Source: an optimization exercise on an open RTL-to-GDS flow (aim: small area). Production flows keep margins and buffers that such runs may drop. The RTL was checked by simulation tests, not by an equivalence proof against the original design. Not every run is shown, and edits may drop behaviour that the tests do not exercise. Power figures rest on the tool's default switching activity, not on a simulated workload. The flow treats the clock pin as an ideal source, which a real chip does not have.

### design/flow/config.mk
export PLATFORM = sky130hd
export DESIGN_NAME = risc_v
export DESIGN_NICKNAME = risc_v
export VERILOG_FILES = /design/flow/design.v
export SDC_FILE = /design/flow/constraint.sdc
export NUM_CORES = 8
export LEC_CHECK = 0
export CAP_MARGIN = 20
export CORE_MARGIN = 2
export CORE_UTILIZATION = 30
export SLEW_MARGIN = 20
### design/flow/constraint.sdc
create_clock -name core_clock -period 20.0 [get_ports {CLK}]
set_input_delay 4.0000 -clock core_clock [delete_from_list [all_inputs] [get_ports {CLK}]]
set_output_delay 4.0000 -clock core_clock [all_outputs]
set_load 0.01 [all_outputs]
### design/flow/run.sh
#!/bin/bash
# synth_recipe.tcl (not shown) runs the flow's synth.tcl, then flattens the netlist and writes it again
# the make line also repeats each setting of config.mk as NAME=value (left out here)
make -C /OpenROAD-flow-scripts/flow DESIGN_CONFIG=/design/flow/config.mk WORK_HOME=/design/flow/orfs CLKGATE_MAP_FILE= SYNTH_SCRIPT=/design/flow/synth_recipe.tcl finish
### design/flow/design.v
module PC #(parameter width = 32 )
           (
            input wire [width-1 : 0] PCNext ,
            input wire CLK ,
	          input wire RST ,
	          output reg [width-1 : 0] PC 
    );
  always @(posedge CLK or negedge RST)
  begin
   if(!RST)
     begin
       PC <= 32'b0 ;
     end
   else
	    begin
		     PC <= PCNext ;
		  end
	 end	
endmodule
module PCPlus4 (PC, PCPlus4);
	input  wire  [31:0] PC;
	output wire  [31:0] PCPlus4 ;
	assign PCPlus4 = PC + 4;
endmodule
module PCTargt (PC,ImmExt ,PCTargt);
	input  wire  [31:0] PC;
  input  wire  [31:0] ImmExt;
	output wire  [31:0] PCTargt ;
	assign PCTargt = PC + ImmExt;
endmodule
 module alu
   (
   input     wire  [31:0]  SrcA,
   input     wire  [31:0]  SrcB,
   input     wire  [2:0]   ALUControl,
   output    reg   [31:0]  ALUResult,
   output    wire          Zero
   );
 always @(*)  
   begin
   case(ALUControl)
	 3'b000: begin   
           ALUResult = SrcA+SrcB; 
           end
	 3'b001: begin   
           ALUResult = SrcA-SrcB; 
           end
	 3'b010: begin   
           ALUResult = SrcA&SrcB;
           end
	 3'b011: begin   
           ALUResult = SrcA|SrcB; 
           end
	 3'b101: begin   
           if(SrcA < SrcB)
           begin
				   ALUResult = 32'b1;
           end 
				   else
           begin
				   ALUResult = 0;
           end
	         end
    default:begin
            ALUResult = 0;
            end         
    endcase	
  end
  assign Zero = (ALUResult == 0 ) ? 1'b1 :1'b0;  
endmodule
module ALU_Decoder 
 (
  input   wire    [2:0]     funct3,
  input   wire              funct7,
  input   wire    [1:0]     ALUOP,
  input   wire              OP,
  output  reg     [2:0]     ALUControl
 );
  localparam    [2:0]    add           = 3'b000,
                         sub           = 3'b001,
                         less_than     = 3'b101,
                         OR            = 3'b011,
                         AND           = 3'b010;
  always@(*)
  begin
    case(ALUOP)
      2'b00: begin
             ALUControl = add;
             end 
      2'b01: begin
             ALUControl = sub;
             end
      2'b10: begin
             if (funct3 == 3'b000)
             begin
             if( {OP,funct7} == 2'b11 )
             begin
             ALUControl = sub;
             end
             else
             begin
             ALUControl = add;
             end
             end
             else if (funct3 == 3'b010)
             begin
             ALUControl = less_than;
             end
             else if (funct3 == 3'b110)
             begin
             ALUControl = OR;
             end
             else  
             begin
             ALUControl = AND;
             end
             end
    default: begin
             ALUControl = add;
             end 
   endcase
 end     
endmodule
module control_decode  (
 input   wire     [6:0]       OP,
 output  reg                  Branch,
 output  reg                  Jump, 
 output  reg                  ALUSrc,
 output  reg                  RegWrite,
 output  reg                  MemWrite,
 output  reg      [1:0]       ResultSrc, 
 output  reg      [1:0]       ALUOp,
 output  reg      [1:0]       ImmSrc
);
parameter   [6:0]   lw    = 7'b0000011,
                    sw    = 7'b0100011,
					R     = 7'b0110011,
					I     = 7'b0010011,
					jal   = 7'b1101111,
                    beq   = 7'b1100011;
always @ (*)
begin
 case(OP)
  lw      : {RegWrite,ImmSrc,ALUSrc,MemWrite,ResultSrc,Branch,ALUOp,Jump} = 11'b 1_00_1_0_01_0_00_0;          
  sw      : {RegWrite,ImmSrc,ALUSrc,MemWrite,ResultSrc,Branch,ALUOp,Jump} = 11'b 0_01_1_1_00_0_00_0;
  R       : {RegWrite,ImmSrc,ALUSrc,MemWrite,ResultSrc,Branch,ALUOp,Jump} = 11'b 1_00_0_0_00_0_10_0;
  beq     : {RegWrite,ImmSrc,ALUSrc,MemWrite,ResultSrc,Branch,ALUOp,Jump} = 11'b 0_10_0_0_00_1_01_0;
  I       : {RegWrite,ImmSrc,ALUSrc,MemWrite,ResultSrc,Branch,ALUOp,Jump} = 11'b 1_00_1_0_00_0_10_0;
  jal     : {RegWrite,ImmSrc,ALUSrc,MemWrite,ResultSrc,Branch,ALUOp,Jump} = 11'b 1_11_0_0_10_0_00_1;
  default : {RegWrite,ImmSrc,ALUSrc,MemWrite,ResultSrc,Branch,ALUOp,Jump} = 11'b 0_00_0_0_00_0_00_0;
  endcase            
 end 
endmodule
module Control_Unit 
(
 input   wire     [6:0]        OP,
 input   wire                  Zero,
 input   wire     [2:0]        funct3,
 input   wire                  funct7,
 output  wire                  PCSrc,
 output  wire                  ALUSrc,
 output  wire                  RegWrite,
 output  wire                  MemWrite,
 output  wire      [1:0]       ResultSrc, 
 output  wire      [2:0]       ALUControl,
 output  wire      [1:0]       ImmSrc
);
wire                            Branch_c,Jump_c;
wire               [1:0]        ALUOp_c;  
control_decode  U0_control_decode(
  .OP(OP),
  .Branch(Branch_c),
  .Jump(Jump_c), 
  .ALUSrc(ALUSrc),
  .RegWrite(RegWrite),
  .MemWrite(MemWrite),
  .ResultSrc(ResultSrc), 
  .ALUOp(ALUOp_c),
  .ImmSrc(ImmSrc)
);
ALU_Decoder U0_ALU_Decoder(
  .funct3(funct3),
  .funct7(funct7),
  .ALUOP(ALUOp_c),
  .OP(OP[5]),
  .ALUControl(ALUControl)
);
assign PCSrc = ( ( Zero & Branch_c) | (Jump_c) ) ? 1'b1 : 1'b0 ;
endmodule
module Extend #(parameter width = 32)(
    input wire  [31 : 7] INSTR ,
	 input wire [1 : 0] IMMSrc ,
	 output reg [31 : 0] IMMExt
    );
	 always @(*)
	 begin
	   case(IMMSrc)
		  2'b00 : begin 
		         IMMExt = {{20{INSTR[31]}} , INSTR[31 : 20]} ;
		       end
		  2'b01 : begin 
		         IMMExt = {{20{INSTR[31]}} , INSTR[31 : 25] , INSTR[11 : 7]} ;
		       end
		  2'b10 : begin
		         IMMExt = {{20{INSTR[31]}}, INSTR[7], INSTR[30 : 25], INSTR[11 : 8], 1'b0} ;
		       end
		  2'b11 : begin 
		         IMMExt = {{12{INSTR[31]}}, INSTR[19 : 12], INSTR[20], INSTR[30 : 21], 1'b0} ;
		       end
                 default : IMMExt =32'b0;
		endcase
	 end
endmodule
module mux_2x1 #(parameter width = 32)
          (
            input  wire [width-1 : 0] RD2 ,
	          input  wire [width-1 : 0] ImmExt ,
	          input  wire ALUSrc ,
	          output wire [width-1 : 0] SrcB 
    );
  assign SrcB = ALUSrc ? ImmExt : RD2 ;
endmodule
module mux_3x1 #(parameter N =32 )
				(
					input [N-1:0] ALUResult,
					input [N-1:0] ReadData,
					input [N-1:0] PCPlus4,
					input [1:0] ResultSrc,
					output reg [N-1:0] Result
				);
				always @(*)
				 begin
					case (ResultSrc)
					 2'b00   : Result = ALUResult;
					 2'b01   : Result = ReadData;
					 2'b10   : Result = PCPlus4;
					 default : Result = 0;
					endcase
				 end
endmodule
module Register_File( 
    input  wire [4:0]    A1,
    input  wire [4:0]    A2,
    input  wire [4:0]    A3,
    input  wire [31:0]   WD3,
    input  wire          CLK,
    input  wire          RST,
    input  wire          WE3,
    output wire [31:0]   RD1,
    output wire [31:0]   RD2
  );
reg [31:0] MEM [31:0];
integer i ;
always@(posedge CLK or negedge RST)
begin
     if(!RST)
        begin
         for(i=0;i<=31;i=i+1)
          begin
            MEM[i] <= 0 ;
          end
        end
      else if(WE3)
        begin
         MEM[A3] <= WD3 ;     
        end
end 
assign RD1 = MEM[A1];
assign RD2 = MEM[A2];
endmodule
module risc_v  
(
 input   wire                        CLK,
 input   wire                        RST,
 output  wire     [31:0]             PC,
 input   wire     [31:0]             Instr,
 output  wire                        MemWrite,
 output  wire     [31:0]             DataAdr,
 output  wire     [31:0]             WriteData,
 input   wire     [31:0]             ReadData
);
 wire      [6:0]       OP_c;
 wire                  Zero_c;
 wire      [2:0]       funct3_c;
 wire                  funct7_c;
 wire                  PCSrc_c;
 wire                  ALUSrc_c;
 wire                  RegWrite_c;
 wire                  MemWrite_c;
 wire       [1:0]      ResultSrc_c;
 wire       [2:0]      ALUControl_c;
 wire       [1:0]      ImmSrc_c;
 wire       [31:0]     PC_c;
 wire       [31:0]     PCNext_c;
 wire       [31:0]     RD2_c;
 wire       [31:0]     ImmExt_c;
 wire       [31:0]     PCPlus_c;
 wire       [31:0]     PCTargt_c;
 wire       [31:0]     ALU_Result_c;   
 wire       [31:0]     Result_c; 
 wire       [31:0]     RD1_c;
 wire       [31:0]     SrcB_c;
Control_Unit U0_Control_Unit (
    .OP(Instr[6:0]),
    .Zero(Zero_c),
    .funct3(Instr[14:12]),
    .funct7(Instr[30]),
    .PCSrc(PCSrc_c),
    .ALUSrc(ALUSrc_c),
    .RegWrite(RegWrite_c),
    .MemWrite(MemWrite_c),
    .ResultSrc(ResultSrc_c),
    .ALUControl(ALUControl_c),
    .ImmSrc(ImmSrc_c)
);
PC U0_PC(
    .PCNext(PCNext_c),
    .CLK(CLK),
    .RST(RST),
    .PC(PC_c) 
);
PCPlus4 U0_PCPlus4(
    .PC(PC_c),
    .PCPlus4(PCPlus_c)
);
PCTargt U0_PCTargt(
    .PC(PC_c),
    .ImmExt(ImmExt_c),
    .PCTargt(PCTargt_c)
);
mux_2x1 U0_mux_2x1(
    .RD2(RD2_c),
    .ImmExt(ImmExt_c),
    .ALUSrc(ALUSrc_c),
    .SrcB(SrcB_c) 
);
mux_2x1 U1_mux_2x1(
    .RD2(PCPlus_c),
    .ImmExt(PCTargt_c),
    .ALUSrc(PCSrc_c),
    .SrcB(PCNext_c) 
);
assign PC = PC_c;
Register_File U0_Register_File( 
    .A1(Instr[19:15]),
    .A2(Instr[24:20]),
    .A3(Instr[11:7]),
    .WD3(Result_c),
    .CLK(CLK),
    .RST(RST),
    .WE3(RegWrite_c),
    .RD1(RD1_c),
    .RD2(RD2_c)   
);
mux_3x1 U0_mux_3x1(
    .ALUResult(ALU_Result_c),
    .ReadData(ReadData),
    .PCPlus4(PCPlus_c),
    .ResultSrc(ResultSrc_c),
    .Result(Result_c)
);
Extend U0_Extend(
    .INSTR(Instr[31:7]),
    .IMMSrc(ImmSrc_c),
    .IMMExt(ImmExt_c)
);
alu  U0_alu(
    .SrcA(RD1_c),
    .SrcB(SrcB_c),
    .ALUControl(ALUControl_c),
    .ALUResult(ALU_Result_c),
    .Zero(Zero_c)
);
assign MemWrite  = MemWrite_c;
assign DataAdr   = ALU_Result_c;
assign WriteData = RD2_c;
endmodule
### Metal 4, run 1

The bar under the picture is 100 µm long. Supply wires on this layer in grey.
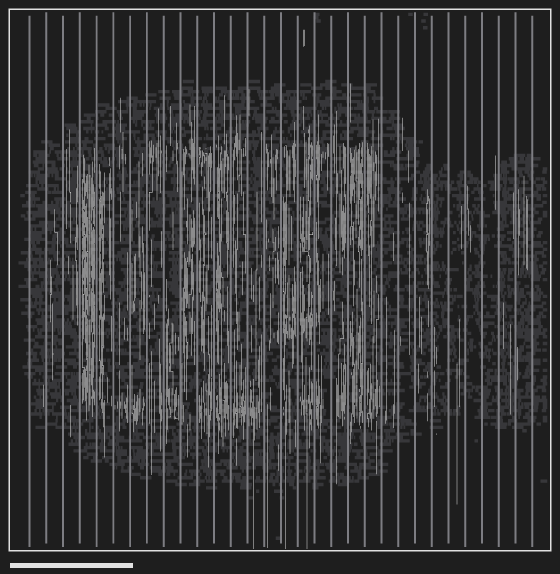
nets with wire on the layer = 285
main direction = vertical
share of all routed wire = 7.0%

### Metal 1, run 1

The bar under the picture is 100 µm long. Supply wires on this layer in grey.
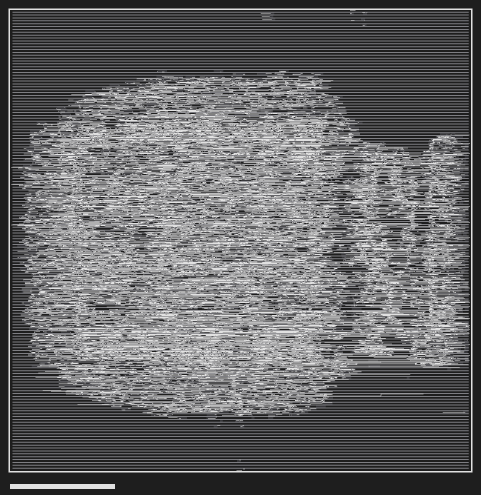
nets with wire on the layer = 5997
wire length on this layer = 113 mm
longest straight run = 106 µm
main direction = horizontal
met1 Usage GRT: 38.35%
routed via count: 58150

==> impl_metrics.env, run 1 <==
export IMPL_status="complete, no violations"
export IMPL_grt_max_degree=160
export IMPL_antenna_found_initial=13
export IMPL_grt_first_pass_wirelength_mm=418.7
export IMPL_fillCellCount=18990
export IMPL_slew_limit_headroom_pct=16.67
export IMPL_cts_resized_gates=0
export IMPL_p_int_uw=3835
export IMPL_critPathCapture="DataAdr[31]"
export IMPL_ys_seq_area_share_pct=46.91
export IMPL_p_seq_uw=2320
export IMPL_rsz0062_at_grt="false"
export IMPL_io_buffers=162
export IMPL_grt_total_usage_pct=30.54
export IMPL_cp_slowest_stage_delay_ns=1.02
export IMPL_period_share_pct=81.61
export IMPL_h_tree_depth=3
export IMPL_synth_xor_area_share_pct=1.197
export IMPL_start_util_pct=30.09
export IMPL_switching_power_uw=1630
export IMPL_crit_cells=22
export IMPL_drc=0
export IMPL_post_cts_buffers=0
export IMPL_hold_class="flop to flop"
export IMPL_fin_cells=8810
export IMPL_yosysUniqueCellTypes=80
export IMPL_period_needed_ns=16.32
export IMPL_postCtsHoldBufs=0
export IMPL_num_rows=159
export IMPL_critical_path_class="primary input to primary output"
export IMPL_finalPower_uw=5465
export IMPL_cts_root_buf="clkbuf_16"
export IMPL_worst_path_dominant_cell_family="compound AO/OA/AOI/OAI gates"
export IMPL_wirelength_mm=304.0
export IMPL_pwr_share_clk_pct=42.2
export IMPL_dp_cells=8576
export IMPL_worst_path_buf_inv=4
export IMPL_syn_area_um2=56330
export IMPL_io_pins=163
export IMPL_yosysWarnings=8
export IMPL_final_cell_mix="1056 x dfrtp_1, 757 x nand2_1, 703 x o21ai_0"
export IMPL_syn_inst=6325
export IMPL_cts_tree="done"
export IMPL_clk_latency_ns=0.82
export IMPL_synth_area_leaders="dfrtp_1 47%, o21ai_0 6.2%, a22oi_1 6.1%"
export IMPL_synth_fa_ha_area_share_pct=2.994
export IMPL_synth_compound_area_share_pct=29.47
export IMPL_cp_max_fo=17
export IMPL_cp_start_kind="primary input"
export IMPL_synth_top_family_by_area="compound AO/OA/AOI/OAI gates"
export IMPL_synth_mux_area_share_pct=0.9439
export IMPL_syn_avg_cell_area_um2=8.907
export IMPL_synth_edf_count=0
export IMPL_gr_total_overflow=0
export IMPL_startpoint="Instr[20]"
export IMPL_r2r_end="U0_PC.PC[1]"
export IMPL_drt_pass1_iter_count=14
export IMPL_hold_start="U0_Register_File.MEM[0][27]"
export IMPL_vdd_ir_drop_max_uv=75.27
export IMPL_clk_pin_slew_ns=0.06
### Clock wiring as the flow saved it, run 1

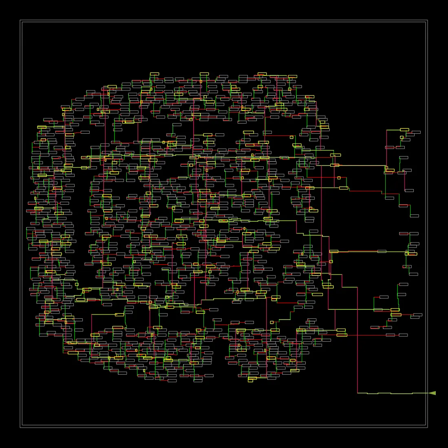
skew final: 0.09485 ns
Num CTS Buffers: 110
Clk power: 2310 µW
CTS sink cnt: 1056
seq_cells: 1056

### Placement by cell class, run 1

Fill, decap, tap and diode cells in grey.
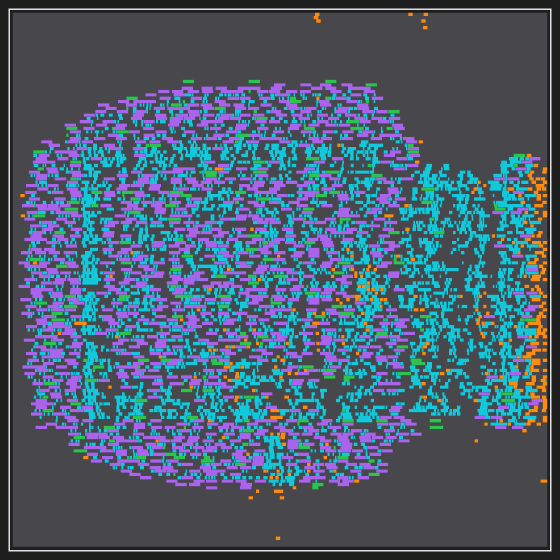
clock drivers and dummy loads -> green  # cells 206
remaining buffers and delay cells -> orange  # cells 324
sequential cells -> purple  # cells 1056
combinational and other logic -> cyan  # cells 4706

[run 1: per-layer routing]
| metal | GRT usage [%] | vias to the layer above | wire length, µm |
|---|---|---|---|
| li1 | - | 23030 | - |
| met1 | 38.35 | 28180 | 113000 |
| met2 | 42.79 | 5246 | 120400 |
| met3 | 14.98 | 1676 | 49040 |
| met4 | 15.73 | 16 | 21410 |
| met5 | 1.134 | - | 144 |
[run 1: area by class of cell]
cell class | count | area (µm²) | share of cell area (%)
Clock buffer | 149 | 3129 | 4.774
Tap cell | 2495 | 3122 | 4.762
Sequential cell | 1056 | 26430 | 40.31
Timing Repair Buffer | 324 | 2944 | 4.491
Antenna cell | 23 | 57.56 | 0.08780
Multi-Input combinational cell | 4598 | 28590 | 43.61
Inverter | 108 | 405.4 | 0.6184
Clock inverter | 57 | 879.6 | 1.342
[run 1: through the flow]
stage	cell area, µm²	setup WS [ns]
floorplan	56330	7.170
global placement	61360	4.253
detailed placement	61370	4.274
CTS	65370	4.233
global route	65500	3.624
finish	65550	3.679
[run 1: worst min-delay path by stage]
| stage | cells after the start | end | slack, ns |
|---|---|---|---|
| after global routing | 2 | U0_Register_File.MEM[21][28] | 0.53 |
| final | 2 | U0_Register_File.MEM[0][27] | 0.51 |
| after global placement | 2 | U0_Register_File.MEM[20][28] | 0.49 |
| after floorplan | 2 | U0_Register_File.MEM[0][17] | 0.47 |
| after detailed placement | 2 | U0_Register_File.MEM[16][0] | 0.50 |
| after CTS | 2 | U0_Register_File.MEM[16][0] | 0.51 |
[run 1: synthesized netlist by cell type, types with 6 or more instances]
master,n
and3_1,15
nor2b_1,18
xor2_1,43
and2_1,7
a211oi_1,10
o31ai_1,9
o21a_1,42
buf_2,9
clkbuf_1,529
or4_1,35
or3_1,14
a31oi_1,7
dfrtp_1,1056
nand2_1,778
mux2i_1,37
nand3b_1,10
nor4_1,11
nand2b_1,25
o211ai_1,32
nand4_1,102
xnor2_1,34
o32a_1,32
inv_1,108
a22o_1,258
or2_2,13
ha_1,130
o21ai_0,703
a22oi_1,458
a211o_1,10
a21o_1,35
mux2_2,7
buf_1,21
nor2_1,577
a21oi_1,563
a221oi_1,280
nand3_1,147
o22ai_1,6
nor3b_1,6
o21ai_1,7
nor3_1,38
o21bai_1,18
[run 1: flip-flops by register name, summed over array words and instances (netlist names)]
register and flops:
U0_Register_File.MEM 1024, U0_PC.PC 32
==> run 2: changes to the inputs <==
==> design/flow/design.v (replaced) <==
module risc_v
(
 input   wire                        CLK,
 input   wire                        RST,
 output  wire     [31:0]             PC,
 input   wire     [31:0]             Instr,
 output  wire                        MemWrite,
 output  wire     [31:0]             DataAdr,
 output  wire     [31:0]             WriteData,
 input   wire     [31:0]             ReadData
);
 reg  [4:0] cnt;
 reg        ph;      
 reg        run;     
 always @(posedge CLK or negedge RST)
   if (!RST) begin
     cnt <= 5'd0;
     ph  <= 1'b0;
     run <= 1'b0;
   end else begin
     cnt <= cnt + 5'd1;
     if (cnt == 5'd31) begin
       if (run) ph <= ~ph;
       run <= 1'b1;
     end
   end
 wire c0  = (cnt == 5'd0);
 wire c31 = (cnt == 5'd31);
 wire p1  = run & ~ph;
 wire p2  = run & ph;
 wire [6:0] op   = Instr[6:0];
 wire [2:0] f3   = Instr[14:12];
 wire isLd  = (op == 7'b0000011);
 wire isSt  = (op == 7'b0100011);
 wire isR   = (op == 7'b0110011);
 wire isI   = (op == 7'b0010011);
 wire isBr  = (op == 7'b1100011);
 wire isJal = (op == 7'b1101111);
 wire isAlu = isR | isI;
 wire fSlt  = (f3 == 3'b010);
 wire fOr   = (f3 == 3'b110);
 wire fAdd  = (f3 == 3'b000);
 wire sltu  = isAlu & fSlt;
 wire subop = isR & fAdd & Instr[30];
 wire doOr  = isAlu & fOr;
 wire doAnd = isAlu & ~(fAdd | fSlt | fOr);
 localparam [2:0] K_NONE = 3'd0, K_ALU = 3'd1, K_SLT0 = 3'd2, K_SLT1 = 3'd3,
                  K_LD   = 3'd4, K_ST  = 3'd5, K_JAL  = 3'd6, K_JMP  = 3'd7;
 reg  [2:0] cls;
 reg  [4:0] rdl;
 wire [31:0] rout;
 wire        wr;
 wire        wbit;
 wire        wb = run & wbit;
 genvar g;
 generate
   for (g = 0; g < 32; g = g + 1) begin : rf
     reg  [31:0] x;
     wire we = ~run | (p2 & wr & (rdl == g));
     always @(posedge CLK)
       x <= {(we ? wb : x[0]), x[31:1]};
     assign rout[g] = x[0];
   end
 endgenerate
 wire a = rout[Instr[19:15]];
 wire b = rout[Instr[24:20]];
 reg im;
 always @(*) begin
   if (cnt == 5'd0)
     im = (isBr | isJal) ? 1'b0 : (isSt ? Instr[7] : Instr[20]);
   else if (cnt <= 5'd4)
     im = (isSt | isBr) ? Instr[cnt + 5'd7] : Instr[cnt + 5'd20];
   else if (cnt <= 5'd10)
     im = Instr[cnt + 5'd20];
   else if (cnt == 5'd11)
     im = isBr ? Instr[7] : (isJal ? Instr[20] : Instr[31]);
   else if (cnt <= 5'd19)
     im = isJal ? Instr[cnt] : Instr[31];
   else
     im = Instr[31];
 end
 reg  [31:0] pc_r;
 reg  [31:0] da;
 reg  [31:0] wd;
 reg         c;      
 reg         eq;
 reg         lc;     
 wire opA  = a & ~(isBr | isJal);
 wire opB  = isR ? b : im;
 wire inv  = subop | sltu;
 wire opBx = opB ^ inv;
 wire cin  = c0 ? (inv & ~ph) : c;
 wire sum  = opA ^ opBx ^ cin;
 wire cout = (opA & opBx) | (opA & cin) | (opBx & cin);
 wire res  = doOr ? (opA | opB) : (doAnd ? (opA & opB) : sum);
 wire diff   = a ^ b;
 wire eqin   = (c0 | eq) & ~diff;
 wire jmp    = (cls == K_JAL) | (cls == K_JMP);
 wire pa     = pc_r[0];
 wire addend = jmp ? da[0] : (cnt == 5'd2);
 wire psum   = pa ^ addend ^ cin;
 wire pcout  = (pa & addend) | (pa & cin) | (addend & cin);
 wire lt     = (cnt == 5'd2) | lc;
 wire link   = pa ^ lt;
 always @(posedge CLK) begin
   c  <= ph ? pcout : cout;
   eq <= eqin;
   lc <= pa & lt & ~c31;
   da <= {res, da[31:1]};
   wd <= {b, (p2 & c0 & (cls == K_LD)) ? ReadData[31:1] : wd[31:1]};
   if (~p1)
     pc_r <= {(run & psum), pc_r[31:1]};
   if (p1 & c31) begin
     rdl <= Instr[11:7];
     if (isLd)       cls <= K_LD;
     else if (isSt)  cls <= K_ST;
     else if (isJal) cls <= K_JAL;
     else if (isBr)  cls <= eqin ? K_JMP : K_NONE;
     else if (isAlu) cls <= sltu ? (cout ? K_SLT0 : K_SLT1) : K_ALU;
     else            cls <= K_NONE;
   end
 end
 assign wr = (cls == K_ALU) | (cls == K_SLT0) | (cls == K_SLT1) |
             (cls == K_LD)  | (cls == K_JAL);
 assign wbit = (cls == K_ALU)  ? da[0] :
               (cls == K_SLT1) ? c0 :
               (cls == K_LD)   ? (c0 ? ReadData[0] : wd[0]) :
               (cls == K_JAL)  ? link : 1'b0;
 assign PC        = pc_r;
 assign DataAdr   = da;
 assign WriteData = wd;
 assign MemWrite  = p2 & c0 & (cls == K_ST);
endmodule
--- a/design/flow/config.mk
+++ b/design/flow/config.mk
@@ -10,2 +10,5 @@
 export CORE_UTILIZATION = 30
+export CTS_BUF_LIST = sky130_fd_sc_hd__clkbuf_8
+export CTS_CLUSTER_DIAMETER = 60
+export CTS_CLUSTER_SIZE = 20
 export SLEW_MARGIN = 20
==> impl_metrics.env, run 2 <==
export IMPL_status="complete, no violations"
export IMPL_cts_resized_gates=0
export IMPL_ys_ff_latch=1138
export IMPL_hold_depth=0
export IMPL_largest_reg_flops=1024
export IMPL_ys_seq_area_share_pct=87.64
export IMPL_grt_first_pass_wirelength_mm=64.51
export IMPL_period_share_pct=36.89
export IMPL_finalInstanceArea_um2=30920
export IMPL_pwr_share_clk_pct=32.2
export IMPL_vdd_ir_drop_max_uv=52.65
export IMPL_io_buffers=162
export IMPL_switching_power_uw=701.5
export IMPL_yosysUniqueCellTypes=53
export IMPL_cp_slowest_stage_delay_ns=0.62
export IMPL_io_pins=163
export IMPL_postCtsHoldBufs=0
export IMPL_syn_inst=1521
export IMPL_grt_max_degree=38
export IMPL_clk_pin_slew_ns=0.10
export IMPL_cts_tree="done"
export IMPL_syn_area_um2=26490
export IMPL_syn_avg_cell_area_um2=17.42
export IMPL_cts_inserted_buffers=75
export IMPL_largest_register="rf.x"
export IMPL_slew_limit_headroom_pct=26.31
export IMPL_synth_area_leaders="dfxtp_1 82%, edfxtp_1 4.5%, mux4_2 3.6%"
export IMPL_p_leak_uw=0.01178
export IMPL_synth_edf_count=40
export IMPL_critical_path_class="flop to primary output"
export IMPL_hold_class="flop to flop"
export IMPL_dp_cells=2811
export IMPL_drt_pass1_iter_count=5
export IMPL_wirelength_mm=41.59
export IMPL_drc=0
export IMPL_antenna_found_initial=5
export IMPL_fillCellCount=8157
export IMPL_dr_total_vias=11210
export IMPL_yosysWarnings=1
export IMPL_setup_ws_ns=12.62
export IMPL_async_flop_share_pct=0.6151
export IMPL_post_place_ws_ns=12.13
export IMPL_post_cts_buffers=0
export IMPL_fin_cells=2924
export IMPL_cts_root_buf="clkbuf_8"
export IMPL_cp_start_kind="flop"
export IMPL_num_rows=108
export IMPL_synth_most_common_cell="dfxtp_1"
export IMPL_h_tree_depth=3
export IMPL_p_int_uw=2729
export IMPL_start_util_pct=30.39
export IMPL_worst_path_dominant_cell_family="buffers and inverters"
export IMPL_worst_path_buf_inv=3
export IMPL_crit_cells=7
export IMPL_cap_violations=0
export IMPL_clk_latency_ns=0.70
export IMPL_ys_top_cells_by_count="1091 x dfxtp_1, 42 x mux4_2, 40 x edfxtp_1"
export IMPL_gr_total_overflow=0
export IMPL_placed_area_um2=29460
export IMPL_grt_total_usage_pct=9.229
export IMPL_max_freq_mhz=135.5
export IMPL_die_w_um=301.2
export IMPL_cp_max_fo=22
export IMPL_period_needed_ns=7.378
[run 2: cell count changes after synthesis, moves of 513 or more]
cell	before	now
clkbuf_1	529	16
dfrtp_1	1056	7
nand2_1	778	29
o21ai_0	703	5
dfxtp_1	0	1091
a21oi_1	563	23
nor2_1	577	31
[run 2: final timing paths]
path | start | end | slack (ns)
min | rf[6].x[17] | rf[6].x[16] | 0.29
min reg2reg | rf[6].x[17] | rf[6].x[16] | 0.29
max in group asynchronous | RST | cnt[1] | 16.16
max reg2reg | cnt[1] | cls[0] | 15.49
max | cnt[2] | MemWrite | 12.62
min in group asynchronous | RST | ph | 3.58
[run 2: cell type report]
cell class	instances	area [µm²]	area share, %
Timing Repair Buffer	168	1667	5.391
Sequential cell	1138	23220	75.10
Clock buffer	81	1115	3.606
Tap cell	1155	1445	4.674
Antenna cell	2	5.005	0.01619
Inverter	12	45.04	0.1457
Multi-Input combinational cell	338	3084	9.976
Clock inverter	30	337.8	1.093
[run 2: cells by family (layout without fill, tap and decap cells)]
| kind of cell | after synthesis | after routing | share of synthesized area [%] |
|---|---|---|---|
| buf+inv | 45 | 291 | 0.7415 |
| simple gates | 145 | 145 | 2.881 |
| fa+ha+maj | 12 | 12 | 0.6234 |
| mux | 96 | 96 | 5.762 |
| xor+xnor | 9 | 9 | 0.2975 |
| compound gates | 76 | 76 | 2.054 |
| other cells | 0 | 2 | 0 |
| flops | 1138 | 1138 | 87.64 |
[run 2: metrics by stage]
step | hold slack [ns] | power [µW]
final | 0.2869 | 3431
after global routing | 0.2843 | 3578
after CTS | 0.2892 | 3489
after detailed placement | 0.3121 | 2379
after global placement | 0.3096 | 2379
after floorplan | 0.3096 | 2348
[run 2: metal layers]
metal | vias up | GRT usage, % | part of all wire (%)
met1 | 5362 | 12.04 | 46
met4 | 2 | 3.767 | 2.5
met2 | 344 | 14.42 | 44
li1 | 5430 | - | -
met5 | - | 0 | 0.034
met3 | 76 | 2.586 | 7.0
[run 2: power groups by stage]
stage	Sequential, µW	Combinational, µW	Clock, µW
4_1_cts	2280	43.1	1160
3_5_place_dp	2340	42.6	0
3_3_place_gp	2340	43.2	0
2_1_floorplan	2340	10.4	0
6_report	2280	42.6	1100
5_1_grt	2290	45.1	1250
### Clock wiring as the flow saved it, run 2

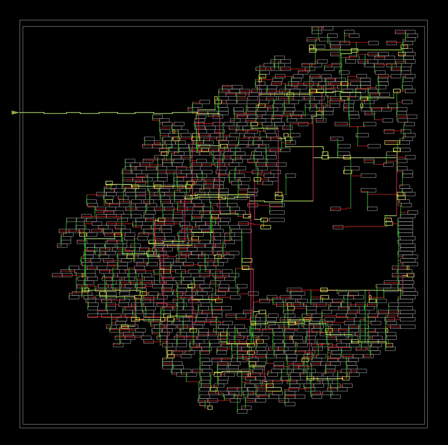
seq_cells: 1138
CTS sink cnt: 1138

### Clock distribution, run 2

The bar under the picture is 100 µm long.
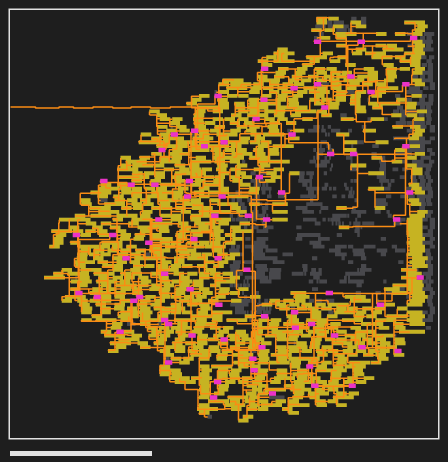
clock drivers -> magenta  # count 75
flip-flops -> yellow  # count 1138
clock wires -> orange  # length 10200 µm
routed clock nets = 76
flops lie = spread over the die
skew final: 0.04820 ns
Clk power: 1100 µW

### Placement by cell class, run 2

Fill, decap, tap and diode cells in grey.
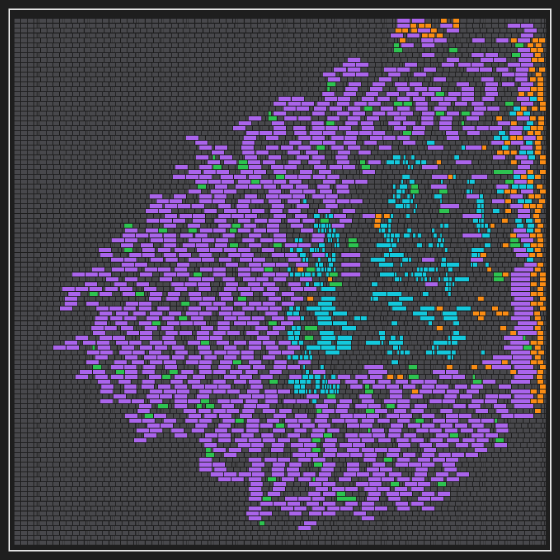
clock drivers and dummy loads -> green  # cells 111
combinational and other logic -> cyan  # cells 350
remaining buffers and delay cells -> orange  # cells 168
sequential cells -> purple  # cells 1138

==> run 3: changes to the inputs <==
--- a/design/flow/config.mk
+++ b/design/flow/config.mk
@@ -10,5 +10,2 @@
 export CORE_UTILIZATION = 30
-export CTS_BUF_LIST = sky130_fd_sc_hd__clkbuf_8
-export CTS_CLUSTER_DIAMETER = 60
-export CTS_CLUSTER_SIZE = 20
 export SLEW_MARGIN = 20
### Clock distribution, run 3

The bar under the picture is 100 µm long.
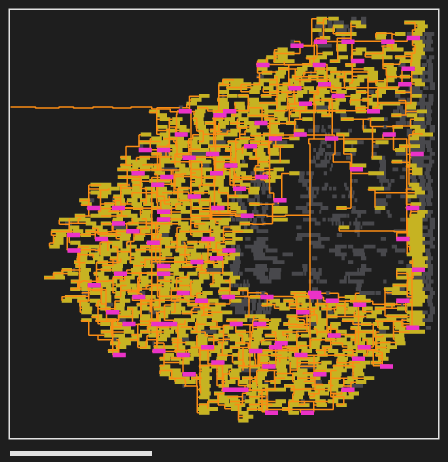
clock wires -> orange  # length 10900 µm
clock drivers -> magenta  # count 102
flip-flops -> yellow  # count 1138
flops lie = spread over the die
routed clock nets = 103

### Metal 1, run 3

The bar under the picture is 100 µm long. Supply wires on this layer in grey.
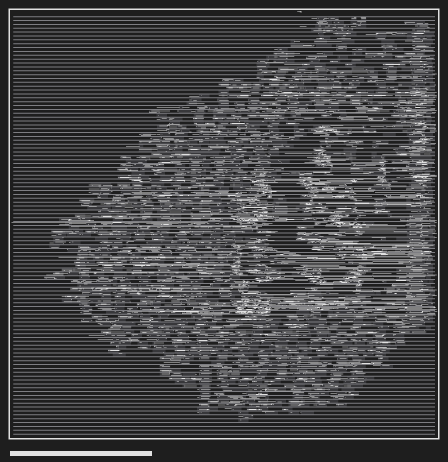
nets with wire on the layer = 1723
longest straight run = 138 µm
main direction = horizontal

==> impl_metrics.env, run 3 <==
export IMPL_status="complete, no violations"
export IMPL_crit_required_ns=16.00
export IMPL_synth_ff_type="dfxtp_1"
export IMPL_routabilityCongestion=0.8706
export IMPL_p_int_uw=3514
export IMPL_regArea_um2=23220
export IMPL_cts_inserted_buffers=102
export IMPL_multi_input_area_um2=3084
export IMPL_cp_max_fo=22
export IMPL_die_w_um=301.2
export IMPL_ys_seq_area_share_pct=87.64
export IMPL_detail_route_antenna_nets=0
export IMPL_ys_ff_latch=1138
export IMPL_syn_avg_cell_area_um2=17.42
export IMPL_cts_resized_gates=0
export IMPL_core_um2=87160
export IMPL_h_tree_depth=3
export IMPL_yosysTopAreaCell="dfxtp_1"
export IMPL_fin_tns_setup_ns=0
export IMPL_wirelength_mm=42.71
export IMPL_nets=1838
export IMPL_tightest_slew_ns=1.118
export IMPL_clk_pin_slew_ns=0.06
export IMPL_async_flop_share_pct=0.6151
export IMPL_ys_top_cells_by_count="1091 x dfxtp_1, 42 x mux4_2, 40 x edfxtp_1"
export IMPL_vdd_ir_drop_max_uv=69.79
export IMPL_wl_per_cell_um=14.22
export IMPL_dr_total_vias=11500
export IMPL_synth_area_leaders="dfxtp_1 82%, edfxtp_1 4.5%, mux4_2 3.6%"
export IMPL_syn_inst=1521
export IMPL_final_cell_mix="1091 x dfxtp_1, 162 x clkdlybuf4s50_1, 106 x clkbuf_16"
export IMPL_grt_pass1_vias=11610
export IMPL_insertedDiodeCount=0
export IMPL_pwr_share_clk_pct=46.7
export IMPL_postCtsHoldBufs=0
export IMPL_finalPower_uw=4365
export IMPL_grt_max_degree=38
export IMPL_antenna_found_initial=6
export IMPL_period_share_pct=36.59
export IMPL_die_area_um2=90700
export IMPL_syn_nets=1599
export IMPL_hold_class="flop to flop"
export IMPL_clock_sinks=1138
export IMPL_slew_limit_headroom_pct=25.27
export IMPL_final_common_cell="dfxtp_1"
export IMPL_critical_path_class="flop to primary output"
export IMPL_drive_gt1_share_pct=14.45
export IMPL_finClkSkew_ns=0.04086
export IMPL_grt_first_pass_wirelength_mm=66.62
export IMPL_switching_power_uw=850.7
export IMPL_hold_violations=0
export IMPL_vias_per_cell=3.830
export IMPL_yosysWarnings=1
export IMPL_whs_ns=0.2879
export IMPL_synth_most_common_cell="dfxtp_1"
export IMPL_clk_latency_ns=0.66
export IMPL_largest_register="rf.x"
export IMPL_drt_iter0_drc=575
export IMPL_p_per_area_nw_per_um2=131.6
export IMPL_setup_violations=0
export IMPL_cts_root_buf="clkbuf_16"
export IMPL_cap_violations=0
export IMPL_p_leak_uw=0.01282
export IMPL_yosysUniqueCellTypes=53
export IMPL_synth_edf_count=40
export IMPL_fillCellCount=7923
export IMPL_start_util_pct=30.39
export IMPL_num_rows=108
export IMPL_fp_dieH_um=301.2
export IMPL_max_freq_mhz=136.7
export IMPL_post_cts_buffers=0
export IMPL_syn_to_final_growth_pct=25.21
export IMPL_cts_tree="done"
export IMPL_syn_area_um2=26490
export IMPL_seq_power_share_pct=52.4
export IMPL_rsz0062_at_grt="false"
export IMPL_cts_path_max_buffers=3
export IMPL_post_place_ws_ns=12.13
export IMPL_io_pins=163
export IMPL_io_buffers=162
export IMPL_worstPathArrival_ns=3.32
export IMPL_cp_end_kind="primary output"
export IMPL_gr_total_overflow=0
export IMPL_dp_hpwl_mm=27.41
export IMPL_largest_reg_flops=1024
export IMPL_period_needed_ns=7.317
export IMPL_combPwrFrac_pct=1.0
export IMPL_report_final_slew_viol_count=0
export IMPL_setup_ws_ns=12.68
export IMPL_grt_total_usage_pct=9.513
export IMPL_synth_top_area_share_pct=82.44
export IMPL_switching_share_pct=19.49
export IMPL_drt_pass1_iter_count=5
export IMPL_drc=0
export IMPL_cp_start_kind="flop"
### Clock wiring as the flow saved it, run 3

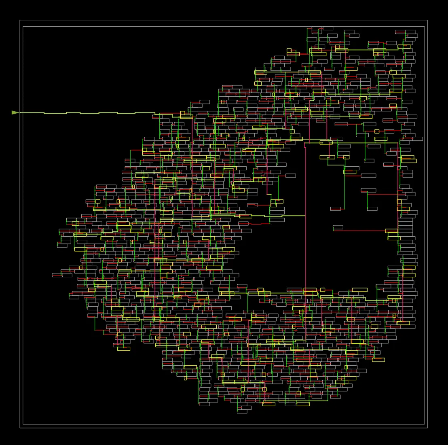
Clk power: 2040 µW
clkbuf count: 136

==> run 3: cell counts after synthesis <==
No cell type changed its count.
==> run 3: worst max-delay path, cell delays in order (launching register included) <==
cell	delay, ns
dfrtp_1	0.36
buf_4	0.22
inv_1	0.31
ha_1	0.22
nor2b_1	0.26
nand2_1	0.29
nor4_1	0.38
clkdlybuf4s50_1	0.62
==> run 3: routing by layer <==
metal | GRT usage [%] | vias to the layer above | routed length, µm
met3 | 2.903 | 86 | 3125
met2 | 14.61 | 389 | 18650
met5 | 0 | - | 14
li1 | - | 5565 | -
met1 | 12.29 | 5460 | 19620
met4 | 4.347 | 2 | 1297
==> run 3: worst paths after layout <==
| check | start | endpoint | slack, ns | cells past startpoint |
|---|---|---|---|---|
| max in group asynchronous | RST | cnt[4] | 16.13 | 1 |
| min in group asynchronous | RST | ph | 3.62 | 1 |
| worst min-delay path | rf[13].x[11] | rf[13].x[10] | 0.29 | 0 |
| worst max register to register | cnt[1] | cls[0] | 15.48 | 12 |
| worst min register to register | rf[13].x[11] | rf[13].x[10] | 0.29 | 0 |
| worst max-delay path | cnt[2] | MemWrite | 12.68 | 7 |
==> run 3: area by class of cell <==
cell class / count / share of cell area [%]
sequential: 1138 / 69.99
multi-input combinational: 338 / 9.298
clock buffer: 136 / 8.970
timing repair buffer: 168 / 5.024
tap: 1155 / 4.357
clock inverter: 56 / 2.222
inverter: 12 / 0.1358
==> run 3: cells by family after synthesis <==
| kind of cell | Yosys count | synth area share (%) |
|---|---|---|
| xor+xnor | 9 | 0.2975 |
| simple gates | 145 | 2.881 |
| flops | 1138 | 87.64 |
| buf+inv | 45 | 0.7415 |
| mux | 96 | 5.762 |
| fa+ha+maj | 12 | 0.6234 |
| compound gates | 76 | 2.054 |
==> run 3: power by group through the flow <==
stage | clock network [µW] | registers (µW) | logic, µW
finish | 2040 | 2280 | 42.7
global route | 2200 | 2280 | 45.1
CTS | 2100 | 2280 | 43.1
detailed placement | 0 | 2340 | 42.6
global placement | 0 | 2340 | 43.2
floorplan | 0 | 2340 | 10.4
==> run 3: metrics by stage <==
stage	instance area, µm²	instances	utilization, %
floorplan	26490	1521	-
global placement	29460	2811	33.80
detailed placement	29460	2811	33.80
CTS	33170	3003	38.06
global route	33170	3003	38.06
finish	33170	3003	38.06
### Placement by cell class, run 3

Fill, decap, tap and diode cells in grey.
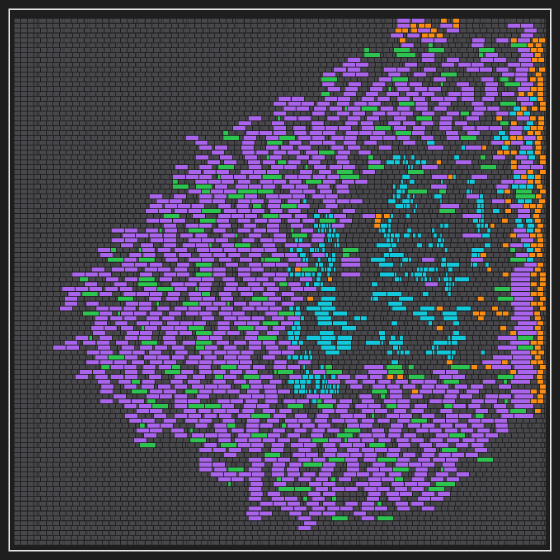

==> run 4: changes to the inputs <==
==> design/flow/flow/run.sh (new file) <==
#!/bin/bash
# Own flow: the standard layout with smaller port buffers and a
# clock tree without dummy loads.
set -euo pipefail
export BUFFER_PORTS_ARGS="-buffer_cell sky130_fd_sc_hd__buf_1"
export CTS_ARGS="-sink_clustering_enable -repair_clock_nets -dont_use_dummy_load -buf_list sky130_fd_sc_hd__clkbuf_8 -sink_clustering_size 20 -sink_clustering_max_diameter 60"
bash standard.sh > standard.log 2>&1
==> design/flow/standard.sh (new file) <==
#!/bin/bash
# synth_recipe.tcl (not shown) runs the flow's synth.tcl, then flattens the netlist and writes it again
# the make line also repeats each setting of config.mk as NAME=value (left out here)
make -C /OpenROAD-flow-scripts/flow DESIGN_CONFIG=/design/flow/config.mk WORK_HOME=/design/flow/orfs CLKGATE_MAP_FILE= SYNTH_SCRIPT=/design/flow/synth_recipe.tcl "${@:-finish}"
removed: design/flow/run.sh
### Placement by cell class, run 4

Fill, decap, tap and diode cells in grey.
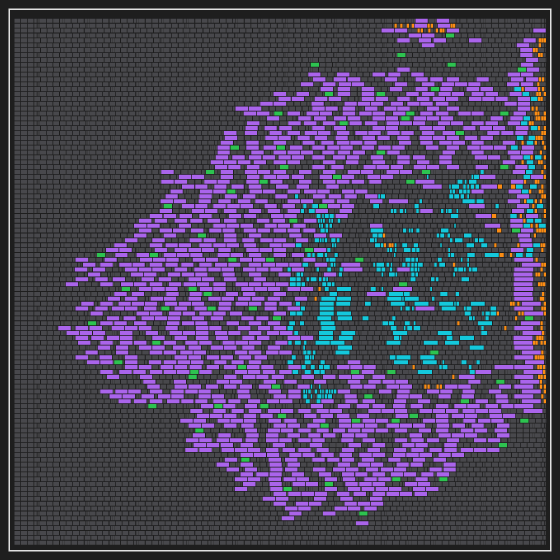
sequential cells -> purple  # cells 1138
clock drivers -> green  # cells 75
combinational and other logic -> cyan  # cells 350
remaining buffers and delay cells -> orange  # cells 167
core area: 87160 µm²
# rows: 108
final core occ: 33.83%

### Metal 4, run 4

The bar under the picture is 100 µm long. Supply wires on this layer in grey.
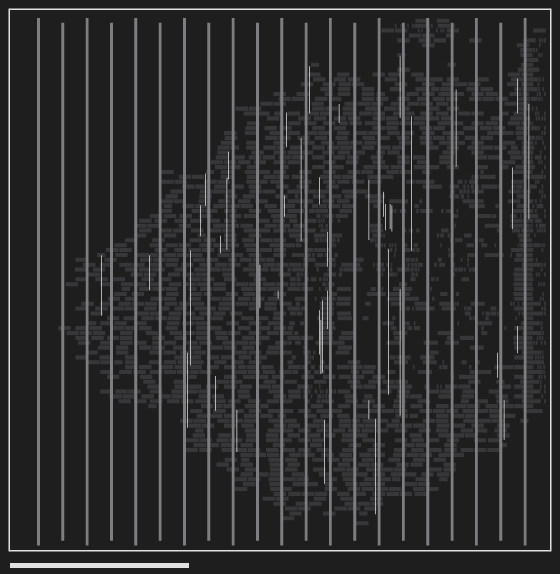
share of all routed wire = 3.0%
nets with wire on the layer = 21

### Clock wiring as the flow saved it, run 4

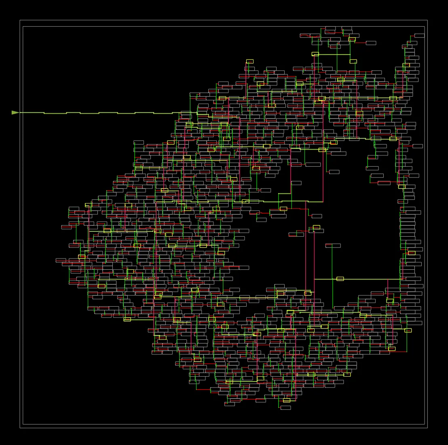
Num CTS Buffers: 75
clkbuf count: 75
skew final: 0.1025 ns

==> impl_metrics.env, run 4 <==
export IMPL_cts_path_max_buffers=3
export IMPL_p_leak_uw=0.01112
export IMPL_async_flop_share_pct=0.6151
export IMPL_ys_seq_area_share_pct=87.64
export IMPL_dp_hpwl_mm=27.41
export IMPL_yosysTopAreaCell="dfxtp_1"
export IMPL_rsz0062_at_grt="false"
export IMPL_fin_cells=2888
export IMPL_synth_most_common_cell="dfxtp_1"
export IMPL_cts_root_buf="clkbuf_8"
export IMPL_wl_per_cell_um=14.43
export IMPL_grt_pass1_vias=11030
export IMPL_r2r_start="cnt[1]"
export IMPL_drt_pass1_iter_count=5
export IMPL_vdd_ir_drop_max_uv=54.72
export IMPL_nets=1810
export IMPL_io_buffers=162
export IMPL_detail_route_antenna_nets=0
export IMPL_fp_dieH_um=301.2
export IMPL_tightest_slew_ns=1.111
export IMPL_synth_top_area_share_pct=82.44
export IMPL_wirelength_mm=41.66
export IMPL_largest_register="rf.x"
export IMPL_max_freq_mhz=138.6
export IMPL_gr_total_overflow=0
export IMPL_clock_sinks=1138
export IMPL_seq_power_share_pct=70.0
export IMPL_period_share_pct=36.07
export IMPL_yosysUniqueCellTypes=53
export IMPL_h_tree_depth=3
export IMPL_p_int_uw=2630
export IMPL_syn_to_final_growth_pct=11.29
export IMPL_finalPower_uw=3262
export IMPL_hold_violations=0
export IMPL_cp_max_fo=13
export IMPL_synth_edf_count=40
export IMPL_synth_ff_type="dfxtp_1"
export IMPL_syn_area_um2=26490
export IMPL_combPwrFrac_pct=0.9
export IMPL_dp_cells=2810
export IMPL_start_util_pct=30.39
export IMPL_clk_pin_slew_ns=0.11
export IMPL_grt_first_pass_wirelength_mm=63.94
export IMPL_pwr_share_clk_pct=29.1
export IMPL_p_per_area_nw_per_um2=110.6
export IMPL_drive_gt1_share_pct=9.191
export IMPL_ys_ff_latch=1138
export IMPL_slew_limit_headroom_pct=25.79
export IMPL_syn_inst=1521
export IMPL_final_cell_mix="1091 x dfxtp_1, 162 x buf_1, 75 x clkbuf_8"
export IMPL_die_area_um2=90700
export IMPL_antenna_found_initial=10
export IMPL_switching_share_pct=19.36
export IMPL_grt_total_usage_pct=9.138
export IMPL_fin_tns_setup_ns=0
export IMPL_setup_ws_ns=12.79
export IMPL_worstPathArrival_ns=3.21
export IMPL_cp_start_kind="flop"
export IMPL_yosysWarnings=1
export IMPL_hold_start="rf[26].x[15]"
export IMPL_post_place_ws_ns=12.53
export IMPL_drt_iter0_drc=579
export IMPL_final_common_cell="dfxtp_1"
export IMPL_grt_max_degree=38
export IMPL_synth_area_leaders="dfxtp_1 82%, edfxtp_1 4.5%, mux4_2 3.6%"
export IMPL_startpoint="cnt[3]"
export IMPL_hold_class="flop to flop"
export IMPL_switching_power_uw=631.3
export IMPL_setup_violations=0
export IMPL_cp_end_kind="primary output"
export IMPL_routabilityCongestion=0.8554
export IMPL_die_w_um=301.2
export IMPL_io_pins=163
export IMPL_cap_violations=0
export IMPL_cts_tree="done"
export IMPL_drc=0
export IMPL_status="complete, no violations"
export IMPL_period_needed_ns=7.214
export IMPL_syn_avg_cell_area_um2=17.42
export IMPL_critical_path_class="flop to primary output"
export IMPL_cts_resized_gates=0
export IMPL_fillCellCount=8307
export IMPL_ys_top_cells_by_count="1091 x dfxtp_1, 42 x mux4_2, 40 x edfxtp_1"
export IMPL_largest_reg_flops=1024
export IMPL_report_final_slew_viol_count=0
export IMPL_postCtsHoldBufs=0
export IMPL_vias_per_cell=3.894
export IMPL_crit_required_ns=16.00
export IMPL_syn_nets=1599
export IMPL_post_cts_buffers=0
export IMPL_clk_latency_ns=0.72
export IMPL_dr_total_vias=11250
==> run 4: cell counts after synthesis <==
Identical to the previous run, type by type.
==> run 4: cells by family (layout without fill, tap and decap cells) <==
family / Yosys count / in the layout / synth area share, %
xor+xnor: 9 / 9 / 0.2975
buf+inv: 45 / 254 / 0.7415
compound gates: 76 / 76 / 2.054
other cells: 0 / 3 / 0
mux: 96 / 96 / 5.762
fa+ha+maj: 12 / 12 / 0.6234
simple gates: 145 / 145 / 2.881
flops: 1138 / 1138 / 87.64
==> run 4: layout make-up <==
type                            count  area [µm²]  share of cell area (%)
Sequential cell                  1138       23220                   78.75
Tap cell                         1155        1445                   4.902
Antenna cell                        3       7.507                 0.02546
Timing Repair Buffer              167       645.6                   2.190
Inverter                           12       45.04                  0.1528
Multi-Input combinational cell    338        3089                   10.48
Clock buffer                       75        1032                   3.501
==> run 4: metal layers <==
layer / part of all wire (%) / GRT usage [%] / vias to the layer above
met5: 0.055 / 0 / -
met4: 3.0 / 3.637 / 4
met3: 7.3 / 2.745 / 101
met2: 43 / 14.05 / 344
met1: 47 / 12.03 / 5417
li1: - / - / 5381
==> run 4: power by group through the flow <==
stage | clock network [µW] | registers, µW | logic, µW
3_5_place_dp | 0 | 2340 | 28.8
5_1_grt | 1090 | 2290 | 31.2
4_1_cts | 1010 | 2280 | 29.1
2_1_floorplan | 0 | 2340 | 10.4
3_3_place_gp | 0 | 2340 | 29.1
6_report | 949 | 2280 | 28.9
==> run 4: final timing paths <==
path	endpoint	slack [ns]	depth (start not counted)
max in group asynchronous	cnt[0]	16.40	1
max reg2reg	cls[0]	15.21	12
max	MemWrite	12.79	6
min in group asynchronous	cnt[1]	3.25	1
min reg2reg	rf[26].x[14]	0.22	0
min	rf[26].x[14]	0.22	0
==> run 4: through the flow <==
stage                     hold slack [ns]  cell area [µm²]  utilization, %
after floorplan                    0.3096            26490               -
after global placement             0.3098            28440           32.63
after detailed placement           0.3121            28440           32.63
after CTS                          0.1998            29470           33.81
after global routing               0.2043            29470           33.82
final                              0.2171            29480           33.83
==> run 4: critical path, cell delays in order, from the launching register on <==
cell	delay, ns
dfrtp_1	0.66
inv_1	0.31
ha_1	0.25
nor2b_1	0.21
nand2_1	0.30
nor4_1	0.58
buf_1	0.22
==> run 5: changes to the inputs <==
==> design/flow/flow/run.sh (replaced) <==
#!/bin/bash
# Own flow: the standard layout with smaller port buffers and a
# clock tree without dummy loads.
set -euo pipefail
export BUFFER_PORTS_ARGS="-buffer_cell sky130_fd_sc_hd__buf_1"
export CTS_ARGS="-sink_clustering_enable -repair_clock_nets -dont_use_dummy_load -buf_list sky130_fd_sc_hd__clkbuf_16 -sink_clustering_size 30 -sink_clustering_max_diameter 60"
bash standard.sh > standard.log 2>&1
### Metal 4, run 5

The bar under the picture is 100 µm long. Supply wires on this layer in grey.
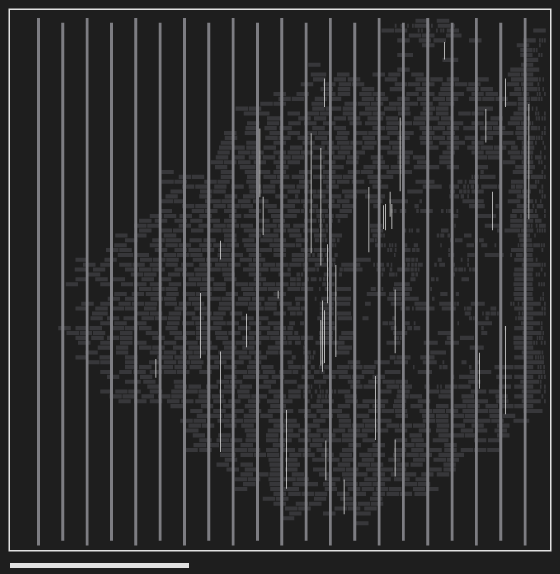
longest straight run = 66.6 µm
share of all routed wire = 2.5%
main direction = vertical
wire length on this layer = 1020 µm
wirelength, routed: 41.37 mm
routed via count: 11100

### Clock wiring as the flow saved it, run 5

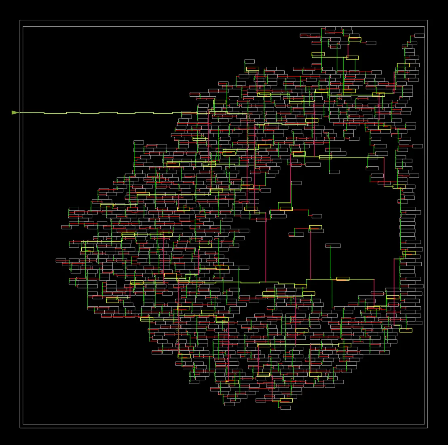
clock latency on the worst-skew pair: 0.63 ns
skew final: 0.07247 ns

==> impl_metrics.env, run 5 <==
export IMPL_clock_sinks=1138
export IMPL_largest_register="rf.x"
export IMPL_synth_edf_count=40
export IMPL_ys_seq_area_share_pct=87.64
export IMPL_finalPower_uw=3450
export IMPL_tightest_slew_ns=1.129
export IMPL_final_cell_mix="1091 x dfxtp_1, 162 x buf_1, 58 x clkbuf_16"
export IMPL_grt_first_pass_wirelength_mm=63.42
export IMPL_die_w_um=301.2
export IMPL_reg2reg_depth=12
export IMPL_cts_resized_gates=0
export IMPL_wl_per_cell_um=14.40
export IMPL_fp_dieH_um=301.2
export IMPL_ys_top_cells_by_count="1091 x dfxtp_1, 42 x mux4_2, 40 x edfxtp_1"
export IMPL_syn_avg_cell_area_um2=17.42
export IMPL_r2r_start="cnt[1]"
export IMPL_vdd_ir_drop_max_uv=65.61
export IMPL_h_tree_depth=2
export IMPL_ys_ff_latch=1138
export IMPL_detail_route_antenna_nets=0
export IMPL_vias_per_cell=3.864
export IMPL_yosysUniqueCellTypes=53
export IMPL_cts_path_max_buffers=3
export IMPL_worstPathArrival_ns=3.10
export IMPL_drt_iter0_drc=568
export IMPL_grt_max_degree=38
export IMPL_core_um2=87160
export IMPL_setup_violations=0
export IMPL_cp_end_kind="primary output"
export IMPL_r2r_end="cls[0]"
export IMPL_rsz0062_at_grt="false"
export IMPL_post_place_ws_ns=12.53
export IMPL_cp_start_kind="flop"
export IMPL_p_per_area_nw_per_um2=115.4
export IMPL_critical_path_class="flop to primary output"
export IMPL_drive_gt1_share_pct=8.290
export IMPL_yosysTopAreaCell="dfxtp_1"
export IMPL_period_needed_ns=7.098
export IMPL_nets=1793
export IMPL_cts_tree="done"
export IMPL_slew_limit_headroom_pct=24.55
export IMPL_cp_max_fo=13
export IMPL_synth_most_common_cell="dfxtp_1"
export IMPL_io_buffers=162
export IMPL_synth_area_leaders="dfxtp_1 82%, edfxtp_1 4.5%, mux4_2 3.6%"
export IMPL_crit_required_ns=16.00
export IMPL_synth_top_area_share_pct=82.44
export IMPL_grt_pass1_vias=10990
export IMPL_syn_nets=1599
export IMPL_largest_reg_flops=1024
export IMPL_cts_inserted_buffers=58
export IMPL_routabilityCongestion=0.8554
export IMPL_drt_pass1_iter_count=4
export IMPL_async_flop_share_pct=0.6151
export IMPL_drc=0
export IMPL_dp_hpwl_mm=27.41
export IMPL_max_freq_mhz=140.9
export IMPL_die_area_um2=90700
export IMPL_yosysWarnings=1
export IMPL_ff2ff_setup_slack_ns=15.26
export IMPL_num_rows=108
export IMPL_cts_root_buf="clkbuf_16"
export IMPL_postCtsHoldBufs=0
export IMPL_setup_ws_ns=12.90
export IMPL_io_pins=163
export IMPL_hold_violations=0
export IMPL_period_share_pct=35.49
export IMPL_report_final_slew_viol_count=0
export IMPL_hold_class="flop to flop"
export IMPL_p_leak_uw=0.01129
export IMPL_critPathCapture="MemWrite"
export IMPL_start_util_pct=30.39
export IMPL_antenna_found_initial=10
export IMPL_status="complete, no violations"
export IMPL_grt_total_usage_pct=8.984
export IMPL_syn_area_um2=26490
export IMPL_syn_inst=1521
export IMPL_post_cts_buffers=0
export IMPL_synth_ff_type="dfxtp_1"
export IMPL_fin_tns_setup_ns=0
export IMPL_startpoint="cnt[3]"
export IMPL_cap_violations=0
export IMPL_clk_pin_slew_ns=0.10
export IMPL_final_common_cell="dfxtp_1"
export IMPL_gr_total_overflow=0
export IMPL_syn_to_final_growth_pct=12.88
### Metal 1, run 5

The bar under the picture is 100 µm long. Supply wires on this layer in grey.
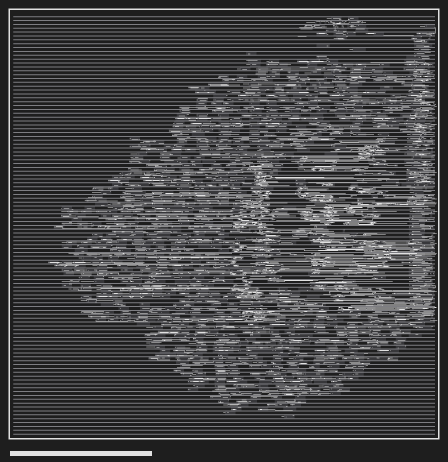
wire length on this layer = 19600 µm
nets with wire on the layer = 1657
share of all routed wire = 47%
met1 Usage GRT: 11.93%

## run 5: through the flow
stage	cell area [µm²]	utilization (%)	hold WS (ns)	instances
final	29900	34.31	0.2502	2872
after global routing	29890	34.30	0.2400	2868
after CTS	29890	34.29	0.2482	2868
after detailed placement	28440	32.63	0.3121	2810
after global placement	28440	32.63	0.3098	2810
after floorplan	26490	-	0.3096	1521
## run 5: how the worst min path moves through the flow
stage	startpoint	to	slack, ns	cells after the start
2_1_floorplan	rf[0].x[1]	rf[0].x[0]	0.31	0
4_1_cts	rf[28].x[12]	rf[28].x[11]	0.25	0
3_3_place_gp	rf[7].x[8]	rf[7].x[7]	0.31	0
3_5_place_dp	rf[11].x[23]	rf[11].x[22]	0.31	0
6_report	rf[28].x[12]	rf[28].x[11]	0.25	0
5_1_grt	rf[28].x[12]	rf[28].x[11]	0.24	0
## run 5: routing by layer
metal	vias up	track usage, %	wire length [µm]	part of all wire, %
li1	5363	-	-	-
met1	5336	11.93	19580	47
met2	313	14.28	17930	43
met3	82	2.514	2815	6.8
met4	4	2.594	1022	2.5
met5	-	0	23	0.056
## run 5: area by class of cell
class	instances	area [µm²]
inverters	12	45.04
repair buffers	167	645.6
well taps	1155	1445
flip-flops and latches	1138	23220
multi-input cells	338	3089
clock buffers	58	1451
fillers	8251	57250
diodes	4	10.01
## run 5: kinds of logic (layout without fill, tap and decap cells)
| family | after synthesis | in the layout | synth area share [%] |
|---|---|---|---|
| XOR/XNOR | 9 | 9 | 0.2975 |
| multiplexers | 96 | 96 | 5.762 |
| buffers and inverters | 45 | 237 | 0.7415 |
| AND/OR/NAND/NOR | 145 | 145 | 2.881 |
| flip-flops | 1138 | 1138 | 87.64 |
| adder cells (fa/ha/maj) | 12 | 12 | 0.6234 |
| other | 0 | 4 | 0 |
| AO/OA/AOI/OAI | 76 | 76 | 2.054 |
## run 5: report_power, final
| part | leakage (µW) | internal, µW | switching (µW) |
|---|---|---|---|
| Sequential | 0.00919 | 2280 | 2.77 |
| Clock | 0.000715 | 513 | 625 |
| Combinational | 0.00138 | 11.6 | 17.2 |
## run 5: critical path, stage by stage, from the launching register on
cell and delay (ns):
dfrtp_1 0.64, inv_1 0.29, ha_1 0.24, nor2b_1 0.21, nand2_1 0.31, nor4_1 0.56
buf_1 0.22
--- run 6 (changed files replaced; the others as in run 5) ---
==> design/flow/design.v <==
module risc_v
(
 input   wire                        CLK,
 input   wire                        RST,
 output  wire     [31:0]             PC,
 input   wire     [31:0]             Instr,
 output  wire                        MemWrite,
 output  wire     [31:0]             DataAdr,
 output  wire     [31:0]             WriteData,
 input   wire     [31:0]             ReadData
);
 reg  [4:0] cnt;
 reg        ph;      
 reg        run;     
 always @(posedge CLK or negedge RST)
   if (!RST) begin
     cnt <= 5'd0;
     ph  <= 1'b0;
     run <= 1'b0;
   end else begin
     cnt <= cnt + 5'd1;
     if (cnt == 5'd31) begin
       if (run) ph <= ~ph;
       run <= 1'b1;
     end
   end
 wire c0  = (cnt == 5'd0);
 wire c2  = (cnt == 5'd2);
 wire c31 = (cnt == 5'd31);
 wire p1  = run & ~ph;
 wire p2  = run & ph;
 wire [6:0] op   = Instr[6:0];
 wire [2:0] f3   = Instr[14:12];
 wire isLd  = (op == 7'b0000011);
 wire isSt  = (op == 7'b0100011);
 wire isR   = (op == 7'b0110011);
 wire isI   = (op == 7'b0010011);
 wire isBr  = (op == 7'b1100011);
 wire isJal = (op == 7'b1101111);
 wire isAlu = isR | isI;
 wire fSlt  = (f3 == 3'b010);
 wire fOr   = (f3 == 3'b110);
 wire fAdd  = (f3 == 3'b000);
 wire sltu  = isAlu & fSlt;
 wire subop = isR & fAdd & Instr[30];
 wire doOr  = isAlu & fOr;
 wire doAnd = isAlu & ~(fAdd | fSlt | fOr);
 reg  [2:0] k;
 reg  [4:0] rdl;     
 wire wr   = k[2] | (k[1] & k[0]);
 wire jmp  = ~k[2] & k[1];
 wire st   = ~k[2] & ~k[1] & k[0];
 wire ld   = k[2] & ~k[1] & k[0];
 wire        swap = p1 ? isSt : (ph & st);
 wire [4:0]  adr2 = ph ? rdl : Instr[24:20];
 wire        wen  = swap | (p2 & wr);
 wire [31:0] rout;
 wire        wbit;
 reg  [31:0] wd;                        
 wire        wbus = run & (swap ? wd[0] : wbit);
 genvar g;
 generate
   for (g = 0; g < 31; g = g + 1) begin : rf
     reg  [31:0] x;
     wire we = ~run | (wen & (adr2 == g));
     always @(posedge CLK)
       x <= {(we ? wbus : x[0]), x[31:1]};
     assign rout[g] = x[0];
   end
 endgenerate
 assign rout[31] = wd[0];
 wire a = rout[Instr[19:15]];
 wire b = rout[adr2];
 reg im;
 always @(*) begin
   if (cnt == 5'd0)
     im = (isBr | isJal) ? 1'b0 : (isSt ? Instr[7] : Instr[20]);
   else if (cnt <= 5'd4)
     im = (isSt | isBr) ? Instr[cnt + 5'd7] : Instr[cnt + 5'd20];
   else if (cnt <= 5'd10)
     im = Instr[cnt + 5'd20];
   else if (cnt == 5'd11)
     im = isBr ? Instr[7] : (isJal ? Instr[20] : Instr[31]);
   else if (cnt <= 5'd19)
     im = isJal ? Instr[cnt] : Instr[31];
   else
     im = Instr[31];
 end
 reg  [31:0] pc_r;
 reg  [31:0] da;
 reg         c;      
 reg         e;      
 wire opA  = a & ~(isBr | isJal);
 wire opB  = isR ? b : im;
 wire inv  = subop | sltu;
 wire opBx = opB ^ inv;
 wire cin  = c0 ? (inv & ~ph) : c;
 wire sum  = opA ^ opBx ^ cin;
 wire cout = (opA & opBx) | (opA & cin) | (opBx & cin);
 wire res  = doOr ? (opA | opB) : (doAnd ? (opA & opB) : sum);
 wire eqin   = (c0 | e) & ~(a ^ b);
 wire pa     = pc_r[0];
 wire addend = jmp ? da[0] : c2;
 wire psum   = pa ^ addend ^ cin;
 wire pcout  = (pa & addend) | (pa & cin) | (addend & cin);
 wire inc    = c2 | (e & ~c0);
 wire link   = pa ^ inc;
 wire ldcap  = ph & c0 & ld;
 always @(posedge CLK) begin
   c  <= ph ? pcout : cout;
   e  <= ph ? (pa & inc) : eqin;
   da <= {res, (ldcap ? ReadData[31:1] : da[31:1])};
   if (~p1)
     pc_r <= {(run & psum), pc_r[31:1]};
   if (p1 & c31) begin
     rdl <= isSt ? Instr[24:20] : Instr[11:7];
     if (isLd)       k <= 3'b101;
     else if (isSt)  k <= 3'b001;
     else if (isJal) k <= 3'b011;
     else if (isBr)  k <= eqin ? 3'b010 : 3'b000;
     else if (isAlu) k <= sltu ? (cout ? 3'b110 : 3'b111) : 3'b100;
     else            k <= 3'b000;
   end
 end
 assign wbit = ~k[2] ? link :
               k[1]  ? (k[0] & c0) :
               ((k[0] & c0) ? ReadData[0] : da[0]);
 wire we31 = p2 & wr & (rdl == 5'd31);
 always @(posedge CLK)
   wd <= {(~run ? 1'b0 : swap ? b : we31 ? wbit : wd[0]), wd[31:1]};
 assign PC        = pc_r;
 assign DataAdr   = da;
 assign WriteData = wd;
 assign MemWrite  = p2 & c0 & st;
endmodule
==> design/flow/flow/run.sh <==
#!/bin/bash
# Own flow: the standard layout with smaller port buffers and a
# clock tree without dummy loads.
set -euo pipefail
export BUFFER_PORTS_ARGS="-buffer_cell sky130_fd_sc_hd__buf_1"
export CTS_ARGS="-sink_clustering_enable -repair_clock_nets -dont_use_dummy_load -buf_list sky130_fd_sc_hd__clkbuf_4 -sink_clustering_size 10 -sink_clustering_max_diameter 40"
bash standard.sh > standard.log 2>&1
==> impl_metrics.env, run 6 <==
export IMPL_status="complete, no violations"
export IMPL_grt_max_degree=42
export IMPL_whs_ns=0.2414
export IMPL_synth_edf_count=40
export IMPL_drt_pass1_iter_count=8
export IMPL_final_cell_mix="1058 x dfxtp_1, 162 x buf_1, 136 x clkbuf_4"
export IMPL_synth_most_common_cell="dfxtp_1"
export IMPL_synth_fa_ha_area_share_pct=0.6394
export IMPL_cts_resized_gates=0
export IMPL_syn_nets=1586
export IMPL_pwr_share_clk_pct=29.1
export IMPL_regArea_um2=22560
export IMPL_fp_dieH_um=297.4
export IMPL_drt_iter0_drc=540
export IMPL_report_final_slew_viol_count=0
export IMPL_synth_simple_area_share_pct=2.233
export IMPL_grt_total_usage_pct=9.375
export IMPL_syn_inst=1508
export IMPL_start_util_pct=30.29
export IMPL_dp_cells=2788
export IMPL_slew_limit_headroom_pct=36.08
export IMPL_ys_top_cells_by_count="1058 x dfxtp_1, 49 x nand2_1, 41 x mux2_2"
export IMPL_cp_max_fo=16
export IMPL_drc=0
export IMPL_die_area_um2=88460
export IMPL_async_flop_share_pct=0.6335
export IMPL_synth_ff_type="dfxtp_1"
export IMPL_clk_latency_ns=0.96
export IMPL_grt_pass1_vias=11870
export IMPL_seq_power_share_pct=69.7
export IMPL_setup_ws_ns=12.69
export IMPL_max_freq_mhz=136.8
export IMPL_fin_cells=2927
export IMPL_cts_inserted_buffers=136
export IMPL_period_needed_ns=7.311
export IMPL_p_per_area_nw_per_um2=110.4
export IMPL_vdd_ir_drop_max_uv=40.66
export IMPL_worstPathArrival_ns=3.31
export IMPL_vias_per_cell=3.923
export IMPL_combPwrFrac_pct=1.2
export IMPL_synth_mux_area_share_pct=5.396
export IMPL_cts_path_max_buffers=3
export IMPL_fin_tns_setup_ns=0
export IMPL_clk_pin_slew_ns=0.10
export IMPL_rsz0062_at_grt="false"
export IMPL_detail_route_antenna_nets=0
export IMPL_gr_total_overflow=0
export IMPL_wirelength_mm=40.67
export IMPL_yosysTopAreaCell="dfxtp_1"
export IMPL_synth_area_leaders="dfxtp_1 82%, edfxtp_1 4.7%, mux4_2 2.5%"
export IMPL_cts_root_buf="clkbuf_4"
export IMPL_syn_area_um2=25830
export IMPL_period_share_pct=36.56
export IMPL_setup_violations=0
export IMPL_cap_violations=0
export IMPL_h_tree_depth=4
export IMPL_placed_area_um2=27770
export IMPL_finalPower_uw=3181
export IMPL_yosysWarnings=1
export IMPL_p_int_uw=2544
export IMPL_multi_input_area_um2=3082
export IMPL_dr_total_vias=11480
export IMPL_final_common_cell="dfxtp_1"
export IMPL_synth_xor_area_share_pct=0.2713
export IMPL_drive_gt1_share_pct=12.30
export IMPL_wl_per_cell_um=13.89
[run 6: cell types whose count changed in the layout (fill, tap and decap cells not counted), moves of 12 or more]
cell       delta
clkbuf_4    +136
nand2_1      +20
nor2_1       -14
o21bai_1     -12
mux4_2       -13
o211ai_1     +32
a21oi_1      -12
nor3b_1      -15
o31ai_1      +30
o311a_1      -12
dfxtp_1      -33
clkbuf_16    -58
[run 6: power groups by stage]
| stage | Combinational [µW] | Clock, µW | Sequential, µW |
|---|---|---|---|
| 6_report | 39.0 | 924 | 2220 |
| 5_1_grt | 42.5 | 1070 | 2220 |
| 4_1_cts | 39.7 | 986 | 2220 |
| 3_5_place_dp | 39.3 | 0 | 2270 |
| 3_3_place_gp | 39.2 | 0 | 2270 |
| 2_1_floorplan | 18.9 | 0 | 2270 |
[run 6: worst paths after layout]
check / from / end / slack, ns / depth (start not counted)
min in group asynchronous: RST / cnt[1] / 2.96 / 1
worst min register to register: rf[1].x[17] / rf[1].x[16] / 0.24 / 0
max in group asynchronous: RST / run / 16.57 / 1
worst min-delay path: rf[1].x[17] / rf[1].x[16] / 0.24 / 0
worst max-delay path: cnt[2] / MemWrite / 12.69 / 5
worst max register to register: cnt[1] / k[0] / 15.32 / 11
[run 6: area by class of cell]
| type | count | share of cell area (%) |
|---|---|---|
| flip-flops and latches | 1105 | 78.32 |
| multi-input cells | 356 | 10.70 |
| well taps | 1144 | 4.970 |
| clock buffers | 136 | 3.545 |
| repair buffers | 166 | 2.216 |
| inverters | 17 | 0.2216 |
| diodes | 3 | 0.02607 |
[run 6: cell families (layout without fill, tap and decap cells)]
group | Yosys count | count (layout)
xor gates and xnor gates | 8 | 8
and+or+nand+nor | 120 | 120
DFF | 1105 | 1105
other | 0 | 3
muxes | 97 | 97
AOI/OAI and AO/OA | 119 | 119
buffers and inverters | 47 | 319
adders and majority gates | 12 | 12
[run 6: layer usage]
metal	track usage (%)	share of wire [%]
met4	4.425	3.2
met5	0	0.027
met1	12.13	48
met3	3.053	5.3
met2	14.17	44
[run 6: critical path: stages (launching register included)]
cell and delay (ns):
dfrtp_1 0.76, clkinv_1 0.45, ha_1 0.39, nand3b_1 0.42
nor3_1 0.12, buf_1 0.20
### Metal 1, run 6

The bar under the picture is 100 µm long. Supply wires on this layer in grey.
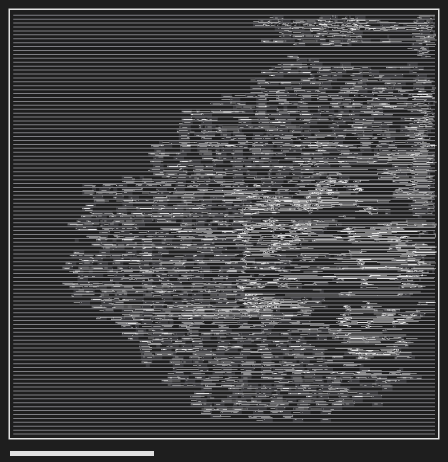
share of all routed wire = 48%
wire length on this layer = 19400 µm

### Clock distribution, run 6

The bar under the picture is 100 µm long.
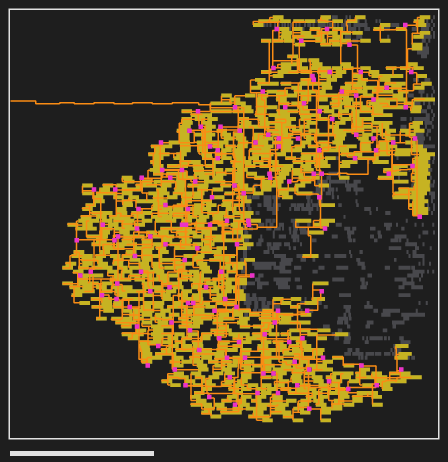
clock drivers -> magenta  # count 136
flip-flops -> yellow  # count 1105
clock wires -> orange  # length 10400 µm
routed clock nets = 137

### Placement by cell class, run 6

Fill, decap, tap and diode cells in grey.
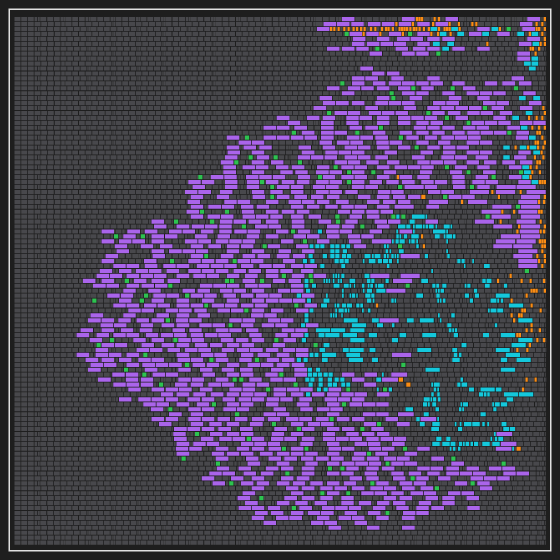
remaining buffers and delay cells -> orange  # cells 166
combinational and other logic -> cyan  # cells 373
sequential cells -> purple  # cells 1105
clock drivers -> green  # cells 136
core area: 85280 µm²
fraction of area in registers: 78.32%
finished layout cell area: 28800 µm²
# rows: 107

==> run 7: changes to the inputs <==
==> design/flow/flow/run.sh (replaced) <==
#!/bin/bash
# Own flow: the standard layout with smaller port buffers and a
# clock tree without dummy loads.
set -euo pipefail
export BUFFER_PORTS_ARGS="-buffer_cell sky130_fd_sc_hd__buf_1"
export CTS_ARGS="-sink_clustering_enable -repair_clock_nets -dont_use_dummy_load -buf_list sky130_fd_sc_hd__clkbuf_8 -sink_clustering_size 20 -sink_clustering_max_diameter 60"
bash standard.sh > standard.log 2>&1
==> impl_metrics.env, run 7 <==
export IMPL_gr_total_overflow=0
export IMPL_routabilityCongestion=0.8416
export IMPL_hold_start="rf[4].x[29]"
export IMPL_yosysTopAreaCell="dfxtp_1"
export IMPL_setup_violations=0
export IMPL_p_int_uw=2543
export IMPL_startpoint="cnt[2]"
export IMPL_start_util_pct=30.29
export IMPL_vias_per_cell=3.855
export IMPL_hold_class="flop to flop"
export IMPL_dp_cells=2788
export IMPL_fin_util_pct=33.68
export IMPL_nets=1793
export IMPL_num_rows=107
export IMPL_hold_violations=0
export IMPL_drt_pass1_iter_count=5
export IMPL_io_buffers=162
export IMPL_clk_pin_slew_ns=0.11
export IMPL_synth_area_leaders="dfxtp_1 82%, edfxtp_1 4.7%, mux4_2 2.5%"
export IMPL_reg2reg_depth=11
export IMPL_synth_ff_type="dfxtp_1"
export IMPL_fin_tns_setup_ns=0
export IMPL_die_w_um=297.4
export IMPL_cp_max_fo=16
export IMPL_fin_cells=2857
export IMPL_wl_per_cell_um=13.93
export IMPL_cts_resized_gates=0
export IMPL_slew_limit_headroom_pct=36.43
export IMPL_crit_required_ns=16.00
export IMPL_final_cell_mix="1058 x dfxtp_1, 162 x buf_1, 69 x clkbuf_8"
export IMPL_drc=0
export IMPL_worstPathArrival_ns=3.03
export IMPL_die_area_um2=88460
export IMPL_syn_to_final_growth_pct=11.19
export IMPL_wirelength_mm=39.80
export IMPL_finalInstanceArea_um2=28720
export IMPL_pwr_share_clk_pct=28.4
export IMPL_r2r_start="cnt[1]"
export IMPL_combPwrFrac_pct=1.2
export IMPL_async_flop_share_pct=0.6335
export IMPL_cts_root_buf="clkbuf_8"
export IMPL_placed_area_um2=27770
export IMPL_synth_most_common_cell="dfxtp_1"
export IMPL_seq_power_share_pct=70.3
export IMPL_largest_register="rf.x"
export IMPL_synth_top_area_share_pct=82.00
export IMPL_p_per_area_nw_per_um2=109.8
export IMPL_detail_route_antenna_nets=0
export IMPL_status="complete, no violations"
export IMPL_ys_ff_latch=1105
export IMPL_synth_edf_count=40
export IMPL_core_um2=85280
export IMPL_cap_violations=0
export IMPL_drt_iter0_drc=549
export IMPL_report_final_slew_viol_count=0
export IMPL_syn_inst=1508
export IMPL_insertedDiodeCount=0
export IMPL_grt_pass1_vias=11170
export IMPL_fp_dieH_um=297.4
export IMPL_final_common_cell="dfxtp_1"
export IMPL_period_share_pct=35.15
export IMPL_vdd_ir_drop_max_uv=42.78
export IMPL_grt_total_usage_pct=9.002
export IMPL_clock_sinks=1105
export IMPL_switching_share_pct=19.38
export IMPL_grt_max_degree=42
export IMPL_max_freq_mhz=142.2
export IMPL_rsz0062_at_grt="false"
export IMPL_cts_inserted_buffers=69
export IMPL_syn_nets=1586
export IMPL_syn_area_um2=25830
export IMPL_h_tree_depth=3
export IMPL_p_leak_uw=0.01071
export IMPL_hold_depth=0
export IMPL_yosysWarnings=1
export IMPL_dp_hpwl_mm=26.19
export IMPL_dr_total_vias=11010
export IMPL_period_needed_ns=7.031
export IMPL_ys_top_cells_by_count="1058 x dfxtp_1, 49 x nand2_1, 41 x mux2_2"
export IMPL_cts_path_max_buffers=3
export IMPL_clk_latency_ns=0.67
export IMPL_tightest_slew_ns=0.9513
export IMPL_drive_gt1_share_pct=8.873
## run 7: path summary, 6_finish.rpt
kind,end,slack (ns)
setup / recovery,MemWrite,12.97
setup reg to reg,k[0],15.36
hold reg to reg,rf[4].x[28],0.24
min in group asynchronous,cnt[4],3.24
hold / removal,rf[4].x[28],0.24
max in group asynchronous,ph,16.42
## run 7: cell type report
type | instances | area (µm²)
multi-input cells | 356 | 3082
inverters | 17 | 63.81
well taps | 1144 | 1431
flip-flops and latches | 1105 | 22560
fillers | 8165 | 56560
repair buffers | 166 | 638.1
clock buffers | 69 | 949.7
## run 7: kinds of logic (layout without fill, tap and decap cells)
| logic type | after synthesis | count (layout) | share of synthesized area [%] |
|---|---|---|---|
| multiplexers | 97 | 97 | 5.396 |
| XOR/XNOR | 8 | 8 | 0.2713 |
| buffers and inverters | 47 | 252 | 0.7654 |
| AO/OA/AOI/OAI | 119 | 119 | 3.367 |
| AND/OR/NAND/NOR | 120 | 120 | 2.233 |
| adder cells (fa/ha/maj) | 12 | 12 | 0.6394 |
| flip-flops | 1105 | 1105 | 87.33 |
## run 7: power groups by stage
stage | registers, µW | logic [µW] | clock network (µW)
2_1_floorplan | 2270 | 18.9 | 0
3_3_place_gp | 2270 | 39.2 | 0
3_5_place_dp | 2270 | 39.3 | 0
4_1_cts | 2220 | 39.7 | 944
5_1_grt | 2220 | 42.5 | 1020
6_report | 2220 | 39.0 | 897
## run 7: metrics by stage
step	setup slack [ns]	hold WS [ns]	total power (µW)
after global routing	12.66	0.2376	3285
after floorplan	13.33	0.3096	2289
after CTS	12.83	0.2362	3203
after detailed placement	12.51	0.3121	2308
final	12.97	0.2361	3155
after global placement	12.55	0.3096	2308
## run 7: layer usage
metal | part of all wire, % | global-route usage [%]
met1 | 49 | 12.16
met2 | 43 | 13.93
met3 | 4.9 | 2.257
met4 | 2.6 | 3.331
met5 | 0.028 | 0
## run 7: worst max-delay path, cell delays in order, from the launching register on
cell      delay [ns]
dfrtp_1         0.76
clkinv_1        0.47
ha_1            0.39
nand3b_1        0.42
nor3_1          0.12
buf_1           0.19
### Metal 4, run 7

The bar under the picture is 100 µm long. Supply wires on this layer in grey.
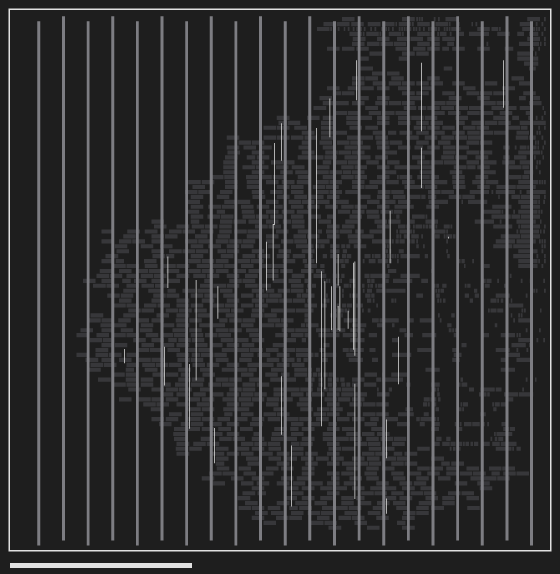
wire length on this layer = 1040 µm
share of all routed wire = 2.6%
longest straight run = 85.0 µm
main direction = vertical

### Clock wiring as the flow saved it, run 7

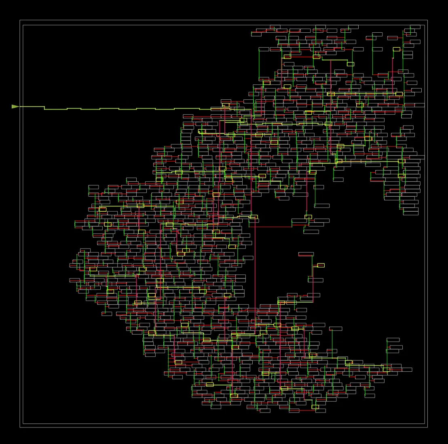
seq_cells: 1105
skew final: 0.1315 ns

### Clock distribution, run 7

The bar under the picture is 100 µm long.
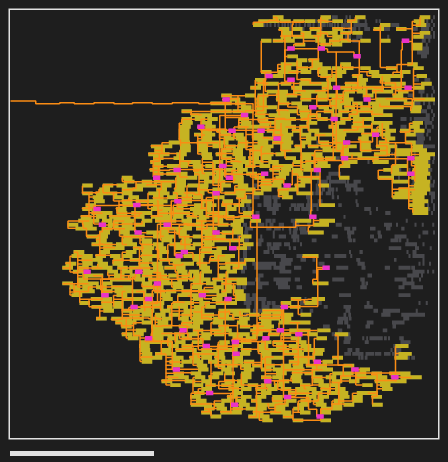
clock wires -> orange  # length 9670 µm
flip-flops -> yellow  # count 1105
clock drivers -> magenta  # count 69
routed clock nets = 70

==> run 8: changes to the inputs <==
--- a/design/flow/design.v
+++ b/design/flow/design.v
@@ -60,7 +60,15 @@
  wire        wbus = run & (swap ? wd[0] : wbit);
+ wire [3:0] wl;
+ wire [7:0] wh;
  genvar g;
  generate
+   for (g = 0; g < 4; g = g + 1) begin : dl
+     assign wl[g] = ~run | (wen & (adr2[1:0] == g));
+   end
+   for (g = 0; g < 8; g = g + 1) begin : dh
+     assign wh[g] = ~run | (adr2[4:2] == g);
+   end
    for (g = 0; g < 31; g = g + 1) begin : rf
      reg  [31:0] x;
-     wire we = ~run | (wen & (adr2 == g));
+     wire we = wl[g % 4] & wh[g / 4];
      always @(posedge CLK)
@@ -74,15 +82,27 @@
  reg im;
+ wire sb = isSt | isBr;
  always @(*) begin
-   if (cnt == 5'd0)
-     im = (isBr | isJal) ? 1'b0 : (isSt ? Instr[7] : Instr[20]);
-   else if (cnt <= 5'd4)
-     im = (isSt | isBr) ? Instr[cnt + 5'd7] : Instr[cnt + 5'd20];
-   else if (cnt <= 5'd10)
-     im = Instr[cnt + 5'd20];
-   else if (cnt == 5'd11)
-     im = isBr ? Instr[7] : (isJal ? Instr[20] : Instr[31]);
-   else if (cnt <= 5'd19)
-     im = isJal ? Instr[cnt] : Instr[31];
-   else
-     im = Instr[31];
+   case (cnt)
+     5'd0:  im = isSt ? Instr[7] : ((isBr | isJal) ? 1'b0 : Instr[20]);
+     5'd1:  im = sb ? Instr[8]  : Instr[21];
+     5'd2:  im = sb ? Instr[9]  : Instr[22];
+     5'd3:  im = sb ? Instr[10] : Instr[23];
+     5'd4:  im = sb ? Instr[11] : Instr[24];
+     5'd5:  im = Instr[25];
+     5'd6:  im = Instr[26];
+     5'd7:  im = Instr[27];
+     5'd8:  im = Instr[28];
+     5'd9:  im = Instr[29];
+     5'd10: im = Instr[30];
+     5'd11: im = isBr ? Instr[7] : (isJal ? Instr[20] : Instr[31]);
+     5'd12: im = isJal ? Instr[12] : Instr[31];
+     5'd13: im = isJal ? Instr[13] : Instr[31];
+     5'd14: im = isJal ? Instr[14] : Instr[31];
+     5'd15: im = isJal ? Instr[15] : Instr[31];
+     5'd16: im = isJal ? Instr[16] : Instr[31];
+     5'd17: im = isJal ? Instr[17] : Instr[31];
+     5'd18: im = isJal ? Instr[18] : Instr[31];
+     5'd19: im = isJal ? Instr[19] : Instr[31];
+     default: im = Instr[31];
+   endcase
  end
==> impl_metrics.env, run 8 <==
export IMPL_num_rows=106
export IMPL_largest_register="rf.x"
export IMPL_synth_most_common_cell="dfxtp_1"
export IMPL_die_area_um2=86930
export IMPL_detail_route_antenna_nets=0
export IMPL_crit_required_ns=16.00
export IMPL_worstPathArrival_ns=3.00
export IMPL_status="complete, no violations"
export IMPL_synth_simple_area_share_pct=2.529
export IMPL_async_flop_share_pct=0.6335
export IMPL_vias_per_cell=3.776
export IMPL_synth_top_area_share_pct=83.46
export IMPL_busiest_layer="met2"
export IMPL_dp_hpwl_mm=25.21
export IMPL_period_share_pct=34.98
export IMPL_hold_violations=0
export IMPL_drt_iter0_drc=390
export IMPL_grtUsageMet2_pct=14.08
export IMPL_ys_ff_latch=1105
export IMPL_yosysWarnings=1
export IMPL_period_needed_ns=6.996
export IMPL_cts_inserted_buffers=71
export IMPL_r2r_end="k[0]"
export IMPL_cts_resized_gates=0
export IMPL_grt_total_usage_pct=8.967
export IMPL_p_per_area_nw_per_um2=114.4
export IMPL_gr_total_overflow=0
export IMPL_fin_tns_setup_ns=0
export IMPL_critPathCapture="MemWrite"
export IMPL_startpoint="cnt[2]"
export IMPL_dp_cells=2763
export IMPL_h_tree_depth=3
export IMPL_syn_nets=1558
export IMPL_drive_gt1_share_pct=9.412
export IMPL_grt_pass1_vias=10760
export IMPL_synth_compound_area_share_pct=2.589
export IMPL_clock_sinks=1105
export IMPL_fin_cells=2835
export IMPL_max_freq_mhz=142.9
export IMPL_synth_top_family_by_area="multiplexers"
export IMPL_cts_path_max_buffers=3
export IMPL_yosysTopAreaCell="dfxtp_1"
export IMPL_report_final_slew_viol_count=0
export IMPL_synth_area_leaders="dfxtp_1 83%, edfxtp_1 4.7%, mux2_2 3.2%"
export IMPL_r2r_start="cnt[0]"
export IMPL_reg2reg_depth=13
export IMPL_setup_violations=0
export IMPL_fp_dieH_um=294.8
export IMPL_vdd_ir_drop_max_uv=45.67
export IMPL_synth_ff_type="dfxtp_1"
export IMPL_fillCellCount=8005
export IMPL_gr_usage_met3_pct=2.624
export IMPL_grt_max_degree=33
export IMPL_finClkSkew_ns=0.09198
export IMPL_core_um2=83690
export IMPL_synth_xor_area_share_pct=0.1726
export IMPL_syn_inst=1483
export IMPL_cts_root_buf="clkbuf_8"
export IMPL_tightest_slew_ns=1.012
export IMPL_final_common_cell="dfxtp_1"
export IMPL_cp_max_fo=17
export IMPL_start_util_pct=30.32
-- run 8: worst min-delay path by stage --
stage	endpoint	slack, ns	depth (start not counted)
after floorplan	rf[0].x[0]	0.31	0
after global placement	rf[11].x[14]	0.31	0
after detailed placement	rf[22].x[10]	0.31	0
after CTS	rf[26].x[16]	0.21	0
after global routing	rf[26].x[13]	0.22	0
final	rf[26].x[16]	0.23	0
-- run 8: layout make-up --
class,instances,area (µm²),area share (%)
sequential,1105,22560,79.60
multi-input combinational,340,2659,9.382
tap,1134,1419,5.007
clock buffer,71,977.2,3.448
timing repair buffer,171,675.6,2.384
inverter,13,48.80,0.1722
antenna,1,2.502,0.008830
-- run 8: routing by layer --
layer  vias to the layer above  wire [µm]
li1                       5245          -
met1                      5050      17910
met2                       314      16830
met3                        95       2722
met4                         0       1440
met5                         -          0
-- run 8: logic make-up (layout without fill, tap and decap cells) --
family,Yosys count,in the layout
mux,108,108
simple gates,131,131
flops,1105,1105
buf+inv,38,255
compound gates,87,87
other cells,0,1
fa+ha+maj,9,9
xor+xnor,5,5
-- run 8: power breakdown --
group	switching, µW	total (µW)	internal [µW]
Clock	589	910	321
Sequential	19.3	2250	2230
Combinational	43.7	79.0	35.3
-- run 8: critical path, cell delays in order, from the launching register on --
cell and delay [ns]:
dfrtp_1 0.58, nor3_1 0.81, nand2_1 0.41, nor3_1 0.36, buf_1 0.21
-- run 8: per-stage QoR --
stage                     power [µW]  worst slack (ns)  util (%)  instance area [µm²]  hold slack, ns
after floorplan                 2340             13.32         -                25380          0.3096
after CTS                       3298             12.79     33.85                28330          0.2143
after detailed placement        2383             12.57     32.68                27350          0.3121
final                           3242             13.00     33.86                28340          0.2267
after global routing            3390             12.67     33.86                28340          0.2172
after global placement          2382             12.61     32.68                27350          0.3096
### Metal 4, run 8

The bar under the picture is 100 µm long. Supply wires on this layer in grey.
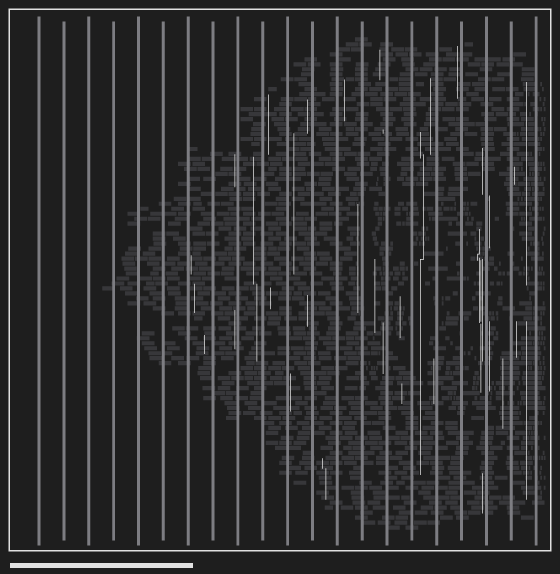
longest straight run = 118 µm
wire length on this layer = 1440 µm
main direction = vertical
nets with wire on the layer = 23
share of all routed wire = 3.7%
wirelength, routed: 38.91 mm
routed via count: 10700

### Clock distribution, run 8

The bar under the picture is 100 µm long.
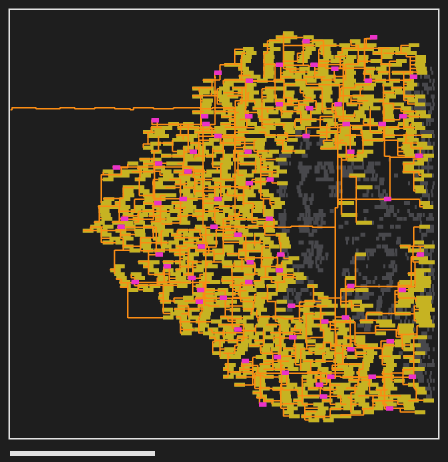
clock wires -> orange  # length 9820 µm
clock drivers -> magenta  # count 71
flip-flops -> yellow  # count 1105
routed clock nets = 72

### Metal 1, run 8

The bar under the picture is 100 µm long. Supply wires on this layer in grey.
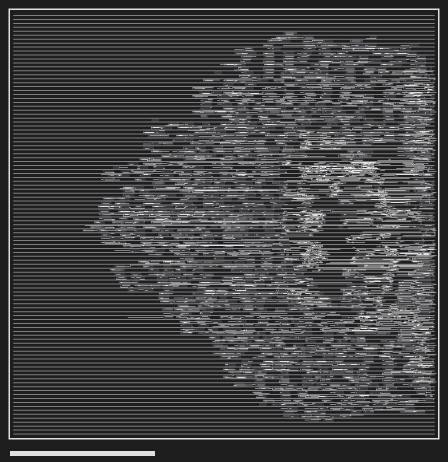
longest straight run = 133 µm
main direction = horizontal

==> run 9: changes to the inputs <==
==> design/flow/flow/run.sh (replaced) <==
#!/bin/bash
# Own flow: the standard layout with the smallest buffer on the ports
# and a clock tree built from the buffers below, without dummy loads.
# make's full output goes to standard.log; ORFS keeps each step's log
# under orfs/logs.
set -euo pipefail
export BUFFER_PORTS_ARGS="-buffer_cell sky130_fd_sc_hd__buf_1"
export CTS_ARGS="-sink_clustering_enable -repair_clock_nets -dont_use_dummy_load -buf_list sky130_fd_sc_hd__clkbuf_8 sky130_fd_sc_hd__clkbuf_16 -sink_clustering_size 30 -sink_clustering_max_diameter 70"

bash standard.sh > standard.log 2>&1
==> impl_metrics.env, run 9 <==
export IMPL_syn_inst=1483
export IMPL_ys_top_cells_by_count="1058 x dfxtp_1, 71 x mux2_2, 42 x nor2_1"
export IMPL_die_w_um=294.8
export IMPL_syn_nets=1558
export IMPL_synth_edf_count=40
export IMPL_io_pins=163
export IMPL_synth_mux_area_share_pct=4.625
export IMPL_placed_area_um2=27350
export IMPL_synth_top_family_by_area="multiplexers"
export IMPL_synth_area_leaders="dfxtp_1 83%, edfxtp_1 4.7%, mux2_2 3.2%"
export IMPL_ys_seq_area_share_pct=88.89
export IMPL_yosysWarnings=1
export IMPL_synth_fa_ha_area_share_pct=0.5029
export IMPL_start_util_pct=30.32
export IMPL_io_buffers=162
export IMPL_lastStage="4_1_cts"
export IMPL_synth_ff_type="dfxtp_1"
export IMPL_synth_simple_area_share_pct=2.529
export IMPL_num_rows=106
export IMPL_synth_top_area_share_pct=83.46
export IMPL_status="aborted with a tool error"
export IMPL_error="[ERROR STA-0564] clock_tree_synthesis positional arguments not supported."
export IMPL_fp_dieH_um=294.8
export IMPL_async_flop_share_pct=0.6335
export IMPL_yosysUniqueCellTypes=65
export IMPL_syn_area_um2=25380
export IMPL_yosysTopAreaCell="dfxtp_1"
export IMPL_post_place_ws_ns=12.57
export IMPL_synth_compound_area_share_pct=2.589
export IMPL_synth_most_common_cell="dfxtp_1"
export IMPL_dp_hpwl_mm=25.21
export IMPL_routabilityCongestion=0.8055
export IMPL_synth_xor_area_share_pct=0.1726
export IMPL_ys_ff_latch=1105
export IMPL_syn_avg_cell_area_um2=17.11
[run 9: cell families after synthesis]
logic type | Yosys count
flops | 1105
simple gates | 131
mux | 108
compound gates | 87
buf+inv | 38
fa+ha+maj | 9
xor+xnor | 5
[run 9: worst min path at each step]
stage	from	to	slack, ns	cells past startpoint
after floorplan	rf[0].x[1]	rf[0].x[0]	0.31	0
after global placement	rf[11].x[15]	rf[11].x[14]	0.31	0
after detailed placement	rf[22].x[11]	rf[22].x[10]	0.31	0
[run 9: stage by stage]
step	std cells	hold slack, ns	power (µW)
2_1_floorplan	1483	0.3096	2340
3_3_place_gp	2763	0.3096	2382
3_5_place_dp	2763	0.3121	2383
[run 9: power by group through the flow]
| stage | clock network, µW | logic, µW | registers, µW |
|---|---|---|---|
| floorplan | 0 | 33.3 | 2310 |
| global placement | 0 | 78.9 | 2300 |
| detailed placement | 0 | 79.0 | 2300 |
==> run 10: changes to the inputs <==
==> design/flow/flow/run.sh (replaced) <==
#!/bin/bash
# Own flow: the standard layout (standard.sh, synth_recipe.tcl) with
#  - an area-oriented ABC script for the combinational logic (the registers,
#    their names and cells are those of the standard synthesis),
#  - the smallest buffer on the ports,
#  - a clock tree of the buffers below, without dummy loads.
# make's full output goes to standard.log; ORFS keeps each step's log
# under orfs/logs.
set -euo pipefail
here=$(pwd)
rm -rf "$here/scripts"
cp -r "$FLOW_HOME/scripts" "$here/scripts"
cp "$here/flow/abc_area.script" "$here/scripts/abc_speed.script"
export SCRIPTS_DIR="$here/scripts"
export BUFFER_PORTS_ARGS="-buffer_cell sky130_fd_sc_hd__buf_1"
export CTS_ARGS="-sink_clustering_enable -repair_clock_nets -dont_use_dummy_load -buf_list {sky130_fd_sc_hd__clkbuf_4 sky130_fd_sc_hd__clkbuf_8} -sink_clustering_buffer sky130_fd_sc_hd__clkbuf_8 -sink_clustering_size 20 -sink_clustering_max_diameter 60"
bash standard.sh > standard.log 2>&1
==> design/flow/flow/abc_area.script (new file) <==
strash
&get -n
&st
&synch2
&if -K 6
&mfs
&st
&dch -f
&put
amap
topo
==> impl_metrics.env, run 10 <==
export IMPL_dr_total_vias=10830
export IMPL_clk_pin_slew_ns=0.10
export IMPL_drt_pass1_iter_count=5
export IMPL_cap_violations=0
export IMPL_ys_seq_area_share_pct=91.14
export IMPL_async_flop_share_pct=0.6335
export IMPL_nets=1800
export IMPL_syn_avg_cell_area_um2=16.64
export IMPL_final_cell_mix="1058 x dfxtp_1, 162 x buf_1, 97 x nor2_1"
export IMPL_drive_gt1_share_pct=4.411
export IMPL_dp_hpwl_mm=25.84
export IMPL_grt_max_degree=33
export IMPL_p_per_area_nw_per_um2=117.4
export IMPL_setup_violations=0
export IMPL_wl_per_cell_um=13.83
export IMPL_fin_cells=2795
export IMPL_drc=0
export IMPL_p_leak_uw=0.01030
export IMPL_drt_iter0_drc=556
export IMPL_report_final_slew_viol_count=0
export IMPL_cts_root_buf="clkbuf_8"
export IMPL_dp_cells=2720
export IMPL_yosysUniqueCellTypes=39
export IMPL_die_w_um=291.2
export IMPL_slew_limit_headroom_pct=36.28
export IMPL_synth_top_area_share_pct=85.58
export IMPL_fin_util_pct=33.87
export IMPL_cts_tree="done"
export IMPL_synth_ff_type="dfxtp_1"
export IMPL_cp_end_kind="flop"
export IMPL_worstPathArrival_ns=8.29
export IMPL_syn_to_final_growth_pct=12.02
export IMPL_h_tree_depth=3
export IMPL_io_pins=163
export IMPL_die_area_um2=84810
export IMPL_ys_ff_latch=1105
export IMPL_cts_path_max_buffers=3
export IMPL_cp_start_kind="primary input"
export IMPL_yosysTopAreaCell="dfxtp_1"
export IMPL_cp_max_fo=11
export IMPL_synth_most_common_cell="dfxtp_1"
export IMPL_grt_pass1_vias=10790
export IMPL_fp_dieH_um=291.2
export IMPL_critical_path_class="primary input to flop"
export IMPL_grt_first_pass_wirelength_mm=61.23
export IMPL_max_freq_mhz=126.1
export IMPL_rsz0062_at_grt="false"
export IMPL_drt_met1_wl_mm=18.50
export IMPL_dr_wl_met3_mm=2.468
export IMPL_syn_area_um2=24750
export IMPL_grt_total_usage_pct=9.206
export IMPL_antenna_found_initial=2
export IMPL_largest_register="rf.x"
export IMPL_yosysWarnings=1
export IMPL_synth_area_leaders="dfxtp_1 86%, edfxtp_1 4.9%, o22a_1 1.6%"
export IMPL_highest_signal_layer="met4"
export IMPL_routabilityCongestion=0.8436
export IMPL_period_needed_ns=7.929
export IMPL_ys_top_cells_by_count="1058 x dfxtp_1, 97 x nor2_1, 44 x a21oi_1, 44 x o22a_1, 40 x edfxtp_1"
export IMPL_status="complete, no violations"
export IMPL_cts_resized_gates=0
export IMPL_vdd_ir_drop_max_uv=42.28
export IMPL_post_cts_buffers=0
export IMPL_period_share_pct=39.64
export IMPL_detail_route_antenna_nets=0
export IMPL_final_common_cell="dfxtp_1"
export IMPL_route_met2_wl_mm=16.53
export IMPL_hold_violations=0
export IMPL_tightest_slew_ns=0.9499
export IMPL_start_util_pct=30.24
export IMPL_largest_reg_flops=992
export IMPL_hold_class="flop to flop"
export IMPL_io_buffers=162
export IMPL_wirelength_mm=38.65
export IMPL_gr_total_overflow=0
export IMPL_syn_inst=1487
export IMPL_syn_nets=1562
export IMPL_fin_tns_setup_ns=0
export IMPL_crit_required_ns=20.36
export IMPL_core_um2=81850
export IMPL_vias_per_cell=3.873
export IMPL_postCtsHoldBufs=0
export IMPL_synth_edf_count=40
[run 10: path summary, 6_finish.rpt]
check                             start      endpoint  slack (ns)  cells past startpoint
max                            Instr[5]          k[0]       12.07                     15
min                        rf[15].x[25]  rf[15].x[24]        0.24                      0
max reg2reg                          ph          k[0]       15.43                     12
min reg2reg                rf[15].x[25]  rf[15].x[24]        0.24                      0
max in group asynchronous           RST        cnt[1]       16.34                      1
min in group asynchronous           RST        cnt[0]        3.30                      1
[run 10: logic make-up after synthesis]
family,Yosys count,share of synthesized area [%]
buf+inv,37,0.5764
flops,1105,91.14
compound gates,182,5.207
simple gates,154,2.558
fa+ha+maj,9,0.5157
[run 10: power by group]
part	internal, µW	switching, µW
sequential	2240	20.0
combinational	38.4	46.8
clock	329	584
[run 10: critical path: stages]
cell       delay [ns]
buf_1            0.10
clkinv_1         0.08
nor2_1           0.19
nand2_1          0.10
nor2_1           0.71
clkinv_1         0.52
nand2_1          0.22
o21ai_0          0.11
a2111oi_0        0.53
o41ai_1          0.16
o32ai_1          0.59
a21oi_1          0.20
fa_1             0.47
a31oi_1          0.19
o21ai_0          0.12
[run 10: layout make-up]
class | instances | area [µm²]
fill | 7790 | 54120
clock buffer | 73 | 1005
tap | 1070 | 1339
sequential | 1105 | 22560
multi-input combinational | 345 | 2061
timing repair buffer | 164 | 623.1
inverter | 36 | 135.1
antenna | 2 | 5.005
[run 10: through the flow]
stage | total power [µW] | hold slack [ns] | cell area (µm²) | setup slack [ns]
after floorplan | 2347 | 0.3096 | 24750 | 12.59
after global placement | 2392 | 0.3097 | 26710 | 11.49
after detailed placement | 2394 | 0.3121 | 26710 | 11.45
after CTS | 3307 | 0.2348 | 27710 | 12.16
after global routing | 3398 | 0.2360 | 27720 | 11.60
final | 3255 | 0.2432 | 27720 | 12.07
[run 10: routing by layer]
layer  track usage, %  vias up
li1                 -     5353
met2            14.17      332
met4            3.513        0
met3            2.726       86
met1            12.19     5054
met5                0        -
### Clock wiring as the flow saved it, run 10

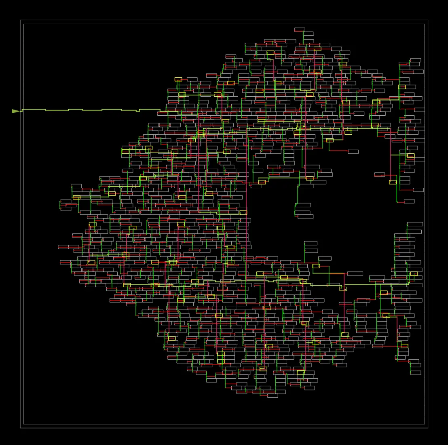
Num CTS Buffers: 73
clock latency on the worst-skew pair: 0.66 ns
CTS sink cnt: 1105
clkbuf count: 73
skew final: 0.08413 ns

### Placement by cell class, run 10

Fill, decap, tap and diode cells in grey.
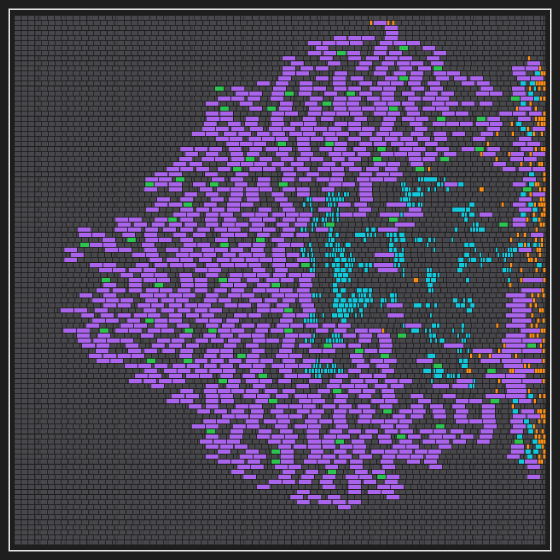
combinational and other logic -> cyan  # cells 381
remaining buffers and delay cells -> orange  # cells 164
clock drivers -> green  # cells 73
sequential cells -> purple  # cells 1105
fraction of area in registers: 81.36%
# rows: 105

### Clock distribution, run 10

The bar under the picture is 100 µm long.
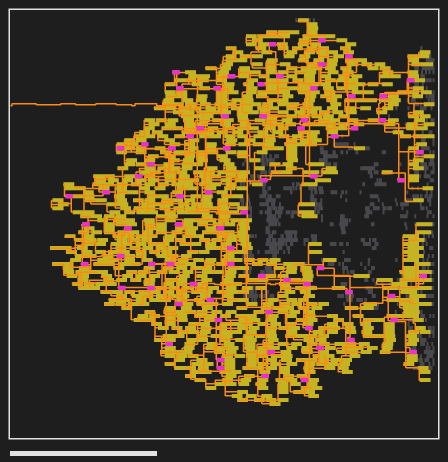
flip-flops -> yellow  # count 1105
clock wires -> orange  # length 9470 µm
clock drivers -> magenta  # count 73
routed clock nets = 74

### Metal 4, run 10

The bar under the picture is 100 µm long. Supply wires on this layer in grey.
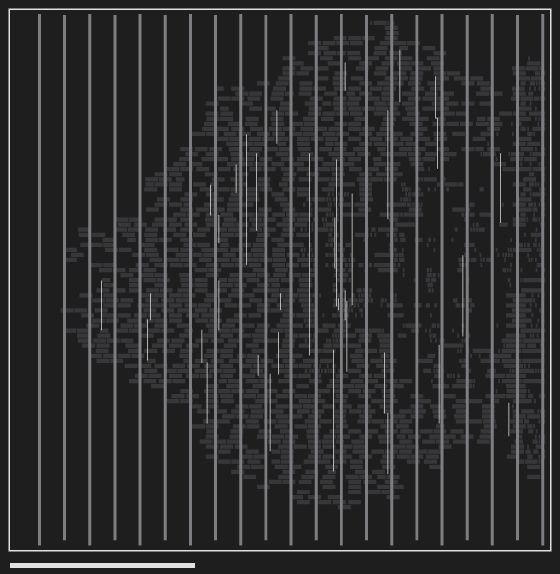

==> run 11: changes to the inputs <==
--- a/design/flow/flow/run.sh
+++ b/design/flow/flow/run.sh
@@ -15,3 +15,3 @@
 export BUFFER_PORTS_ARGS="-buffer_cell sky130_fd_sc_hd__buf_1"
-export CTS_ARGS="-sink_clustering_enable -repair_clock_nets -dont_use_dummy_load -buf_list {sky130_fd_sc_hd__clkbuf_4 sky130_fd_sc_hd__clkbuf_8} -sink_clustering_buffer sky130_fd_sc_hd__clkbuf_8 -sink_clustering_size 20 -sink_clustering_max_diameter 60"
+export CTS_ARGS="-sink_clustering_enable -repair_clock_nets -dont_use_dummy_load -buf_list sky130_fd_sc_hd__clkbuf_16 -sink_clustering_size 32 -sink_clustering_max_diameter 50"
 bash standard.sh > standard.log 2>&1
### Metal 4, run 11

The bar under the picture is 100 µm long. Supply wires on this layer in grey.
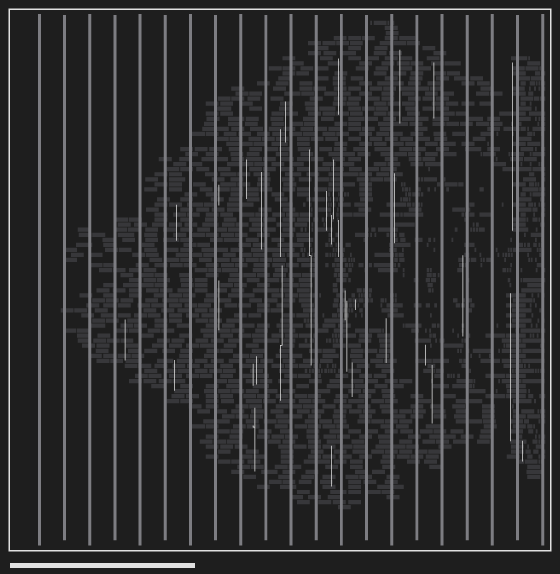
longest straight run = 90.4 µm
share of all routed wire = 2.9%
nets with wire on the layer = 17
wire length on this layer = 1120 µm
main direction = vertical
wirelength, routed: 39.16 mm
routed via count: 10870

### Metal 1, run 11

The bar under the picture is 100 µm long. Supply wires on this layer in grey.
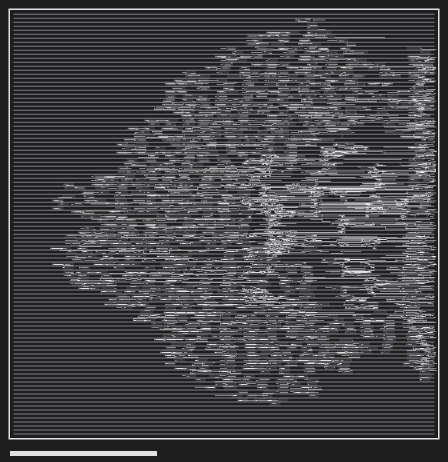
wire length on this layer = 18700 µm
main direction = horizontal
longest straight run = 75.4 µm
met1 Usage GRT: 12.21%

==> impl_metrics.env, run 11 <==
export IMPL_combPwrFrac_pct=2.3
export IMPL_fillCellCount=7683
export IMPL_vias_per_cell=3.884
export IMPL_crit_required_ns=20.33
export IMPL_post_cts_buffers=0
export IMPL_wl_per_cell_um=13.99
export IMPL_cp_start_kind="primary input"
export IMPL_async_flop_share_pct=0.6335
export IMPL_tightest_slew_ns=0.9516
export IMPL_worstPathArrival_ns=8.27
export IMPL_h_tree_depth=3
export IMPL_reg2reg_depth=12
export IMPL_dp_hpwl_mm=25.84
export IMPL_final_common_cell="dfxtp_1"
export IMPL_postCtsHoldBufs=0
export IMPL_drive_gt1_share_pct=4.688
export IMPL_cap_violations=0
export IMPL_grt_total_usage_pct=9.288
export IMPL_synth_ff_type="dfxtp_1"
export IMPL_syn_avg_cell_area_um2=16.64
export IMPL_start_util_pct=30.24
export IMPL_yosysUniqueCellTypes=39
export IMPL_max_freq_mhz=125.9
export IMPL_cp_max_fo=11
export IMPL_grt_pass1_vias=10880
export IMPL_hold_violations=0
export IMPL_syn_to_final_growth_pct=15.84
export IMPL_final_cell_mix="1058 x dfxtp_1, 162 x buf_1, 97 x nor2_1"
export IMPL_detail_route_antenna_nets=0
export IMPL_ys_ff_latch=1105
export IMPL_r2r_end="k[0]"
export IMPL_hold_depth=0
export IMPL_r2r_start="ph"
export IMPL_syn_area_um2=24750
export IMPL_cts_resized_gates=0
export IMPL_largest_register="rf.x"
export IMPL_status="complete, no violations"
export IMPL_synth_top_area_share_pct=85.58
export IMPL_io_pins=163
export IMPL_fp_dieH_um=291.2
export IMPL_cts_tree="done"
export IMPL_critical_path_class="primary input to flop"
export IMPL_clk_pin_slew_ns=0.08
export IMPL_cts_path_max_buffers=3
export IMPL_vdd_ir_drop_max_uv=62.82
export IMPL_core_um2=81850
export IMPL_setup_violations=0
export IMPL_p_per_area_nw_per_um2=128.1
export IMPL_seq_power_share_pct=61.4
export IMPL_clock_sinks=1105
export IMPL_drc=0
export IMPL_yosysWarnings=1
export IMPL_yosysTopAreaCell="dfxtp_1"
export IMPL_num_rows=105
export IMPL_ff2ff_setup_slack_ns=15.46
export IMPL_period_share_pct=39.70
export IMPL_die_area_um2=84810
export IMPL_slew_limit_headroom_pct=36.17
export IMPL_clk_latency_ns=0.63
export IMPL_whs_endpoint="rf[19].x[7]"
export IMPL_grt_max_degree=33
export IMPL_whs_ns=0.2684
export IMPL_ys_seq_area_share_pct=91.14
export IMPL_routabilityCongestion=0.8436
export IMPL_hold_class="flop to flop"
export IMPL_post_place_ws_ns=11.45
export IMPL_switching_share_pct=19.32
export IMPL_drt_iter0_drc=576
### Clock distribution, run 11

The bar under the picture is 100 µm long.
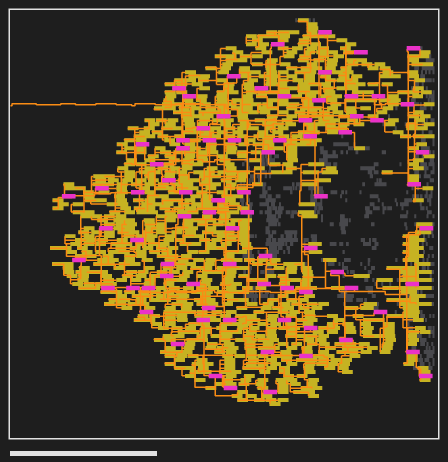
clock wires -> orange  # length 9740 µm
clock drivers -> magenta  # count 78
flip-flops -> yellow  # count 1105
routed clock nets = 79

==> run 11: power by group through the flow <==
stage | clock, µW | sequential, µW | combinational [µW]
floorplan | 0 | 2310 | 37.1
global placement | 0 | 2310 | 86.2
detailed placement | 0 | 2310 | 86.2
CTS | 1380 | 2260 | 86.5
global route | 1460 | 2260 | 92.8
finish | 1330 | 2260 | 85.3
==> run 11: final cells by class <==
cell class	count	area [µm²]	share of cell area, %
inverters	36	135.1	0.4714
multi-input cells	345	2061	7.188
diodes	1	2.502	0.008729
well taps	1070	1339	4.670
flip-flops and latches	1105	22560	78.68
clock buffers	78	1952	6.808
repair buffers	164	623.1	2.173
==> run 11: routing by layer <==
layer  vias up  part of all wire, %  GRT usage [%]  wire (µm)
li1       5378                    -              -          -
met1      5066                   48          12.21      18690
met2       347                   43          14.23      16830
met3        80                  6.4          2.741       2525
met4         0                  2.8          3.930       1115
met5         -                    0              0          0
==> run 11: critical path: stages <==
cell and delay [ns]:
buf_1 0.10, clkinv_1 0.07, nor2_1 0.19, nand2_1 0.10, nor2_1 0.70, clkinv_1 0.53, nand2_1 0.22, o21ai_0 0.11
a2111oi_0 0.54, o41ai_1 0.16, o32ai_1 0.57, a21oi_1 0.19, fa_1 0.47, a31oi_1 0.19, o21ai_0 0.12
==> run 11: logic make-up after synthesis <==
family | synth area share [%]
simple gates | 2.558
flops | 91.14
buf+inv | 0.5764
fa+ha+maj | 0.5157
compound gates | 5.207
==> run 11: worst max path at each step <==
| stage | start | end | slack (ns) | cells after the start |
|---|---|---|---|---|
| floorplan | Instr[1] | rf[0].x[31] | 12.59 | 9 |
| global placement | Instr[5] | k[0] | 11.49 | 15 |
| detailed placement | Instr[5] | k[0] | 11.45 | 15 |
| CTS | Instr[5] | k[0] | 12.10 | 15 |
| global route | Instr[5] | k[0] | 11.54 | 15 |
| finish | Instr[5] | k[0] | 12.06 | 15 |
==> run 11: per-stage QoR <==
step / instances / utilization, % / cell area, µm²
2_1_floorplan: 1487 / - / 24750
3_3_place_gp: 2720 / 32.63 / 26710
3_5_place_dp: 2720 / 32.63 / 26710
4_1_cts: 2798 / 35.01 / 28660
5_1_grt: 2799 / 35.03 / 28670
6_report: 2799 / 35.03 / 28670
### Placement by cell class, run 11

Fill, decap, tap and diode cells in grey.
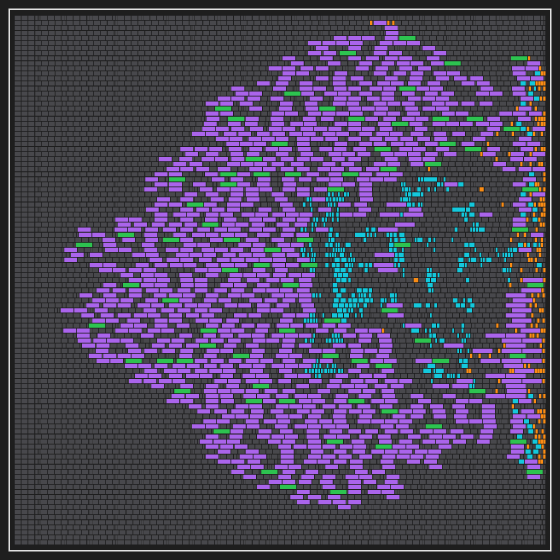

==> run 12: changes to the inputs <==
--- a/design/flow/flow/run.sh
+++ b/design/flow/flow/run.sh
@@ -15,3 +15,3 @@
 export BUFFER_PORTS_ARGS="-buffer_cell sky130_fd_sc_hd__buf_1"
-export CTS_ARGS="-sink_clustering_enable -repair_clock_nets -dont_use_dummy_load -buf_list sky130_fd_sc_hd__clkbuf_16 -sink_clustering_size 32 -sink_clustering_max_diameter 50"
+export CTS_ARGS="-sink_clustering_enable -repair_clock_nets -dont_use_dummy_load -buf_list sky130_fd_sc_hd__clkbuf_16 -sink_clustering_size 36 -sink_clustering_max_diameter 80"
 bash standard.sh > standard.log 2>&1
### Placement by cell class, run 12

Fill, decap, tap and diode cells in grey.
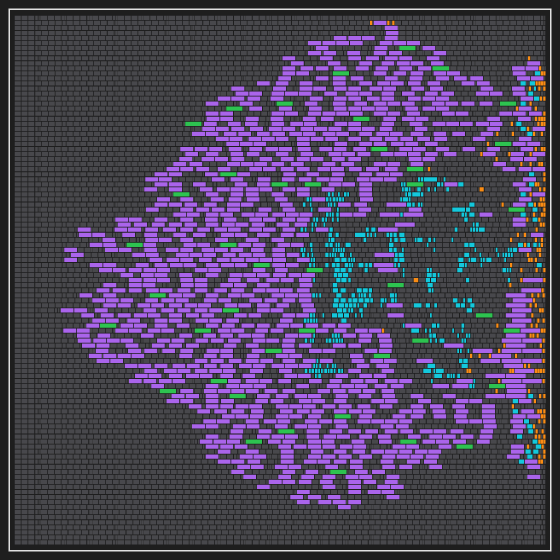
clock drivers -> green  # cells 42
sequential cells -> purple  # cells 1105
combinational and other logic -> cyan  # cells 381
remaining buffers and delay cells -> orange  # cells 164
finished layout cell area: 27770 µm²
final core occ: 33.92%
fraction of area in registers: 81.24%
core area: 81850 µm²

### Clock distribution, run 12

The bar under the picture is 100 µm long.
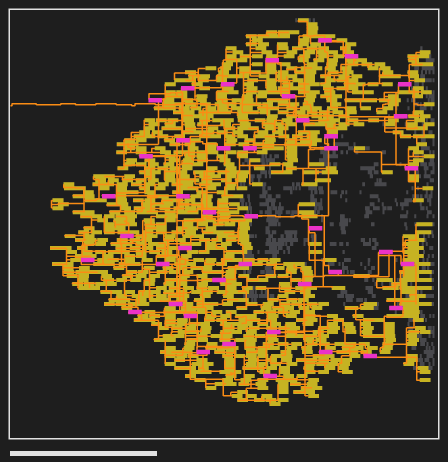
clock drivers -> magenta  # count 42
clock wires -> orange  # length 9200 µm
flip-flops -> yellow  # count 1105
routed clock nets = 43

### Metal 4, run 12

The bar under the picture is 100 µm long. Supply wires on this layer in grey.
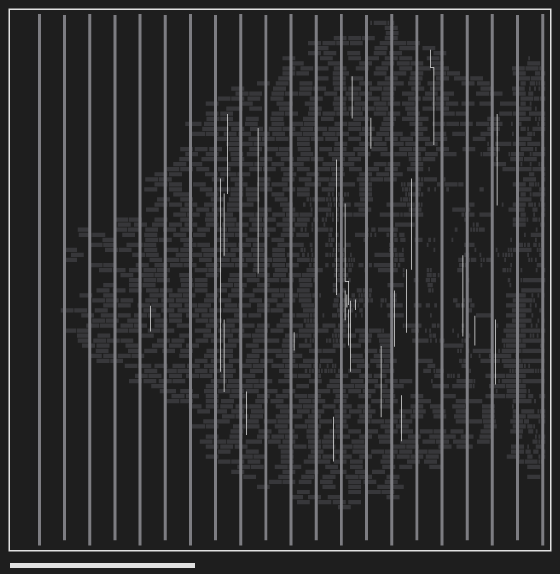
wire length on this layer = 991 µm
share of all routed wire = 2.6%
main direction = vertical
wirelength, routed: 38.49 mm
routed via count: 10650

==> impl_metrics.env, run 12 <==
export IMPL_cp_start_kind="primary input"
export IMPL_cap_violations=0
export IMPL_fp_dieH_um=291.2
export IMPL_seq_power_share_pct=68.3
export IMPL_syn_area_um2=24750
export IMPL_grt_total_usage_pct=9.039
export IMPL_yosysTopAreaCell="dfxtp_1"
export IMPL_reg2reg_depth=12
export IMPL_r2r_start="ph"
export IMPL_p_per_area_nw_per_um2=119.0
export IMPL_synth_edf_count=40
export IMPL_clk_pin_slew_ns=0.12
export IMPL_worstPathArrival_ns=8.28
export IMPL_die_w_um=291.2
export IMPL_ff2ff_setup_slack_ns=15.40
export IMPL_final_common_cell="dfxtp_1"
export IMPL_pwr_share_clk_pct=29.1
export IMPL_dp_hpwl_mm=25.84
export IMPL_largest_register="rf.x"
export IMPL_final_cell_mix="1058 x dfxtp_1, 162 x buf_1, 97 x nor2_1"
export IMPL_synth_most_common_cell="dfxtp_1"
export IMPL_start_util_pct=30.24
export IMPL_cts_path_max_buffers=3
export IMPL_gr_total_overflow=0
export IMPL_cp_end_kind="flop"
export IMPL_grt_pass1_vias=10440
export IMPL_startpoint="Instr[5]"
export IMPL_synth_area_leaders="dfxtp_1 86%, edfxtp_1 4.9%, o22a_1 1.6%"
export IMPL_crit_required_ns=20.29
export IMPL_postCtsHoldBufs=0
export IMPL_grt_max_degree=37
export IMPL_ys_top_cells_by_count="1058 x dfxtp_1, 97 x nor2_1, 44 x a21oi_1, 44 x o22a_1, 40 x edfxtp_1"
export IMPL_ys_seq_area_share_pct=91.14
export IMPL_critical_path_class="primary input to flop"
export IMPL_h_tree_depth=2
export IMPL_combPwrFrac_pct=2.6
export IMPL_grt_first_pass_wirelength_mm=60.31
export IMPL_hold_start="rf[27].x[22]"
export IMPL_drc=0
export IMPL_syn_to_final_growth_pct=12.19
export IMPL_status="complete, no violations"
export IMPL_ys_ff_latch=1105
export IMPL_io_pins=163
export IMPL_report_final_slew_viol_count=0
export IMPL_switching_share_pct=19.63
export IMPL_drt_pass1_iter_count=7
export IMPL_p_leak_uw=0.01029
export IMPL_period_share_pct=39.96
export IMPL_async_flop_share_pct=0.6335
export IMPL_vias_per_cell=3.856
export IMPL_routabilityCongestion=0.8436
export IMPL_rsz0062_at_grt="false"
export IMPL_tightest_slew_ns=0.9437
export IMPL_hold_class="flop to flop"
export IMPL_insertedDiodeCount=0
export IMPL_die_area_um2=84810
export IMPL_largest_reg_flops=992
export IMPL_yosysWarnings=1
export IMPL_max_freq_mhz=125.1
export IMPL_fin_tns_setup_ns=0
export IMPL_syn_nets=1562
export IMPL_cts_tree="done"
export IMPL_drt_iter0_drc=607
export IMPL_setup_ws_ns=12.01
export IMPL_cts_root_buf="clkbuf_16"
export IMPL_vdd_ir_drop_max_uv=57.36
export IMPL_io_buffers=162
export IMPL_placed_area_um2=26710
export IMPL_finClkSkew_ns=0.07926
export IMPL_switching_power_uw=648.6
export IMPL_syn_inst=1487
export IMPL_syn_avg_cell_area_um2=16.64
export IMPL_period_needed_ns=7.992
export IMPL_synth_ff_type="dfxtp_1"
export IMPL_wl_per_cell_um=13.94
export IMPL_nets=1769
export IMPL_synth_top_area_share_pct=85.58
export IMPL_antenna_found_initial=1
export IMPL_clock_sinks=1105
export IMPL_detail_route_antenna_nets=0
export IMPL_post_place_ws_ns=11.45
export IMPL_fillCellCount=7781
export IMPL_cts_resized_gates=0
export IMPL_num_rows=105
export IMPL_cts_inserted_buffers=42
export IMPL_setup_violations=0
export IMPL_post_cts_buffers=0
export IMPL_cp_max_fo=11
export IMPL_hold_depth=0
export IMPL_hold_violations=0
export IMPL_drive_gt1_share_pct=2.660
export IMPL_yosysUniqueCellTypes=39
export IMPL_slew_limit_headroom_pct=36.70
export IMPL_clk_latency_ns=0.61
export IMPL_p_int_uw=2655
run 12: changes by cell type in the layout (fill, tap and decap cells not counted):
| cell | before | now |
|---|---|---|
| clkbuf_16 | 78 | 42 |
| diode_2 | 1 | 0 |
run 12: worst max-delay path, stage by stage:
cell and delay (ns):
buf_1 0.10, clkinv_1 0.08, nor2_1 0.19, nand2_1 0.10, nor2_1 0.70, clkinv_1 0.52
nand2_1 0.22, o21ai_0 0.11, a2111oi_0 0.53, o41ai_1 0.16, o32ai_1 0.59, a21oi_1 0.20
fa_1 0.47, a31oi_1 0.19, o21ai_0 0.12
run 12: through the flow:
stage	instances	total power [µW]	hold slack [ns]
6_report	2762	3304	0.2418
5_1_grt	2762	3431	0.2442
4_1_cts	2762	3349	0.2473
3_5_place_dp	2720	2394	0.3121
3_3_place_gp	2720	2392	0.3097
2_1_floorplan	1487	2347	0.3096
run 12: area by class of cell:
class                           count  area [µm²]  area share (%)
Timing Repair Buffer              164       623.1           2.244
Clock buffer                       42        1051           3.785
Sequential cell                  1105       22560           81.24
Multi-Input combinational cell    345        2061           7.422
Tap cell                         1070        1339           4.822
Inverter                           36       135.1          0.4867
run 12: kinds of logic after synthesis:
kind of cell,share of synthesized area [%]
AND/OR/NAND/NOR,2.558
adder cells (fa/ha/maj),0.5157
buffers and inverters,0.5764
AO/OA/AOI/OAI,5.207
flip-flops,91.14
run 12: path summary, 6_finish.rpt:
kind | endpoint
setup / recovery | k[0]
hold / removal | rf[27].x[21]
setup reg to reg | k[0]
hold reg to reg | rf[27].x[21]
max in group asynchronous | run
min in group asynchronous | cnt[0]
run 12: power by group through the flow:
stage | clock network (µW) | registers (µW) | logic, µW
floorplan | 0 | 2310 | 37.1
global placement | 0 | 2310 | 86.2
detailed placement | 0 | 2310 | 86.2
CTS | 1010 | 2260 | 86.5
global route | 1080 | 2260 | 93.0
finish | 962 | 2260 | 85.5
run 12: per-layer routing:
layer	part of all wire (%)	global-route usage [%]	wire [µm]
met5	0	0	0
met4	2.6	3.159	991
met3	6.2	2.176	2372
met2	43	14.10	16440
met1	49	12.24	18690

==> notes/layouts.md <==
Pictures saved along the way, in no particular order.

Clock distribution.
The bar under the picture is 100 µm long.
Plate I
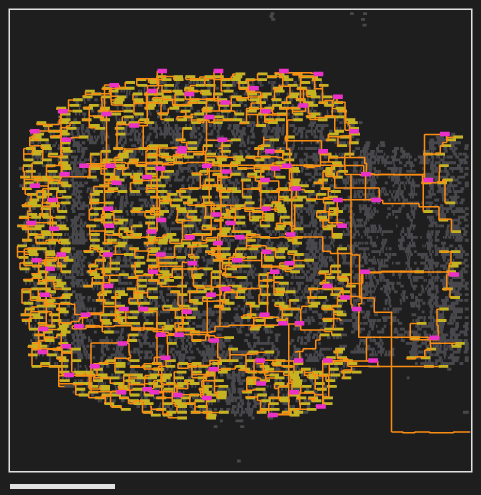
Plate II
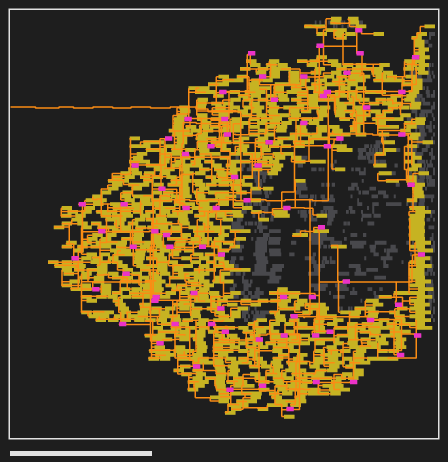
run 4: Plate II
run 1: Plate I
- largest die: Plate I

Key to Plate II:
clock wires -> orange  # length 10300 µm
flip-flops -> yellow  # count 1138
clock drivers -> magenta  # count 75
flops lie = spread over the die
routed clock nets = 76

-- separate check: timing with driven ports --
The results above use ideal ports. As a check the final layouts listed here were re-extracted and re-timed, cells and wires unchanged. Step 1: set_driving_cell puts a clkbuf_16 on CLK and a buf_2 on each other input, an assumption about the parent block. Step 2 also shifts input and output timing later by t, the mid clock arrival at the registers, as if the neighbouring blocks saw the same clock. Three values: ideal ports, drivers, drivers and shift; two values: the first two.
run | t (ns) | setup WS [ns] | worst setup path after step 2 | clock arrival spread, ns | worst slew at a driven data input, ns
run 1 | 0.859 | 3.679 / 3.653 / 3.653 | input to output | 0.094 / 0.095 | 0.12
run 2 | 0.729 | 12.622 / 12.568 / 12.051 | input to register | 0.058 / 0.058 | 0.15
run 3 | 0.695 | 12.683 / 12.626 / 12.057 | input to register | 0.047 / 0.046 | 0.16
run 4 | 0.696 | 12.786 / 12.735 / 12.408 | input to register | 0.149 / 0.150 | 0.13
run 5 | 0.659 | 12.902 / 12.844 / 12.438 | input to register | 0.086 / 0.086 | 0.13
run 6 | 0.927 | 12.689 / 12.634 / 12.504 | input to register | 0.171 / 0.171 | 0.07
run 7 | 0.661 | 12.969 / 12.914 / 12.475 | input to register | 0.133 / 0.133 | 0.07
run 8 | 0.677 | 13.004 / 12.951 / 12.750 | input to register | 0.104 / 0.105 | 0.10
run 10 | 0.663 | 12.071 / 12.086 / 11.422 | input to register | 0.110 / 0.111 | 0.11
run 11 | 0.642 | 12.060 / 12.077 / 11.435 | input to register | 0.104 / 0.105 | 0.12
run 12 | 0.615 | 12.008 / 12.026 / 11.411 | input to register | 0.103 / 0.103 | 0.11
After both steps setup and hold are still met in every run listed. The setup slack of run 10, which loses most, moves by +0.015 ns with the drivers and by -0.649 ns with both steps.
